This is an optimization exercise on Yosys and OpenROAD, whose aim is small area, a short achievable clock period and few clock cycles per item, not a production implementation. At most, simulation tests tie the RTL to the original design; equivalence was not proved. Some runs may be left out. An edit can pass the tests and still lose a function that they never use. Function not checked in runs 6 to 8: the RTL went through the layout flow alone.

Fig. 1: run 1, I/O pins on the die edge
Pins as bars across the die edge, other pins in gray.
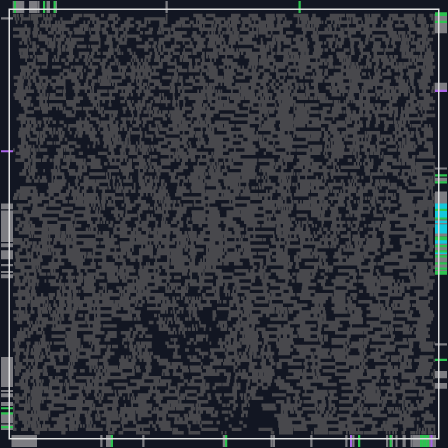
Fig. 2: run 1, metal layers overlaid
Scale bar: 100 um. Only two layers are drawn.
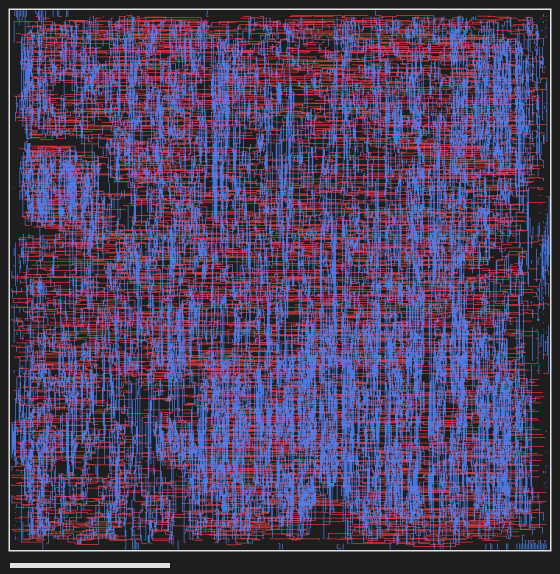
Fig. 3: run 1, floorplan with the power grid
Scale bar: 100 um. Pins as bars on the die edge.
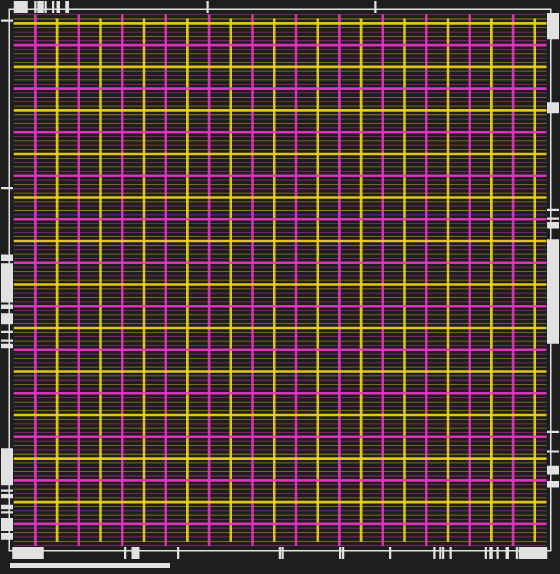
--- flow/design.v: outline only ---
// module CPU: 646 lines
// module ksadd: 26 lines
// module booth17e: 447 lines
// module booth17enc: 14 lines
// module bkadd67: 266 lines
// module bkadd34: 133 lines
// module bkadd33: 131 lines
module CPU(
				clk,
			  rst_n,
		   IO_stall,
         awid_m_inf,
       awaddr_m_inf,
       awsize_m_inf,
      awburst_m_inf,
        awlen_m_inf,
      awvalid_m_inf,
      awready_m_inf,
        wdata_m_inf,
        wlast_m_inf,
       wvalid_m_inf,
       wready_m_inf,
          bid_m_inf,
        bresp_m_inf,
       bvalid_m_inf,
       bready_m_inf,
         arid_m_inf,
       araddr_m_inf,
        arlen_m_inf,
       arsize_m_inf,
      arburst_m_inf,
      arvalid_m_inf,
      arready_m_inf, 
          rid_m_inf,
        rdata_m_inf,
        rresp_m_inf,
        rlast_m_inf,
       rvalid_m_inf,
       rready_m_inf 
);
  // ...
==> flow/flow/run.sh <==
#!/bin/bash
# Standard layout, with timing repair aiming for a larger setup margin.
set -euo pipefail
bash standard.sh SETUP_SLACK_MARGIN=5.75 finish > standard_flow.log 2>&1
==> flow/standard.sh <==
#!/bin/bash
# synth_recipe.tcl (not shown) runs the flow's synth.tcl, then flattens the netlist and writes it again
# the make line also repeats each setting of config.mk as NAME=value (left out here)
make -C /OpenROAD-flow-scripts/flow DESIGN_CONFIG=/design/flow/config.mk WORK_HOME=/design/flow/orfs CLKGATE_MAP_FILE= SYNTH_SCRIPT=/design/flow/synth_recipe.tcl "${@:-finish}"
==> flow/config.mk <==
export PLATFORM = sky130hd
export DESIGN_NAME = CPU
export DESIGN_NICKNAME = CPU
export VERILOG_FILES = /design/flow/design.v
export SDC_FILE = /design/flow/constraint.sdc
export NUM_CORES = 8
export LEC_CHECK = 0
export CAP_MARGIN = 20
export CORE_MARGIN = 2
export CORE_UTILIZATION = 55.0
export SETUP_SLACK_MARGIN = 5
export SLEW_MARGIN = 20
==> flow/constraint.sdc <==
create_clock -name core_clock -period 10.0 [get_ports {clk}]
set_input_delay 2.0000 -clock core_clock [delete_from_list [all_inputs] [get_ports {clk}]]
set_output_delay 2.0000 -clock core_clock [all_outputs]
set_load 0.01 [all_outputs]
==> results_dict.tcl, run 1 <==
set metrics [dict create \
    ys_seq_area_share_pct 45.4 \
    post-synth-top-area-fraction_pct 29.9 \
    gpl.final_weighted_congestion 1.00 \
    tritoncts_sink_count 1046 \
    cts_hold_buffers 0 \
    globalRouteOverflowTotal 0 \
    worst_pin_slew_ns 1.14 \
    worst_path_most_repeated_cell "nand2_1" \
    maxSlewViolCount 0 \
    timing.critical_path.cells "clkdlybuf4s50_1 -> nand2_1 -> nor4_4 -> nand2_1 -> o22ai_1 -> a221oi_1 -> nor2_4 -> buf_4" \
    cpMaxStageDelayCell "nor4_4" \
    ant_nets 0 \
    cts_htree_levels 3 \
    detailedRoute.firstPassIterationCount 8 \
    tritoncts "built" \
    rrSetupSlack_ns 5.83 \
    drt_iter0_drc 6383 \
    crit_path_dat_ns 4.60 \
    dr_vias_cell 6.50 \
    drive_above_1_share_pct 11.6 \
    final_setup_violation_count 0 \
    ff2ff_path_depth 19 \
    hold_viol_final 0 \
    grt_pass1_vias 46330 \
    final_area_mm2 0.0690 \
    grt_start_max_net_pins 83 \
    yosysTopAreaCell "edfxtp_1" \
    avg_inst_size_synth_um2 10.3 \
    filler_cell_count 9159 \
    holdWs_ns 0.326 \
    ys_top_cells_by_count "609 x edfxtp_1, 456 x nand2_1, 388 x nor2_1" \
    run_status "complete, no violations" \
    initial_antenna_violation_count 7 \
    worstSetupPathType "input port to flop" \
    placement.io_buffers 103 \
    timing.slew.headroom_pct 23.5 \
    leading_register_cell_type_out_of_synthesis "edfxtp_1" \
    critPathTopFamily "simple AND/OR/NAND/NOR gates" \
    worst_clock_skew_ns 0.0606 \
    slowest_delay_ns 0.50 \
    synth-async-reset-ratio_pct 13.5 \
    fin_util_pct 62.4 \
    hold_depth 0 \
    worst-endpoint-required_ns 10.40 \
    yosys_warnings 4 \
    timing.critical_path.to_type "flop" \
    yosysMostFrequentCell "edfxtp_1" \
]
Testbench counts for the RTL of run 1, summed over its fixed seeds: cycles 38,604, instructions 12,000.
Back to the opening pictures, Fig. 1:
port	color	pins	direction	edge
arburst_m_inf	purple	4	output	2 bottom, 1 left, 1 right
wdata_m_inf	cyan	16	output	right
awaddr_m_inf	green	32	output	17 right, 8 bottom, 4 top, 3 left
all pins by edge	79 right, 66 left, 63 bottom, 22 top

Back to the opening pictures, Fig. 2:
layer	color	wire length
met2	blue	88.1 mm
met1	red	87.0 mm

Back to the opening pictures, Fig. 3:
net	color
VSS	magenta
VDD	yellow
met5 straps	24
met1 rails	123
rows	122
met4 straps	24
height of the chip: 337 um
Core Area: 0.111 mm^2
die width: 337 um

[run 1: cells by family after synthesis]
| group | share of synthesized area [%] |
|---|---|
| AOI/OAI and AO/OA | 18.3 |
| and+or+nand+nor | 11.8 |
| DFF | 45.4 |
| buffers and inverters | 6.02 |
| xor gates and xnor gates | 5.76 |
| adders and majority gates | 9.85 |
| muxes | 2.86 |
| other | 0.0123 |
[run 1: per-layer routing]
layer	vias to the layer above	track usage [%]	wire, um
li1	21637	-	-
met1	24099	51.9	87000
met2	2924	52.4	88100
met3	505	8.95	24500
met4	2	14.0	8790
met5	-	0	8
[run 1: final cells by class]
class / count / area share (%)
tap: 1488 / 2.70
multi-input combinational: 4131 / 45.4
clock inverter: 58 / 0.885
sequential: 1046 / 40.3
antenna: 5 / 0.0181
timing repair buffer: 299 / 4.25
clock buffer: 150 / 4.37
inverter: 383 / 2.11
[run 1: timing repair]
action                     4_1_cts  5_1_grt
gates cloned                     0        3
resized for setup              129      143
pin swaps                       28       34
setup endpoints to repair      662      275
buffers inserted                49       29
[run 1: cell usage in the layout, fill, tap and decap left out, types with 145 or more instances in the layout]
cell	instances
edfxtp_1	609
a21oi_1	292
a22oi_1	245
nor2_1	378
nand2_1	439
ha_1	243
o21ai_0	238
dfxtp_1	276
xor2_1	155
xnor2_1	236
inv_1	376
buf_4	145
[run 1: stage by stage]
stage	instances	worst slack (ns)
global route	7555	5.56
floorplan	6031	5.64
global placement	7264	4.05
CTS	7521	5.70
finish	7560	5.80
detailed placement	7264	3.90
Fig. 4: run 1, the worst timing path
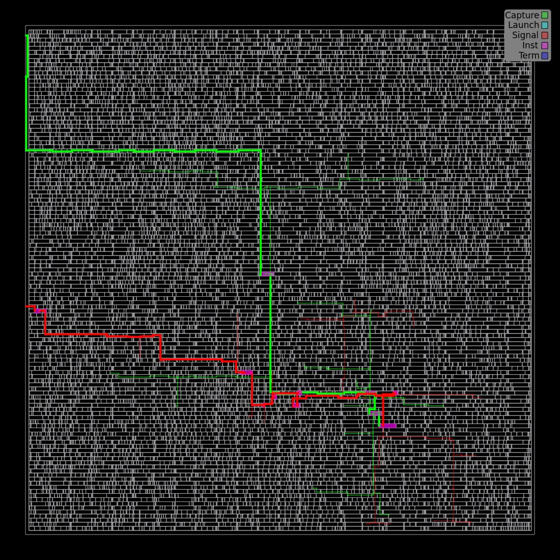

==> inputs of run 2 (changes only) <==
==> flow/flow/run.sh (replaced) <==
#!/bin/bash
# Standard layout, with timing repair aiming for a larger setup margin.
set -euo pipefail
bash standard.sh SETUP_SLACK_MARGIN=5.5 finish > standard_flow.log 2>&1
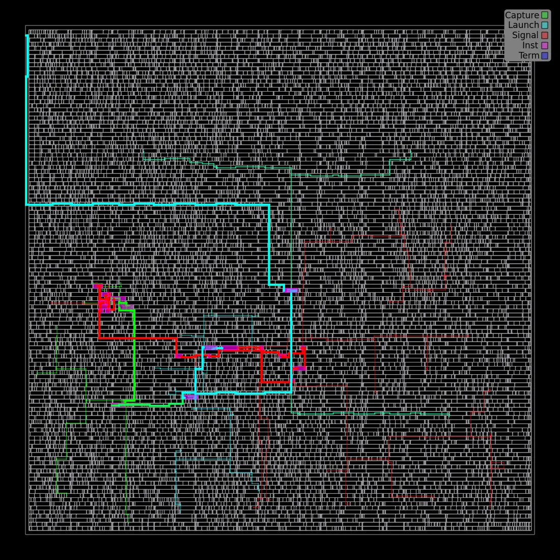
Fig. 5. The worst timing path (run 2).
utilization after layout: 61.7%
non-filler cells, final: 7528
total negative setup slack: 0 ns
final worst-path setup slack: 5.47 ns

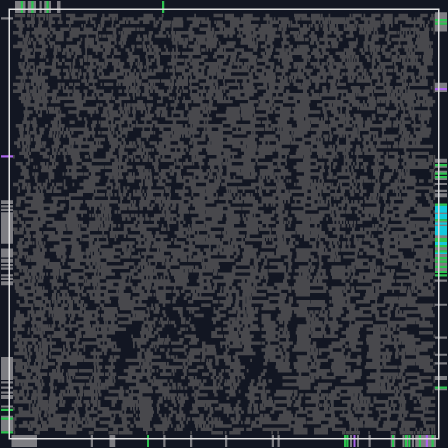
Fig. 6. I/O pins on the die edge (run 2).
Pins as bars across the die edge, other pins in gray.
port	color	pins	direction	edge
arburst_m_inf	purple	4	output	2 bottom, 1 left, 1 right
wdata_m_inf	cyan	16	output	right
awaddr_m_inf	green	32	output	17 right, 8 bottom, 4 top, 3 left
all pins by edge	78 right, 67 left, 63 bottom, 22 top

==> run 2 against run 1 <==
Net effect: core utilization down 0.69 points; clock-buffer cell count down 11; flip-flop and latch count unchanged; die area unchanged; register-to-register slack worse by 0.36 ns; highest routed layer unchanged; non-clock buffer count down 31; critical endpoint is now rc_full; still clean on timing, DRC and antenna; worst setup slack worse by 0.33 ns; critical path type is now flop to flop; hold slack better by 0.0021 ns; via count down 0.89%.
==> results_dict.tcl, run 2 <==
set metrics [dict create \
    dr_vias_cell 6.47 \
    placement.io_buffers 103 \
    crit_path_dat_ns 5.17 \
    synth-async-reset-ratio_pct 13.5 \
    ant_nets 0 \
    mostFrequentLayoutCell "edfxtp_1" \
    cts_htree_levels 3 \
    timing.slew.headroom_pct 19.1 \
    worst_clock_skew_ns 0.0419 \
    tritoncts "built" \
    via_count 48731 \
    gpl.final_weighted_congestion 0.964 \
    worst-endpoint-required_ns 10.64 \
    hold_viol_final 0 \
    critical_path.max_fanout 28 \
    hold_depth 0 \
    initial_antenna_violation_count 8 \
    yosysTopAreaCell "edfxtp_1" \
    tritoncts_sink_count 1046 \
    cts_hold_buffers 0 \
    holdWs_ns 0.328 \
    maxCapViolations 0 \
    wire_length_per_cell_after_detailed_routing_um 27.3 \
    drt_iter0_drc 6328 \
    dieHeight_um 337 \
    avg_inst_size_synth_um2 10.3 \
    run_status "complete, no violations" \
    ff2ff_path_depth 15 \
    ys_top_cells_by_count "609 x edfxtp_1, 456 x nand2_1, 388 x nor2_1" \
    die_width_um 337 \
    grt_start_max_net_pins 76 \
    grtUsageTotal_pct 35.6 \
    core_area_mm2 0.111 \
    rrSetupSlack_ns 5.47 \
    ys_seq_area_share_pct 45.4 \
    worst_pin_slew_ns 1.20 \
    worstSetupPathType "flop to flop" \
    yosys_warnings 4 \
    drive_above_1_share_pct 10.4 \
    final_setup_violation_count 0 \
    grt_pass1_vias 46072 \
    drc 0 \
    layout.cells.most_common_list "609 x edfxtp_1, 447 x nand2_1, 382 x nor2_1, 377 x inv_1, 298 x a21oi_1" \
    leading_register_cell_type_out_of_synthesis "edfxtp_1" \
    layout-area-overhead-vs-synth_pct 11.5 \
    yosysMostFrequentCell "edfxtp_1" \
    globalRouteOverflowTotal 0 \
    final_area_mm2 0.0682 \
    maxSlewViolCount 0 \
    post-synth-top-area-fraction_pct 29.9 \
]
## run 2: repair_timing
| action | 4_1_cts | 5_1_grt |
|---|---|---|
| setup buffers | 29 | 18 |
| gates cloned | 1 | 0 |
| pin swaps | 14 | 10 |
| setup endpoints to repair | 412 | 197 |
| resized for setup | 71 | 73 |
## run 2: routing by layer
metal  up-vias  share of wire, %  GRT usage, %  wire, um
li1      21587                 -             -         -
met1     23811                43          52.2     88100
met2      2819                42          51.9     86600
met3       512                11          7.96     22600
met4         2               4.1          12.7      8370
met5         -            0.0053             0        11
## run 2: layout make-up
class	count	area (um^2)
fillers	9235	42300
multi-input cells	4131	30900
flip-flops and latches	1046	27800
clock buffers	139	3100
repair buffers	268	2490
well taps	1488	1860
inverters	383	1450
clock inverters	70	612
diodes	3	7.51
## run 2: stage by stage
step           setup WS (ns)  util (%)
6_report                5.47      61.7
2_1_floorplan           5.41         -
3_3_place_gp            4.02      57.3
5_1_grt                 5.37      61.7
4_1_cts                 5.46      61.2
3_5_place_dp            3.96      57.3
## run 2: cells by family (layout without fill, tap and decap cells)
family	count (synthesis)	count (layout)	share of synthesized area [%]
flip-flops	1046	1046	45.4
adder cells (fa/ha/maj)	397	397	9.85
other	2	109	0.0123
multiplexers	127	127	2.86
XOR/XNOR	402	402	5.76
AND/OR/NAND/NOR	1461	1462	11.8
buffers and inverters	855	860	6.02
AO/OA/AOI/OAI	1637	1637	18.3
## run 2: critical path: stages, from the launching register on
cell	delay, ns
edfxtp_1	0.48
buf_4	0.52
a221oi_1	0.26
a31oi_4	0.21
buf_4	0.39
o31ai_2	0.16
a21oi_1	0.35
nor3b_2	0.45
a21oi_2	0.14
ha_1	0.32
inv_1	0.06
ha_1	0.15
inv_1	0.06
fa_1	0.44
xnor2_2	0.25
and4_1	0.22
Fig. 7: run 2, floorplan with the power grid
Scale bar: 100 um. Pins as bars on the die edge.
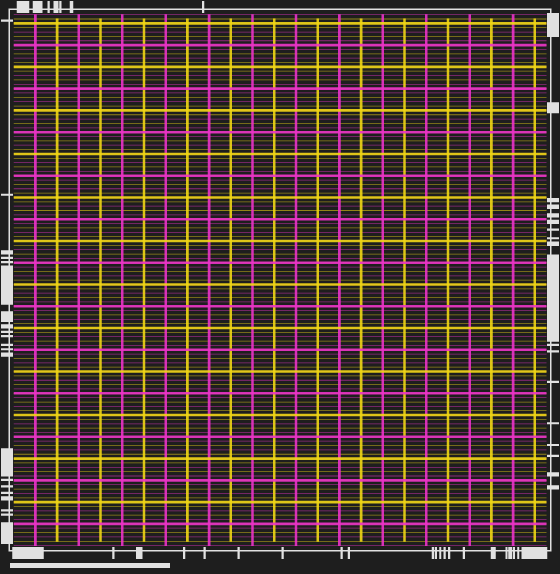

==> inputs of run 3 (changes only) <==
==> flow/flow/run.sh (replaced) <==
#!/bin/bash
# Standard layout, with timing repair aiming for a larger setup margin.
set -euo pipefail
bash standard.sh SETUP_SLACK_MARGIN=6 finish > standard_flow.log 2>&1
--- a/flow/config.mk
+++ b/flow/config.mk
@@ -9,3 +9,6 @@
 export CORE_MARGIN = 2
-export CORE_UTILIZATION = 55.0
+export CORE_UTILIZATION = 66.0
+export CTS_CLUSTER_DIAMETER = 120
+export CTS_CLUSTER_SIZE = 24
+export PLACE_DENSITY = 0.78
 export SETUP_SLACK_MARGIN = 5
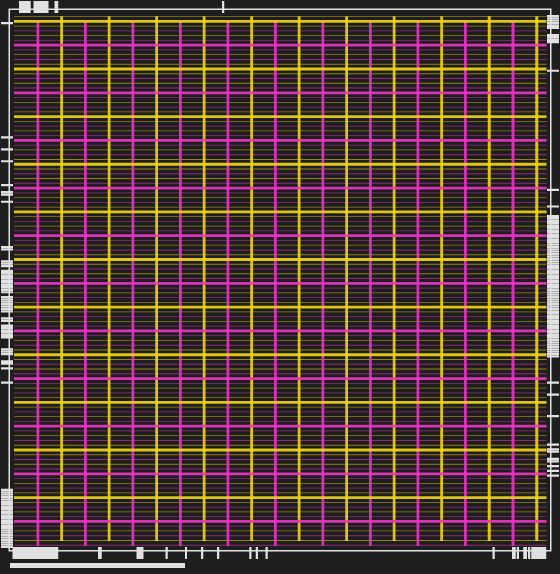
Fig. 8. Floorplan with the power grid (run 3).
Scale bar: 100 um. Pins as bars on the die edge.
net	color
VSS	magenta
VDD	yellow
signal pins	230
met5 straps	22
met1 rails	112
met4 straps	22
die width: 308 um
height of the chip: 308 um

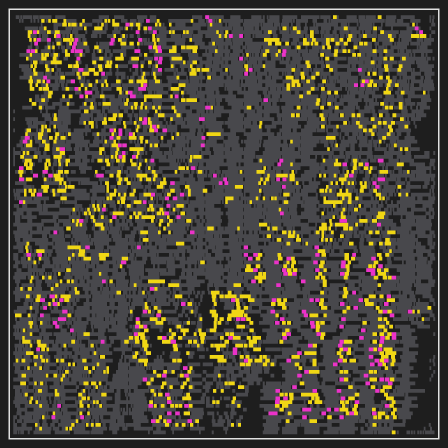
Fig. 9. Logic cells by family (run 3).
family	color	cells	where
AND-OR and OR-AND gates	magenta	283	widely spread
inverting AOI/OAI gates	yellow	1357	widely spread
fraction of area in multi-input gates: 47.1%
non-filler cells, final: 7241
most common cell after layout, fill and taps aside: edfxtp_1

==> run 3 against run 2 <==
Net effect: non-clock buffer count grew 73; hold slack improved by 0.0019 ns; synthesized area is the same; critical path depth decreased by 7; clock-buffer cell count decreased by 52; sequential share of layout area grew 0.54 points; first-iteration DRC count grew 22%; via count increased by 3.7%.
==> results_dict.tcl, run 3 <==
set metrics [dict create \
    post-synth-top-area-fraction_pct 29.9 \
    ys_top_cells_by_count "609 x edfxtp_1, 456 x nand2_1, 388 x nor2_1" \
    wire_length_per_cell_after_detailed_routing_um 27.7 \
    worstSetupPathType "input port to flop" \
    leading_register_cell_type_out_of_synthesis "edfxtp_1" \
    met1_usage_pct 55.6 \
    layout-area-overhead-vs-synth_pct 10.2 \
    cts_htree_levels 2 \
    tritoncts "built" \
    post-place-cells 7017 \
    hold_viol_final 0 \
    maxCapViolations 0 \
    tritoncts_sink_count 1046 \
    finalSetupTns_ns 0 \
    worst-endpoint-required_ns 10.37 \
    timing.critical_path.to_type "flop" \
    fin_util_pct 73.4 \
    ff2ff_path_depth 15 \
    globalRouteOverflowTotal 0 \
    worst_clock_skew_ns 0.0477 \
    core_area_mm2 0.0918 \
    grtUsageTotal_pct 40.9 \
    holdWs_ns 0.330 \
    drt_iter0_drc 7692 \
    met2_usage_pct 60.7 \
    ys_seq_area_share_pct 45.4 \
    rrSetupSlack_ns 5.98 \
    global_route.peak_usage_layer "met2" \
    dr_vias_cell 6.98 \
    via_count 50545 \
    run_status "complete, no violations" \
    dp_slack_ns 4.40 \
    detailedRoute.firstPassIterationCount 13 \
    synth-async-reset-ratio_pct 13.5 \
    grt_start_max_net_pins 93 \
    grtUsageMet3_pct 12.8 \
    drc 0 \
    initial_antenna_violation_count 1 \
]
[run 3: cell counts after synthesis]
No cell type changed its count.
[run 3: critical path, cell delays in order]
cell and delay [ns]:
clkdlybuf4s50_1 0.47, nand2_2 0.20, nor4_4 0.38, nand2_1 0.18, o22ai_1 0.25, a22oi_1 0.15
o21ai_4 0.37, buf_4 0.36
[run 3: cell families (layout without fill, tap and decap cells)]
logic type | after synthesis | after routing | synth area share, %
simple gates | 1461 | 1461 | 11.8
fa+ha+maj | 397 | 397 | 9.85
compound gates | 1637 | 1640 | 18.3
flops | 1046 | 1046 | 45.4
buf+inv | 855 | 818 | 6.02
xor+xnor | 402 | 402 | 5.76
mux | 127 | 127 | 2.86
other cells | 2 | 107 | 0.0123
[run 3: final cells by class]
class	instances	area [um^2]	area share, %
Timing Repair Buffer	341	3280	4.86
Multi-Input combinational cell	4133	31800	47.1
Antenna cell	1	2.50	0.00371
Inverter	383	1470	2.18
Sequential cell	1046	27800	41.3
Tap cell	1243	1560	2.31
Clock buffer	87	1410	2.09
Clock inverter	7	101	0.150
[run 3: layer usage]
layer	part of all wire [%]	wire, um
met1	37	74700
met2	43	85200
met3	15	29400
met4	5.5	11100
met5	0.0055	11
[run 3: metrics by stage]
stage | cell area [um^2]
after CTS | 66000
final | 67400
after floorplan | 61700
after global placement | 63000
after detailed placement | 63000
after global routing | 67400
[run 3: timing repair]
action	CTS	global route
resized for setup	204	186
endpoints found under the hold margin	0	0
buffers inserted	58	61
pin swaps	32	75
setup endpoints to repair	871	500
hold buffers	0	0
gates cloned	4	4
Fig. 10: run 3, the worst timing path
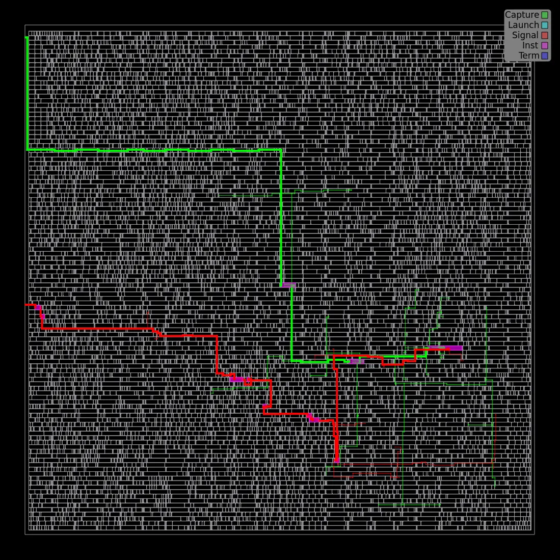

==> inputs of run 4 (changes only) <==
--- a/flow/config.mk
+++ b/flow/config.mk
@@ -9,6 +9,6 @@
 export CORE_MARGIN = 2
-export CORE_UTILIZATION = 66.0
+export CORE_UTILIZATION = 62.0
 export CTS_CLUSTER_DIAMETER = 120
 export CTS_CLUSTER_SIZE = 24
-export PLACE_DENSITY = 0.78
+export PLACE_DENSITY = 0.75
 export SETUP_SLACK_MARGIN = 5
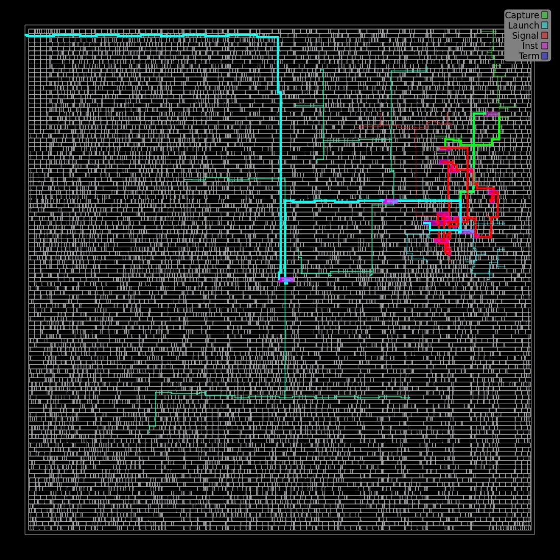
Fig. 11. The worst timing path (run 4).
final worst-path setup slack: 6.02 ns
non-filler cells, final: 7319
utilization after layout: 69.1%
final critical-path required period: 3.98 ns

==> run 4 against run 3 <==
Net effect: global-route usage fell by 2.4 points; final cell count rose by 1.1%; clock-buffer cell count up 1; core utilization is 4.3 points lower; synthesized cell count did not move; fmax grew 1.1%; non-clock buffer count increased by 38; synthesized area unchanged; flip-flop and latch count is the same; hold slack improved by 0.0058 ns; largest cell class unchanged.
==> results_dict.tcl, run 4 <==
set metrics [dict create \
    run_status "complete, no violations" \
    layout.cells.most_common_list "609 x edfxtp_1, 438 x nand2_1, 375 x inv_1, 373 x nor2_1, 280 x a21oi_1" \
    layout-area-overhead-vs-synth_pct 10.9 \
    finalSetupTns_ns 0 \
    hold_depth 0 \
    leading_register_cell_type_out_of_synthesis "edfxtp_1" \
    post-place-cells 7065 \
    final_area_mm2 0.0678 \
    gpl.final_weighted_congestion 0.994 \
    dpl-instance-area_mm2 0.0631 \
    globalRouteOverflowTotal 0 \
    dieHeight_um 318 \
    die_width_um 318 \
    grt_start_max_net_pins 85 \
    maxCapViolations 0 \
    regArea_mm2 0.0278 \
    final_setup_violation_count 0 \
    rrSetupSlack_ns 6.02 \
    yosys_warnings 4 \
    grtUsageMet3_pct 10.6 \
    critical_path.max_fanout 10 \
    avg_inst_size_synth_um2 10.3 \
    core_area_mm2 0.0981 \
    worst-endpoint-required_ns 10.56 \
    met1_usage_pct 54.1 \
]
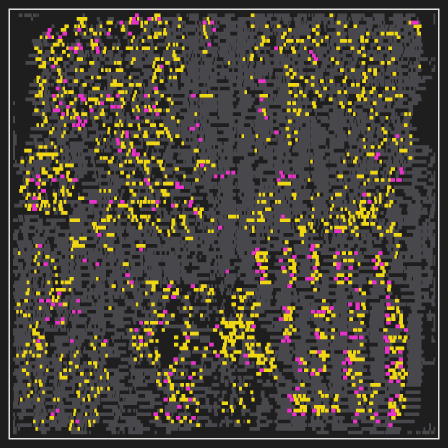
Fig. 12. Logic cells by family (run 4).
family	color	cells	where
inverting AOI/OAI gates	yellow	1355	widely spread
AND-OR and OR-AND gates	magenta	283	widely spread
fraction of area in multi-input gates: 47.0%

run 4: timing repair:
| action | 4_1_cts | 5_1_grt |
|---|---|---|
| pin swaps | 34 | 92 |
| cloned | 2 | 4 |
| hold buffers | 0 | 0 |
| buffers inserted | 63 | 91 |
| gates resized for setup | 187 | 233 |
| setup endpoints to repair | 802 | 444 |
run 4: per-stage QoR:
step                      setup slack, ns  hold slack (ns)  utilization, %
final                                6.02            0.336            69.1
after global routing                 5.83            0.339            69.1
after CTS                            5.94            0.336            67.3
after detailed placement             4.40            0.313            64.3
after global placement               4.49            0.312            64.3
after floorplan                      5.69            0.310               -
run 4: logic make-up after synthesis:
logic type / after synthesis / share of synthesized area, %
buffers and inverters: 855 / 6.02
other: 2 / 0.0123
adders and majority gates: 397 / 9.85
and+or+nand+nor: 1461 / 11.8
muxes: 127 / 2.86
DFF: 1046 / 45.4
AOI/OAI and AO/OA: 1637 / 18.3
xor gates and xnor gates: 402 / 5.76
run 4: area by class of cell:
| type | instances | area share [%] |
|---|---|---|
| clock inverter | 4 | 0.0664 |
| inverter | 383 | 2.16 |
| tap | 1287 | 2.37 |
| sequential | 1046 | 41.0 |
| multi-input combinational | 4131 | 47.0 |
| antenna | 1 | 0.00369 |
| clock buffer | 88 | 2.09 |
| timing repair buffer | 379 | 5.29 |
run 4: routing by layer:
| metal | vias to the layer above | share of wire, % |
|---|---|---|
| met3 | 694 | 14 |
| met5 | - | 0.0040 |
| met2 | 3597 | 43 |
| li1 | 21598 | - |
| met1 | 24186 | 38 |
| met4 | 2 | 5.1 |
run 4: critical path: stages, from the launching register on:
cell and delay, ns:
dfxtp_4 0.37, buf_12 0.15, xor2_2 0.19, ha_4 0.24, and3_1 0.20, a221oi_2 0.33, o21ai_2 0.13, o41ai_2 0.29
buf_4 0.18, o311ai_0 0.13, a21oi_1 0.25, xnor2_2 0.14, xnor2_2 0.28, nor2_1 0.12, or3_1 0.34, o31a_1 0.12
a311oi_2 0.39
Fig. 13: run 4, metal layers overlaid
Scale bar: 100 um. Only two layers are drawn.
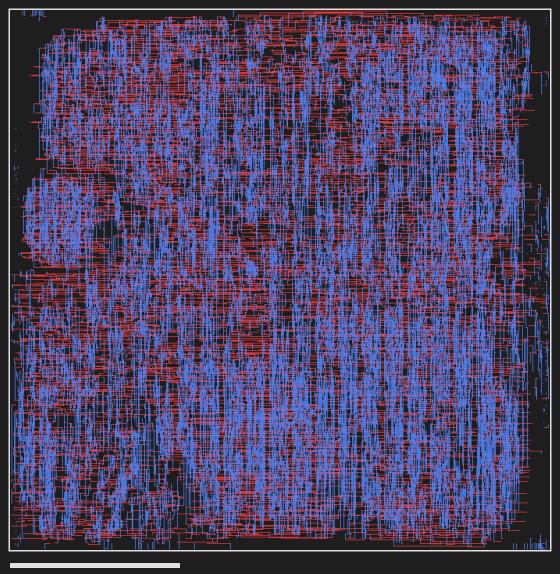

==> inputs of run 5 (changes only) <==
==> flow/flow/run.sh (replaced) <==
#!/bin/bash
# Standard layout, with timing repair aiming for a larger setup margin.
set -euo pipefail
bash standard.sh SETUP_SLACK_MARGIN=6.2 finish > standard_flow.log 2>&1
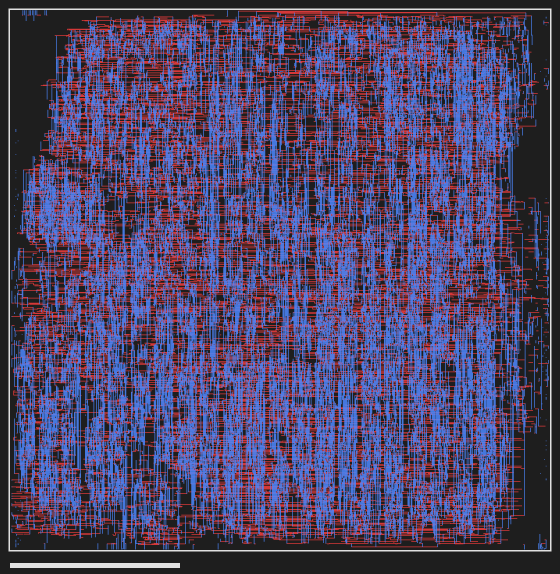
Fig. 14. Metal layers overlaid (run 5).
Scale bar: 100 um. Only two layers are drawn.
layer	color	wire length
met1	red	78.3 mm
met2	blue	88.5 mm

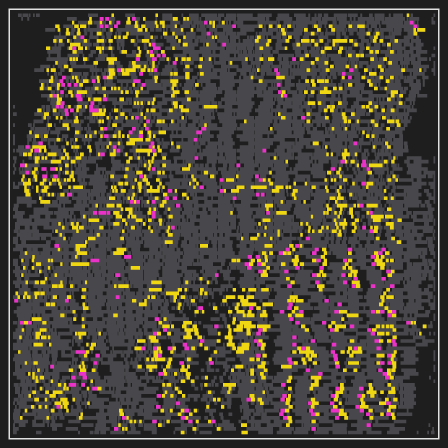
Fig. 15. Logic cells by family (run 5).
family	color	cells	where
inverting AOI/OAI gates	yellow	1356	widely spread
AND-OR and OR-AND gates	magenta	282	widely spread
fraction of area in multi-input gates: 47.1%
non-filler cells, final: 7411

==> run 5 against run 4 <==
Net effect: design area rose by 3.3%; global-route usage is 0.86 points higher; routed wire length increased by 3.6%; core utilization grew 2.3 points.
==> results_dict.tcl, run 5 <==
set metrics [dict create \
    run_status "complete, no violations" \
    timing.slew.headroom_pct 23.3 \
    cts_htree_levels 2 \
    post-synth-top-area-fraction_pct 29.9 \
    yosysMostFrequentCell "edfxtp_1" \
    wl_met2_mm 88.5 \
    layout.cells.most_common_list "609 x edfxtp_1, 427 x nand2_1, 360 x inv_1, 348 x nor2_1, 270 x a21oi_1" \
    cpMaxStageDelayCell "or4_4" \
    final.min_clock_period_ns 4.04 \
    grtUsageTotal_pct 39.3 \
    ys_top_cells_by_count "609 x edfxtp_1, 456 x nand2_1, 388 x nor2_1" \
    grt_pass1_vias 47869 \
    final_setup_violation_count 0 \
    avg_inst_size_synth_um2 10.3 \
    hold_depth 0 \
    mostFrequentLayoutCell "edfxtp_1" \
    ff2ff_path_depth 16 \
    timing.critical_path.to_type "flop" \
    highest_signal_layer "met5" \
    layout-area-overhead-vs-synth_pct 14.5 \
    gpl.final_weighted_congestion 0.996 \
    drt_iter0_drc 7804 \
    filler_cell_count 6938 \
]
run 5: cell families after synthesis:
kind of cell	Yosys count	synth area share, %
multiplexers	127	2.86
AO/OA/AOI/OAI	1637	18.3
flip-flops	1046	45.4
XOR/XNOR	402	5.76
other	2	0.0123
adder cells (fa/ha/maj)	397	9.85
AND/OR/NAND/NOR	1461	11.8
buffers and inverters	855	6.02
run 5: layout make-up:
| cell class | instances | area, um^2 | share of cell area (%) |
|---|---|---|---|
| multi-input combinational | 4138 | 33000 | 47.1 |
| sequential | 1046 | 27800 | 39.8 |
| timing repair buffer | 461 | 4590 | 6.56 |
| tap | 1287 | 1610 | 2.30 |
| inverter | 383 | 1480 | 2.11 |
| clock buffer | 84 | 1380 | 1.97 |
| clock inverter | 8 | 126 | 0.180 |
| antenna | 4 | 10.0 | 0.0143 |
run 5: timing repair:
action / in CTS / in global routing
endpoints found under the hold margin: 0 / 0
gates resized for setup: 372 / 312
buffers inserted: 164 / 74
pin swaps: 119 / 150
setup endpoints to repair: 956 / 717
cloned: 6 / 8
run 5: stage by stage:
stage / setup WS (ns) / cell area [um^2] / std cells / util [%]
after global routing: 5.85 / 70000 / 7407 / 71.4
after CTS: 6.05 / 67800 / 7321 / 69.1
final: 5.96 / 70000 / 7411 / 71.4
after detailed placement: 4.31 / 63200 / 7059 / 64.4
after global placement: 4.41 / 63200 / 7058 / 64.4
after floorplan: 5.69 / 61900 / 6031 / -
run 5: worst max-delay path: cells and delay by family (launching register included):
family                 cells  cell delay, ns
buffers and inverters      5            1.17
AND/OR/NAND/NOR            4            1.13
AO/OA/AOI/OAI              6            1.00
flip-flops                 1            0.35
multiplexers               1            0.19
run 5: routing by layer:
| layer | up-vias | GRT usage (%) |
|---|---|---|
| li1 | 21803 | - |
| met1 | 24630 | 54.2 |
| met2 | 3951 | 56.7 |
| met3 | 770 | 12.7 |
| met4 | 2 | 17.8 |
| met5 | - | 0 |
Fig. 16: run 5, I/O pins on the die edge
Pins as bars across the die edge, other pins in gray.
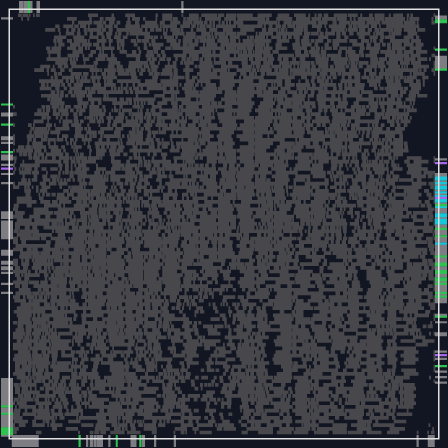

==> inputs of run 6 (changes only) <==
--- a/flow/design.v
+++ b/flow/design.v
@@ -268,3 +268,3 @@
 wire [66:0] acc_sum;
-ksadd #(67, 7) u_acc (.a(acc), .b(mp), .ci(1'b0), .s(acc_sum));
+bkadd67 u_acc (.a(acc), .b(mp), .ci(1'b0), .s(acc_sum));
 wire        sat_ok  = (&acc[66:15]) | ~(|acc[66:15]);
==> flow/flow/run.sh (replaced) <==
#!/bin/bash
# Standard layout, with timing repair aiming for a larger setup margin.
set -euo pipefail
bash standard.sh SETUP_SLACK_MARGIN=6 finish > standard_flow.log 2>&1
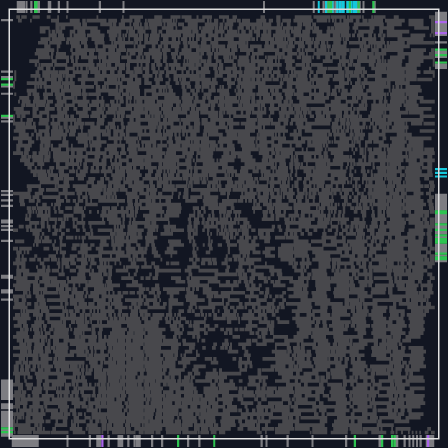
Fig. 17. I/O pins on the die edge (run 6).
Pins as bars across the die edge, other pins in gray.
port	color	pins	direction	edge
arburst_m_inf	purple	4	output	2 bottom, 2 right
wdata_m_inf	cyan	16	output	13 top, 3 right
awaddr_m_inf	green	32	output	14 right, 7 top, 6 bottom, 5 left
die width: 317 um
count of input and output buffers: 103

==> run 6 against run 5 <==
Net effect: still clean; hold slack worse by 0.0018 ns; design area down 3.1%; clock-buffer cell count up 2; critical path type unchanged; largest cell class unchanged.
==> results_dict.tcl, run 6 <==
set metrics [dict create \
    finalSetupTns_ns 0 \
    filler_cell_count 7062 \
    cpMaxStageDelayCell "a311o_2" \
    drt_iter0_drc 7197 \
    layout-area-overhead-vs-synth_pct 12.1 \
    critPathTopFamily "compound AO/OA/AOI/OAI gates" \
    timing.critical_path.cells "buf_4 -> and4b_1 -> nand2_1 -> o211ai_1 -> a21oi_1 -> and4_4 -> a211oi_2 -> o211a_1 -> buf_12 -> mux2i_4 -> buf_4 -> nor3_2 -> a311o_2 -> nor4_2" \
    antenna-diode-count 0 \
    worst_clock_skew_ns 0.0340 \
    grt_start_max_net_pins 101 \
    run_status "complete, no violations" \
    ys_seq_area_share_pct 45.8 \
    drc 0 \
    rrSetupSlack_ns 5.75 \
    globalRouteOverflowTotal 0 \
    buf_inv_on_cp 3 \
    synth_top_family_by_area "compound AO/OA/AOI/OAI gates" \
    avg_inst_size_synth_um2 10.6 \
    area_of_the_multi_input_gates_mm2 0.0318 \
    tritoncts "built" \
    worst_path_most_repeated_cell "buf_4" \
    synth_compound_gate_area_share_pct 17.0 \
    synth_xor_area_share_pct 5.53 \
    post-synth-top-area-fraction_pct 30.2 \
    yosysTopAreaCell "edfxtp_1" \
    ant_nets 0 \
    final_setup_violation_count 0 \
    synthAdderAreaFrac_pct 11.0 \
    worst-endpoint-required_ns 10.50 \
    dr_vias_cell 6.94 \
    critical_path.max_fanout 9 \
    grtUsageTotal_pct 39.6 \
    core_area_mm2 0.0967 \
    ff2ff_path_depth 14 \
    gpl.final_weighted_congestion 1.02 \
    slowest_delay_ns 0.51 \
    maxCapViolations 0 \
    post_synth_and_or_nand_nor_area_fraction_pct 11.3 \
    via_count 49317 \
    synth-async-reset-ratio_pct 13.5 \
    regArea_mm2 0.0278 \
    worstSetupPathType "flop to flop" \
    yosysMostFrequentCell "edfxtp_1" \
    tritoncts_sink_count 1046 \
    detailedRoute.firstPassIterationCount 7 \
    wire_length_per_cell_after_detailed_routing_um 28.9 \
    ys_top_cells_by_count "609 x edfxtp_1, 427 x nand2_1, 361 x inv_1" \
    maxSlewViolCount 0 \
    layout.cells.most_common_list "609 x edfxtp_1, 415 x nand2_1, 355 x inv_1, 312 x nor2_1, 254 x dfxtp_1" \
    drive_above_1_share_pct 14.4 \
    crit_path_dat_ns 4.75 \
    mostFrequentLayoutCell "edfxtp_1" \
]
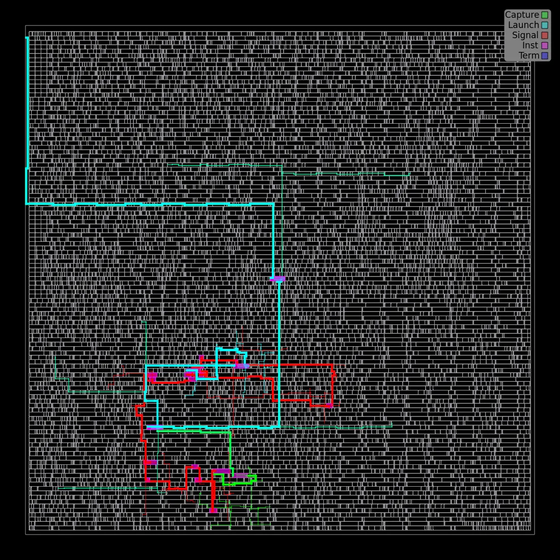
Fig. 18. The worst timing path (run 6).
final critical-path required period: 4.25 ns
final worst-path setup slack: 5.75 ns
utilization after layout: 70.2%
non-filler cells, final: 7108

[run 6: cell types whose count changed after synthesis, sizes merged, moves of 29 or more]
cell   change
nor2      -63
nor4      +43
nand2     -29
a21oi     -80
fa        +32
o21ai     -44
[run 6: kinds of logic after synthesis]
family	count (synthesis)
compound gates	1468
buf+inv	820
other cells	2
flops	1046
fa+ha+maj	427
simple gates	1390
xor+xnor	381
mux	160
[run 6: layout make-up]
| cell class | count | share of cell area [%] |
|---|---|---|
| clock inverters | 6 | 0.136 |
| repair buffers | 387 | 5.50 |
| flip-flops and latches | 1046 | 41.0 |
| multi-input cells | 3939 | 46.9 |
| inverters | 368 | 2.07 |
| well taps | 1276 | 2.35 |
| clock buffers | 86 | 2.07 |
[run 6: routing by layer]
metal,part of all wire (%),global-route usage [%],vias up
met1,37,53.3,23915
met3,13,10.9,823
met4,6.2,19.8,6
li1,-,-,20925
met5,0.018,0,-
met2,44,59.1,3648
[run 6: what timing repair did]
item | CTS | global route
buffers inserted | 71 | 79
setup endpoints to repair | 667 | 358
gates resized for setup | 253 | 228
pin swaps | 59 | 79
hold endpoints to repair | 0 | 0
gates cloned | 5 | 7
[run 6: metrics by stage]
| stage | cell area, um^2 | instances | util [%] | hold WS, ns |
|---|---|---|---|---|
| final | 67900 | 7108 | 70.2 | 0.334 |
| after global routing | 67900 | 7108 | 70.2 | 0.340 |
| after CTS | 66100 | 7022 | 68.3 | 0.335 |
| after detailed placement | 62800 | 6854 | 65.0 | 0.313 |
| after global placement | 62800 | 6851 | 64.9 | 0.311 |
| after floorplan | 61300 | 5798 | - | 0.310 |
Fig. 19: run 6, floorplan with the power grid
Scale bar: 100 um. Pins as bars on the die edge.
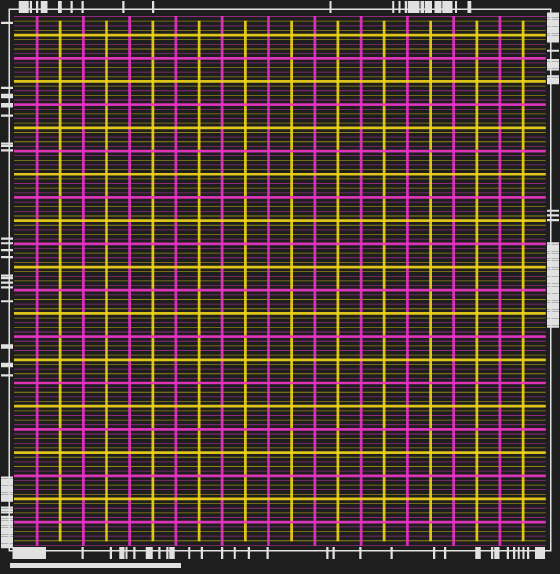

==> inputs of run 7 (changes only) <==
--- a/flow/design.v
+++ b/flow/design.v
@@ -104,4 +104,4 @@
 reg  [10:0] f_addr;        
-reg         q0v, q1v;
-reg  [15:0] q0, q1;
+reg         q0v;
+reg  [15:0] q0;
 reg  [10:0] ipc;           
@@ -268,3 +268,3 @@
 wire [66:0] acc_sum;
-bkadd67 u_acc (.a(acc), .b(mp), .ci(1'b0), .s(acc_sum));
+ksadd #(67, 7) u_acc (.a(acc), .b(mp), .ci(1'b0), .s(acc_sum));
 wire        sat_ok  = (&acc[66:15]) | ~(|acc[66:15]);
@@ -363,2 +363,5 @@
     end
+reg  [15:0] ib0, ib1;
+reg         ib_rp;
+reg  [1:0]  ib_cnt;
 wire        rem_z   = (f_rem == 8'd0);
@@ -370,7 +373,6 @@
 wire [10:0] f_addr_1 = f_addr + 11'd1;
-wire [10:0] ipc_1   = ipc + 11'd1;
 reg  [10:0] rd_d;
-reg         rdr_imm1;
+reg  [4:0]  rdr_k;
 wire        rd_inb  = ~rem_z & ({1'b0, rd_d} < {4'd0, f_rem});
-wire        rd_q1   = q1v & rdr_imm1;
+wire        rd_jmp  = q0v & (rdr_k[4:2] == 3'd0) & (rdr_k[1:0] != 2'd0) & (rdr_k[1:0] <= ib_cnt);
 wire [10:0] tgt_d   = br_tgt - f_addr;
@@ -378,4 +380,4 @@
     if (taken) begin
-        rd_d     <= i_beat ? tgt_d - 11'd1 : tgt_d;
-        rdr_imm1 <= (f_imm == 5'd1);
+        rd_d  <= i_beat ? tgt_d - 11'd1 : tgt_d;
+        rdr_k <= f_imm;
     end
@@ -383,4 +385,13 @@
 wire        hold_ar = q0v & is_br;
+wire        q_adv   = (pop & ~rdr) | (rdr & rd_jmp);
+wire [1:0]  adv     = rdr ? rdr_k[1:0] : 2'd1;
+wire        rd_idx  = ib_rp + adv[0] - 1'b1;
+reg  [15:0] ib_rd;
+always @(*) begin
+    ib_rd = rd_idx ? ib1 : ib0;
+end
 reg  [7:0]  drop_n;
-reg         q0v_n, q1v_n, drain_n, q0_beat, q0_q1, q1_beat, new_ar;
+reg  [1:0]  cnt_n;
+reg         rp_n;
+reg         q0v_n, drain_n, q0_beat, q0_ib, ib_push, new_ar;
 reg  [10:0] sa, ipc_n;
@@ -390,6 +401,7 @@
     q0v_n   = q0v;
-    q1v_n   = q1v;
+    cnt_n   = ib_cnt;
+    rp_n    = ib_rp;
     q0_beat = 1'b0;
-    q0_q1   = 1'b0;
-    q1_beat = 1'b0;
+    q0_ib   = 1'b0;
+    ib_push = 1'b0;
     ipc_n   = ipc;
@@ -397,5 +409,5 @@
     new_ar  = end_n & ~hold_ar;
-    if (rdr & ~rd_q1) begin
+    if (rdr & ~rd_jmp) begin
         q0v_n = 1'b0;
-        q1v_n = 1'b0;
+        cnt_n = 2'd0;
         ipc_n = rdr_tgt;
@@ -412,9 +424,18 @@
         end
-    end else if (pop | rdr) begin
-        ipc_n = ipc_1;
-        if (q1v) begin q0_q1 = 1'b1; q0v_n = 1'b1; q1v_n = push; q1_beat = push; end
-        else     begin q0v_n = push; q0_beat = push; q1v_n = 1'b0; end
+    end else if (q_adv) begin
+        ipc_n = ipc + {9'd0, adv};
+        if (ib_cnt >= adv) begin
+            q0_ib  = 1'b1;
+            q0v_n  = 1'b1;
+            rp_n   = ib_rp + adv[0];
+            cnt_n  = ib_cnt - adv + {1'd0, push};
+            ib_push = push;
+        end else begin                       
+            q0v_n  = push;
+            q0_beat = push;
+            cnt_n  = 2'd0;
+        end
     end else if (push) begin
         if (!q0v) begin q0_beat = 1'b1; q0v_n = 1'b1; end
-        else      begin q1_beat = 1'b1; q1v_n = 1'b1; end
+        else      begin ib_push = 1'b1; cnt_n = ib_cnt + 2'd1; end
     end
@@ -423,6 +444,8 @@
 wire [6:0]  sa_len  = (sa[10:7] == 4'hf) ? ~sa[6:0] : 7'd127;
+wire        ib_wp   = ib_rp + ib_cnt[0];
 always @(posedge clk) begin
     if (q0_beat)     q0 <= i_rdata;
-    else if (q0_q1)  q0 <= q1;
-    if (q1_beat)     q1 <= i_rdata;
+    else if (q0_ib)  q0 <= ib_rd;
+    if (ib_push & ~ib_wp) ib0 <= i_rdata;
+    if (ib_push & ib_wp)  ib1 <= i_rdata;
     if (taken)       rdr_tgt <= br_tgt;
@@ -439,3 +462,4 @@
         q0v       <= 1'b0;
-        q1v       <= 1'b0;
+        ib_cnt    <= 2'd0;
+        ib_rp     <= 1'b0;
         ipc       <= 11'd0;
@@ -458,4 +482,5 @@
         q0v      <= q0v_n;
-        q1v      <= q1v_n;
-        i_rready <= (drop_n != 8'd0) | ~(q0v_n & q1v_n);
+        ib_cnt   <= cnt_n;
+        ib_rp    <= rp_n;
+        i_rready <= (drop_n != 8'd0) | ~(q0v_n & (cnt_n == 2'd2));
     end
@@ -470,8 +495,8 @@
         rb_sel <= 16'd1 << i_rdata[8:5];
-    end else if (q0_q1) begin
-        ra_sel <= 16'd1 << q1[12:9];
-        rb_sel <= 16'd1 << q1[8:5];
+    end else if (q0_ib) begin
+        ra_sel <= 16'd1 << ib_rd[12:9];
+        rb_sel <= 16'd1 << ib_rd[8:5];
     end
     if (q0_beat)    rd_sel <= 16'd1 << i_rdata[4:1];
-    else if (q0_q1) rd_sel <= 16'd1 << q1[4:1];
+    else if (q0_ib) rd_sel <= 16'd1 << ib_rd[4:1];
 end
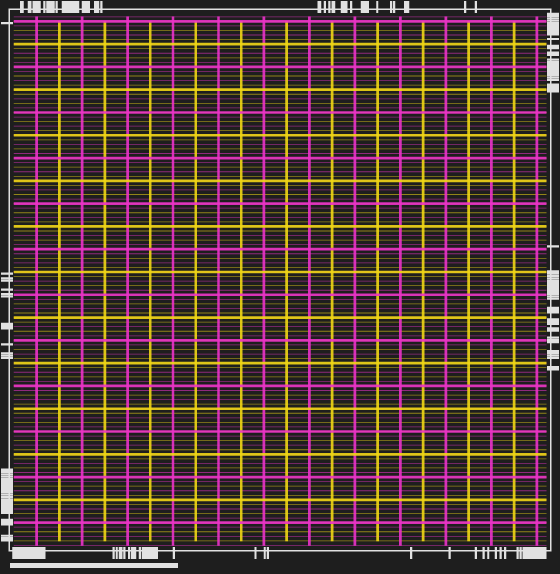
Fig. 20. Floorplan with the power grid (run 7).
Scale bar: 100 um. Pins as bars on the die edge.
net	color
VDD	yellow
VSS	magenta
met1 rails	117
met5 straps	23
met4 straps	23
signal pins	230
rows	116
Core Area: 0.100 mm^2
height of the chip: 322 um
die width: 322 um

==> run 7 against run 6 <==
Net effect: synthesized area grew 3.7%; core utilization increased by 0.43 points; worst setup slack improved by 0.15 ns; fmax increased by 3.7%; clock-buffer cell count up 1; critical endpoint is now b1[32]; still clean on timing, DRC and antenna; non-clock buffer count increased by 36; register-to-register slack improved by 0.15 ns.
==> results_dict.tcl, run 7 <==
set metrics [dict create \
    run_status "complete, no violations" \
    worst-endpoint-required_ns 10.43 \
    final_setup_violation_count 0 \
    yosysTopAreaCell "edfxtp_1" \
    buf_inv_on_cp 2 \
    crit_path_dat_ns 4.53 \
    avg_inst_size_synth_um2 10.3 \
    worstSetupPathType "flop to flop" \
    worst_pin_slew_ns 1.24 \
    ys_seq_area_share_pct 45.2 \
    final_area_mm2 0.0709 \
    synth-async-reset-ratio_pct 13.4 \
    ys_top_cells_by_count "629 x edfxtp_1, 468 x nand2_1, 384 x nor2_1" \
    hold_viol_final 0 \
    globalRouteOverflowTotal 0 \
    final_worst_path_setup_slack_ns 5.90 \
    cts_htree_levels 2 \
    finalSetupTns_ns 0 \
    via_count 51953 \
    grt_pass1_vias 48474 \
    mostFrequentLayoutCell "edfxtp_1" \
    ant_nets 0 \
    rrSetupSlack_ns 5.90 \
    cts_hold_buffers 0 \
    timing.critical_path.cells "clkinvlp_4 -> buf_6 -> ha_4 -> a21o_1 -> a21oi_4 -> o211ai_1 -> a21oi_2 -> o21ai_2 -> o41a_1 -> a221oi_2 -> o21ai_2 -> o41ai_2 -> nor2_1 -> a211oi_2 -> fa_2 -> xnor2_2 -> xnor2_2" \
    dp_slack_ns 4.49 \
    detailedRoute.firstPassIterationCount 9 \
    fin_util_pct 70.6 \
    maxSlewViolCount 0 \
    layout-area-overhead-vs-synth_pct 12.8 \
    wire_length_per_cell_after_detailed_routing_um 28.1 \
]
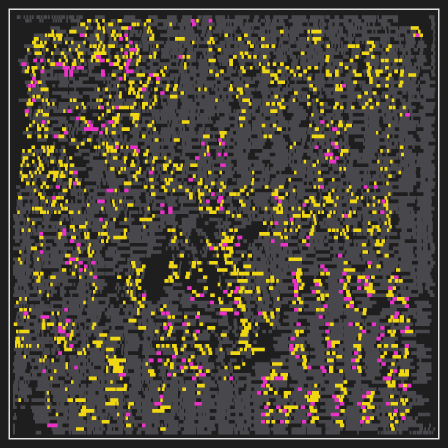
Fig. 21. Logic cells by family (run 7).
family	color	cells	where
AND-OR and OR-AND gates	magenta	291	widely spread
inverting AOI/OAI gates	yellow	1417	widely spread
non-filler cells, final: 7627
fraction of area in multi-input gates: 47.0%

-- run 7: cell count changes after synthesis, sizes merged, moves of 29 or more --
| cell | delta |
|---|---|
| o21ai | +62 |
| fa | -31 |
| nor4 | -41 |
| nor2 | +57 |
| a21oi | +146 |
| o211ai | -29 |
| nand2 | +41 |
-- run 7: worst register-to-register path, stage by stage, from the launching register on --
cell	delay (ns)
dfxtp_4	0.40
clkinvlp_4	0.10
buf_6	0.13
ha_4	0.20
a21o_1	0.20
a21oi_4	0.16
o211ai_1	0.16
a21oi_2	0.33
o21ai_2	0.13
o41a_1	0.37
a221oi_2	0.34
o21ai_2	0.12
o41ai_2	0.34
nor2_1	0.10
a211oi_2	0.22
fa_2	0.28
xnor2_2	0.09
xnor2_2	0.17
-- run 7: cell type report --
type                    count  share of cell area (%)
clock inverters             4                  0.0565
multi-input cells        4304                    47.0
flip-flops and latches   1068                    40.2
repair buffers            423                    6.28
inverters                 381                    2.06
diodes                      3                  0.0106
clock buffers              87                    2.02
well taps                1357                    2.40
-- run 7: cell families (layout without fill, tap and decap cells) --
| logic type | count (synthesis) | in the layout | share of synthesized area (%) |
|---|---|---|---|
| AND/OR/NAND/NOR | 1550 | 1554 | 12.3 |
| multiplexers | 133 | 133 | 2.86 |
| flip-flops | 1068 | 1068 | 45.2 |
| buffers and inverters | 854 | 895 | 5.85 |
| AO/OA/AOI/OAI | 1707 | 1708 | 18.5 |
| other | 2 | 109 | 0.0120 |
| XOR/XNOR | 398 | 399 | 5.55 |
| adder cells (fa/ha/maj) | 404 | 404 | 9.75 |
-- run 7: timing repair --
action / CTS / global route
pin swaps: 67 / 79
resized for setup: 262 / 227
setup endpoints to repair: 773 / 558
endpoints found under the hold margin: 0 / 0
buffers inserted: 106 / 73
gates cloned: 11 / 9
-- run 7: routing by layer --
metal / part of all wire (%) / wire, um / global-route usage, %
met1: 38 / 80900 / 54.6
met2: 42 / 90500 / 58.3
met3: 13 / 28300 / 10.0
met4: 6.8 / 14600 / 22.6
met5: 0.016 / 35 / 0
Fig. 22: run 7, metal layers overlaid
Scale bar: 100 um. Only two layers are drawn.
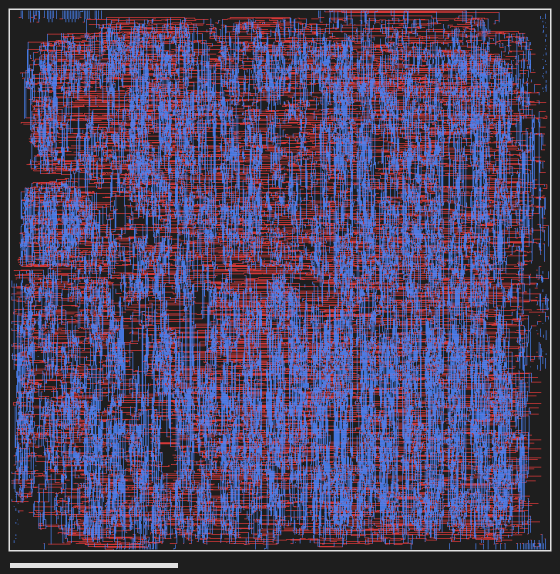

==> inputs of run 8 (changes only) <==
--- a/flow/design.v
+++ b/flow/design.v
@@ -104,4 +104,4 @@
 reg  [10:0] f_addr;        
-reg         q0v;
-reg  [15:0] q0;
+reg         q0v, q1v;
+reg  [15:0] q0, q1;
 reg  [10:0] ipc;           
@@ -330,8 +330,8 @@
 wire rd_kl   = d_beat & ~md_v & k_ld0;
+wire [15:0] wb_oth  = p_mulwb ? mp[15:0] : dt_done ? det_res : md;
+wire [15:0] wb_en_e = p_mulwb ? dec_ptag : x_alu ? x_rd : dt_done ? 16'd1 : md_wb ? dec_md : 16'd0;
+wire        rd_ok   = d_rready & ~md_v & ~wb_busy & ~k_ld0;
 always @(*) begin
-    if (p_mulwb)      begin wb_en = dec_ptag; wb_data = mp[15:0]; end
-    else if (x_alu)   begin wb_en = x_rd;     wb_data = alu_res;  end
-    else if (dt_done) begin wb_en = 16'd1;    wb_data = det_res;  end
-    else if (md_v)    begin wb_en = md_wb ? dec_md : 16'd0; wb_data = md; end
-    else              begin wb_en = rd_wb ? dec_ld0 : 16'd0; wb_data = rdata_m_inf[15:0]; end
+    wb_data = x_alu ? alu_res : (p_mulwb | dt_done | md_v) ? wb_oth : rdata_m_inf[15:0];
+    wb_en   = wb_en_e | ((rd_ok & rvalid_m_inf[0]) ? dec_ld0 : 16'd0);
 end
@@ -363,5 +363,2 @@
     end
-reg  [15:0] ib0, ib1;
-reg         ib_rp;
-reg  [1:0]  ib_cnt;
 wire        rem_z   = (f_rem == 8'd0);
@@ -369,10 +366,8 @@
 wire        drop_z  = (f_drop == 8'd0);
-wire        push    = i_beat & drop_z;
-wire [7:0]  rem_n   = f_rem - {7'd0, i_beat};
-wire        end_n   = rem_z | (rem_1 & i_beat);    
 wire [10:0] f_addr_1 = f_addr + 11'd1;
+wire [10:0] ipc_1   = ipc + 11'd1;
 reg  [10:0] rd_d;
-reg  [4:0]  rdr_k;
+reg         rdr_imm1;
 wire        rd_inb  = ~rem_z & ({1'b0, rd_d} < {4'd0, f_rem});
-wire        rd_jmp  = q0v & (rdr_k[4:2] == 3'd0) & (rdr_k[1:0] != 2'd0) & (rdr_k[1:0] <= ib_cnt);
+wire        rd_q1   = q1v & rdr_imm1;
 wire [10:0] tgt_d   = br_tgt - f_addr;
@@ -380,4 +375,4 @@
     if (taken) begin
-        rd_d  <= i_beat ? tgt_d - 11'd1 : tgt_d;
-        rdr_k <= f_imm;
+        rd_d     <= i_beat ? tgt_d - 11'd1 : tgt_d;
+        rdr_imm1 <= (f_imm == 5'd1);
     end
@@ -385,67 +380,105 @@
 wire        hold_ar = q0v & is_br;
-wire        q_adv   = (pop & ~rdr) | (rdr & rd_jmp);
-wire [1:0]  adv     = rdr ? rdr_k[1:0] : 2'd1;
-wire        rd_idx  = ib_rp + adv[0] - 1'b1;
-reg  [15:0] ib_rd;
+wire        push_1  = drop_z;
+wire        push_0  = 1'b0;
+wire [7:0]  rem_n_1 = f_rem - 8'd1;
+wire [7:0]  rem_n_0 = f_rem;
+wire        end_n_1 = rem_z | rem_1;
+wire        end_n_0 = rem_z;
+reg  [7:0]  drop_n_1, drop_n_0;
+reg         q0v_n_1, q1v_n_1, drain_n_1, q0_beat_1, q0_q1_1, q1_beat_1, new_ar_1;
+reg         q0v_n_0, q1v_n_0, drain_n_0, q0_beat_0, q0_q1_0, q1_beat_0, new_ar_0;
+reg  [10:0] sa_1, ipc_n_1, sa_0, ipc_n_0;
 always @(*) begin
-    ib_rd = rd_idx ? ib1 : ib0;
+    drop_n_1  = f_drop - {7'd0, 1'b1 & ~drop_z};
+    drain_n_1 = f_drain;
+    q0v_n_1   = q0v;
+    q1v_n_1   = q1v;
+    q0_beat_1 = 1'b0;
+    q0_q1_1   = 1'b0;
+    q1_beat_1 = 1'b0;
+    ipc_n_1   = ipc;
+    sa_1      = f_drain ? rdr_tgt : (1'b1 ? f_addr_1 : f_addr);
+    new_ar_1  = end_n_1 & ~hold_ar;
+    if (rdr & ~rd_q1) begin
+        q0v_n_1 = 1'b0;
+        q1v_n_1 = 1'b0;
+        ipc_n_1 = rdr_tgt;
+        new_ar_1 = end_n_1;
+        if (rd_inb) begin
+            if (1'b1) begin
+                if (rd_d == 11'd0) begin q0v_n_1 = 1'b1; q0_beat_1 = 1'b1; drop_n_1 = 8'd0; end
+                else drop_n_1 = {1'b0, rd_d[6:0]} - 8'd1;
+            end else drop_n_1 = {1'b0, rd_d[6:0]};
+        end else begin
+            drop_n_1  = rem_n_1;
+            drain_n_1 = 1'b1;
+            sa_1      = rdr_tgt;
+        end
+    end else if (pop | rdr) begin
+        ipc_n_1 = ipc_1;
+        if (q1v) begin q0_q1_1 = 1'b1; q0v_n_1 = 1'b1; q1v_n_1 = push_1; q1_beat_1 = push_1; end
+        else     begin q0v_n_1 = push_1; q0_beat_1 = push_1; q1v_n_1 = 1'b0; end
+    end else if (push_1) begin
+        if (!q0v) begin q0_beat_1 = 1'b1; q0v_n_1 = 1'b1; end
+        else      begin q1_beat_1 = 1'b1; q1v_n_1 = 1'b1; end
+    end
+    if (new_ar_1) drain_n_1 = 1'b0;
 end
-reg  [7:0]  drop_n;
-reg  [1:0]  cnt_n;
-reg         rp_n;
-reg         q0v_n, drain_n, q0_beat, q0_ib, ib_push, new_ar;
-reg  [10:0] sa, ipc_n;
 always @(*) begin
-    drop_n  = f_drop - {7'd0, i_beat & ~drop_z};
-    drain_n = f_drain;
-    q0v_n   = q0v;
-    cnt_n   = ib_cnt;
-    rp_n    = ib_rp;
-    q0_beat = 1'b0;
-    q0_ib   = 1'b0;
-    ib_push = 1'b0;
-    ipc_n   = ipc;
-    sa      = f_drain ? rdr_tgt : (i_beat ? f_addr_1 : f_addr);
-    new_ar  = end_n & ~hold_ar;
-    if (rdr & ~rd_jmp) begin
-        q0v_n = 1'b0;
-        cnt_n = 2'd0;
-        ipc_n = rdr_tgt;
-        new_ar = end_n;
+    drop_n_0  = f_drop - {7'd0, 1'b0 & ~drop_z};
+    drain_n_0 = f_drain;
+    q0v_n_0   = q0v;
+    q1v_n_0   = q1v;
+    q0_beat_0 = 1'b0;
+    q0_q1_0   = 1'b0;
+    q1_beat_0 = 1'b0;
+    ipc_n_0   = ipc;
+    sa_0      = f_drain ? rdr_tgt : (1'b0 ? f_addr_1 : f_addr);
+    new_ar_0  = end_n_0 & ~hold_ar;
+    if (rdr & ~rd_q1) begin
+        q0v_n_0 = 1'b0;
+        q1v_n_0 = 1'b0;
+        ipc_n_0 = rdr_tgt;
+        new_ar_0 = end_n_0;
         if (rd_inb) begin
-            if (i_beat) begin
-                if (rd_d == 11'd0) begin q0v_n = 1'b1; q0_beat = 1'b1; drop_n = 8'd0; end
-                else drop_n = {1'b0, rd_d[6:0]} - 8'd1;
-            end else drop_n = {1'b0, rd_d[6:0]};
+            if (1'b0) begin
+                if (rd_d == 11'd0) begin q0v_n_0 = 1'b1; q0_beat_0 = 1'b1; drop_n_0 = 8'd0; end
+                else drop_n_0 = {1'b0, rd_d[6:0]} - 8'd1;
+            end else drop_n_0 = {1'b0, rd_d[6:0]};
         end else begin
-            drop_n  = rem_n;
-            drain_n = 1'b1;
-            sa      = rdr_tgt;
-        end
-    end else if (q_adv) begin
-        ipc_n = ipc + {9'd0, adv};
-        if (ib_cnt >= adv) begin
-            q0_ib  = 1'b1;
-            q0v_n  = 1'b1;
-            rp_n   = ib_rp + adv[0];
-            cnt_n  = ib_cnt - adv + {1'd0, push};
-            ib_push = push;
-        end else begin                       
-            q0v_n  = push;
-            q0_beat = push;
-            cnt_n  = 2'd0;
+            drop_n_0  = rem_n_0;
+            drain_n_0 = 1'b1;
+            sa_0      = rdr_tgt;
         end
-    end else if (push) begin
-        if (!q0v) begin q0_beat = 1'b1; q0v_n = 1'b1; end
-        else      begin ib_push = 1'b1; cnt_n = ib_cnt + 2'd1; end
+    end else if (pop | rdr) begin
+        ipc_n_0 = ipc_1;
+        if (q1v) begin q0_q1_0 = 1'b1; q0v_n_0 = 1'b1; q1v_n_0 = push_0; q1_beat_0 = push_0; end
+        else     begin q0v_n_0 = push_0; q0_beat_0 = push_0; q1v_n_0 = 1'b0; end
+    end else if (push_0) begin
+        if (!q0v) begin q0_beat_0 = 1'b1; q0v_n_0 = 1'b1; end
+        else      begin q1_beat_0 = 1'b1; q1v_n_0 = 1'b1; end
     end
-    if (new_ar) drain_n = 1'b0;
+    if (new_ar_0) drain_n_0 = 1'b0;
 end
-wire [6:0]  sa_len  = (sa[10:7] == 4'hf) ? ~sa[6:0] : 7'd127;
-wire        ib_wp   = ib_rp + ib_cnt[0];
+wire [6:0]  sa_len_1 = (sa_1[10:7] == 4'hf) ? ~sa_1[6:0] : 7'd127;
+wire [6:0]  sa_len_0 = (sa_0[10:7] == 4'hf) ? ~sa_0[6:0] : 7'd127;
+wire        rdy_1    = (drop_n_1 != 8'd0) | ~(q0v_n_1 & q1v_n_1);
+wire        rdy_0    = (drop_n_0 != 8'd0) | ~(q0v_n_0 & q1v_n_0);
+wire [7:0]  drop_n  = i_beat ? drop_n_1  : drop_n_0;
+wire        q0v_n   = i_beat ? q0v_n_1   : q0v_n_0;
+wire        q1v_n   = i_beat ? q1v_n_1   : q1v_n_0;
+wire        drain_n = i_beat ? drain_n_1 : drain_n_0;
+wire        q0_beat = i_beat & q0_beat_1;
+wire        q0_q1   = i_beat ? q0_q1_1   : q0_q1_0;
+wire        q1_beat = i_beat & q1_beat_1;
+wire        new_ar  = i_beat ? new_ar_1  : new_ar_0;
+wire [10:0] sa      = i_beat ? sa_1      : sa_0;
+wire [6:0]  sa_len  = i_beat ? sa_len_1  : sa_len_0;
+wire [10:0] ipc_n   = ipc_n_0;
+wire [7:0]  rem_n   = i_beat ? rem_n_1   : rem_n_0;
+wire        rdy_n   = i_beat ? rdy_1     : rdy_0;
 always @(posedge clk) begin
     if (q0_beat)     q0 <= i_rdata;
-    else if (q0_ib)  q0 <= ib_rd;
-    if (ib_push & ~ib_wp) ib0 <= i_rdata;
-    if (ib_push & ib_wp)  ib1 <= i_rdata;
+    else if (q0_q1)  q0 <= q1;
+    if (q1_beat)     q1 <= i_rdata;
     if (taken)       rdr_tgt <= br_tgt;
@@ -462,4 +495,3 @@
         q0v       <= 1'b0;
-        ib_cnt    <= 2'd0;
-        ib_rp     <= 1'b0;
+        q1v       <= 1'b0;
         ipc       <= 11'd0;
@@ -482,5 +514,4 @@
         q0v      <= q0v_n;
-        ib_cnt   <= cnt_n;
-        ib_rp    <= rp_n;
-        i_rready <= (drop_n != 8'd0) | ~(q0v_n & (cnt_n == 2'd2));
+        q1v      <= q1v_n;
+        i_rready <= rdy_n;
     end
@@ -495,8 +526,8 @@
         rb_sel <= 16'd1 << i_rdata[8:5];
-    end else if (q0_ib) begin
-        ra_sel <= 16'd1 << ib_rd[12:9];
-        rb_sel <= 16'd1 << ib_rd[8:5];
+    end else if (q0_q1) begin
+        ra_sel <= 16'd1 << q1[12:9];
+        rb_sel <= 16'd1 << q1[8:5];
     end
     if (q0_beat)    rd_sel <= 16'd1 << i_rdata[4:1];
-    else if (q0_ib) rd_sel <= 16'd1 << ib_rd[4:1];
+    else if (q0_q1) rd_sel <= 16'd1 << q1[4:1];
 end
--- a/flow/config.mk
+++ b/flow/config.mk
@@ -9,6 +9,3 @@
 export CORE_MARGIN = 2
-export CORE_UTILIZATION = 62.0
-export CTS_CLUSTER_DIAMETER = 120
-export CTS_CLUSTER_SIZE = 24
-export PLACE_DENSITY = 0.75
+export CORE_UTILIZATION = 55.0
 export SETUP_SLACK_MARGIN = 5
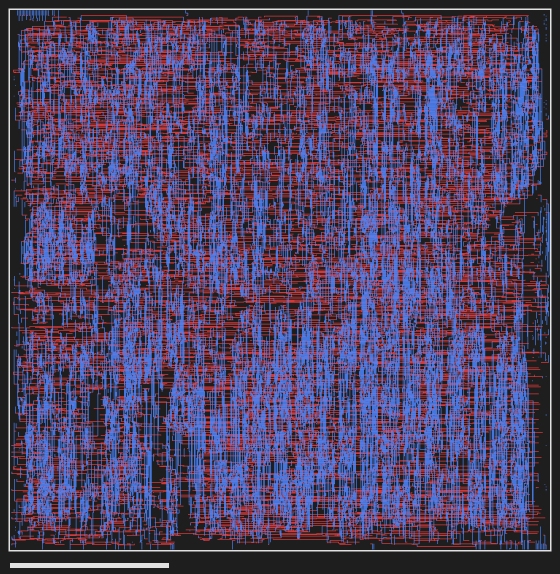
Fig. 23. Metal layers overlaid (run 8).
Scale bar: 100 um. Only two layers are drawn.
layer	color	wire length
met1	red	90.3 mm
met2	blue	93.0 mm

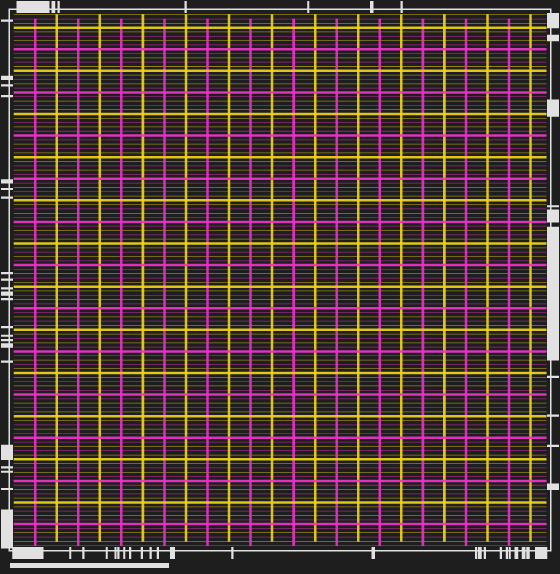
Fig. 24. Floorplan with the power grid (run 8).
Scale bar: 100 um. Pins as bars on the die edge.
net	color
VSS	magenta
VDD	yellow
signal pins	230
met4 straps	24
rows	123
Core Area: 0.112 mm^2
die width: 340 um

==> run 8 against run 7 <==
Net effect: critical path type unchanged; flip-flop and latch count down 22; sequential share of layout area is 1.4 points lower; design area is 1.0% higher; core utilization down 6.9 points; non-clock buffer count decreased by 24; clock-buffer cell count up 53; worst setup slack improved by 0.057 ns; largest cell class unchanged; highest routed layer is now met4; routed wire length is 2.3% higher; still clean on timing, DRC and antenna.
==> results_dict.tcl, run 8 <==
set metrics [dict create \
    ff2ff_path_depth 16 \
    avg_inst_size_synth_um2 10.1 \
    run_status "complete, no violations" \
    post-place-cells 7506 \
    crit_path_dat_ns 4.52 \
    placement.io_buffers 103 \
    rrSetupSlack_ns 5.96 \
    layout.cells.most_common_list "609 x edfxtp_1, 468 x nand2_1, 381 x nor2_1, 367 x inv_1, 358 x a21oi_1" \
    fin_util_pct 63.7 \
    worst_pin_slew_ns 1.15 \
    grt_start_max_net_pins 88 \
    timing.critical_path.cells "ha_1 -> nor2b_1 -> o21ai_1 -> nand2_1 -> nor2_1 -> nor2_2 -> ha_1 -> a21boi_0 -> o21ai_1 -> a21boi_1 -> o21a_1 -> o21ai_2 -> or4b_4 -> o311ai_2 -> xnor2_1 -> xnor2_1" \
    ant_nets 0 \
    worstSetupPathType "flop to flop" \
    layout-area-overhead-vs-synth_pct 15.1 \
    detailedRoute.firstPassIterationCount 7 \
    timing.slew.headroom_pct 22.7 \
    mostFrequentLayoutCell "edfxtp_1" \
    initial_antenna_violation_count 4 \
    final_area_mm2 0.0716 \
    worst_clock_skew_ns 0.0565 \
    filler_cell_count 9106 \
    worst-endpoint-required_ns 10.48 \
    yosys_warnings 4 \
    final_setup_violation_count 0 \
    critical_path.max_fanout 5 \
    finalSetupTns_ns 0 \
    final.min_clock_period_ns 4.04 \
    drive_above_1_share_pct 13.6 \
    maxSlewViolCount 0 \
    ys_top_cells_by_count "609 x edfxtp_1, 472 x nand2_1, 394 x a21oi_1, 394 x nor2_1, 375 x inv_1" \
    synth-async-reset-ratio_pct 13.5 \
    drc 0 \
    wire_length_per_cell_after_detailed_routing_um 27.8 \
    drt_iter0_drc 6814 \
    globalRouteOverflowTotal 0 \
    cts_htree_levels 3 \
    tritoncts "built" \
    final_cells 7893 \
    maxCapViolations 0 \
    dr_vias_cell 6.58 \
    hold_depth 0 \
    cts_hold_buffers 0 \
    timing.critical_path.to_type "flop" \
    gpl.final_weighted_congestion 0.978 \
    hold_viol_final 0 \
    cpMaxStageDelayCell "edfxtp_1" \
    yosysMostFrequentCell "edfxtp_1" \
    yosysTopAreaCell "edfxtp_1" \
    via_count 51902 \
    dpl-instance-area_mm2 0.0646 \
]
[run 8: per-layer routing]
layer	wire length, um	track usage (%)	vias up
met4	10900	14.9	0
met5	0	0	-
met2	93000	54.2	3178
met1	90300	52.8	25327
met3	25200	8.71	643
li1	-	-	22754
[run 8: final cells by class]
type / count / area [um^2] / area share [%]
Antenna cell: 4 / 10.0 / 0.0140
Clock buffer: 140 / 3080 / 4.31
Clock inverter: 77 / 910 / 1.27
Inverter: 377 / 1430 / 2.00
Multi-Input combinational cell: 4350 / 32700 / 45.6
Sequential cell: 1046 / 27800 / 38.8
Tap cell: 1500 / 1880 / 2.62
Timing Repair Buffer: 399 / 3830 / 5.35
[run 8: timing repair]
action,4_1_cts,5_1_grt
pin swaps,52,64
gates resized for setup,200,145
buffers inserted,78,75
setup endpoints to repair,811,348
gates cloned,6,6
[run 8: kinds of logic (layout without fill, tap and decap cells)]
| logic type | after synthesis | count (layout) | synth area share (%) |
|---|---|---|---|
| compound gates | 1755 | 1759 | 19.2 |
| xor+xnor | 389 | 389 | 5.48 |
| fa+ha+maj | 394 | 394 | 9.63 |
| buf+inv | 853 | 993 | 5.89 |
| flops | 1046 | 1046 | 44.6 |
| mux | 118 | 118 | 2.70 |
| other cells | 2 | 110 | 0.0121 |
| simple gates | 1582 | 1584 | 12.5 |
[run 8: stage by stage]
step / worst slack (ns) / hold slack (ns)
after floorplan: 5.74 / 0.310
after global placement: 4.41 / 0.311
after detailed placement: 4.42 / 0.312
after CTS: 5.96 / 0.326
after global routing: 5.77 / 0.333
final: 5.96 / 0.326
[run 8: worst max-delay path: cells and delay by family (launching register included)]
family                     cells  cell delay (ns)
AOI/OAI and AO/OA              7             1.07
DFF                            1             0.78
xor gates and xnor gates       2             0.31
and+or+nand+nor                5             0.90
adders and majority gates      2             0.72

==> afterwards: timing with drivers on the ports <==
No port has a modelled driver above. Below, the same layouts with a new extraction and two added sets of constraints. Step 1, drivers: a clkbuf_16 drives clk and a buf_2 each remaining input, both assumed. Step 2, shift: input delay + t, output delay - t, t = (earliest + latest rising clock arrival at the registers) / 2. This alone moves slack from input paths to output paths. a / b / c = no drivers / after step 1 / after step 2; a / b = the first two.
run	shift t [ns]	slack for setup (ns)	latest minus earliest clock arrival (ns)
run 1	0.786	5.798 / 5.826 / 5.057	0.062 / 0.061
run 2	0.790	5.468 / 5.468 / 4.784	0.045 / 0.045
run 3	0.736	5.977 / 5.984 / 5.288	0.052 / 0.053
run 4	0.753	6.020 / 6.020 / 5.414	0.038 / 0.038
run 5	0.788	5.955 / 5.955 / 5.483	0.051 / 0.052
run 6	0.756	5.751 / 5.751 / 5.319	0.034 / 0.034
run 7	0.776	5.902 / 5.902 / 5.328	0.041 / 0.041
run 8	0.806	5.959 / 5.959 / 5.328	0.058 / 0.058
After both steps setup and hold are still met in every run listed. For run 1, which loses most, drivers alone change the setup slack by +0.028 ns; drivers and shift together by -0.741 ns.
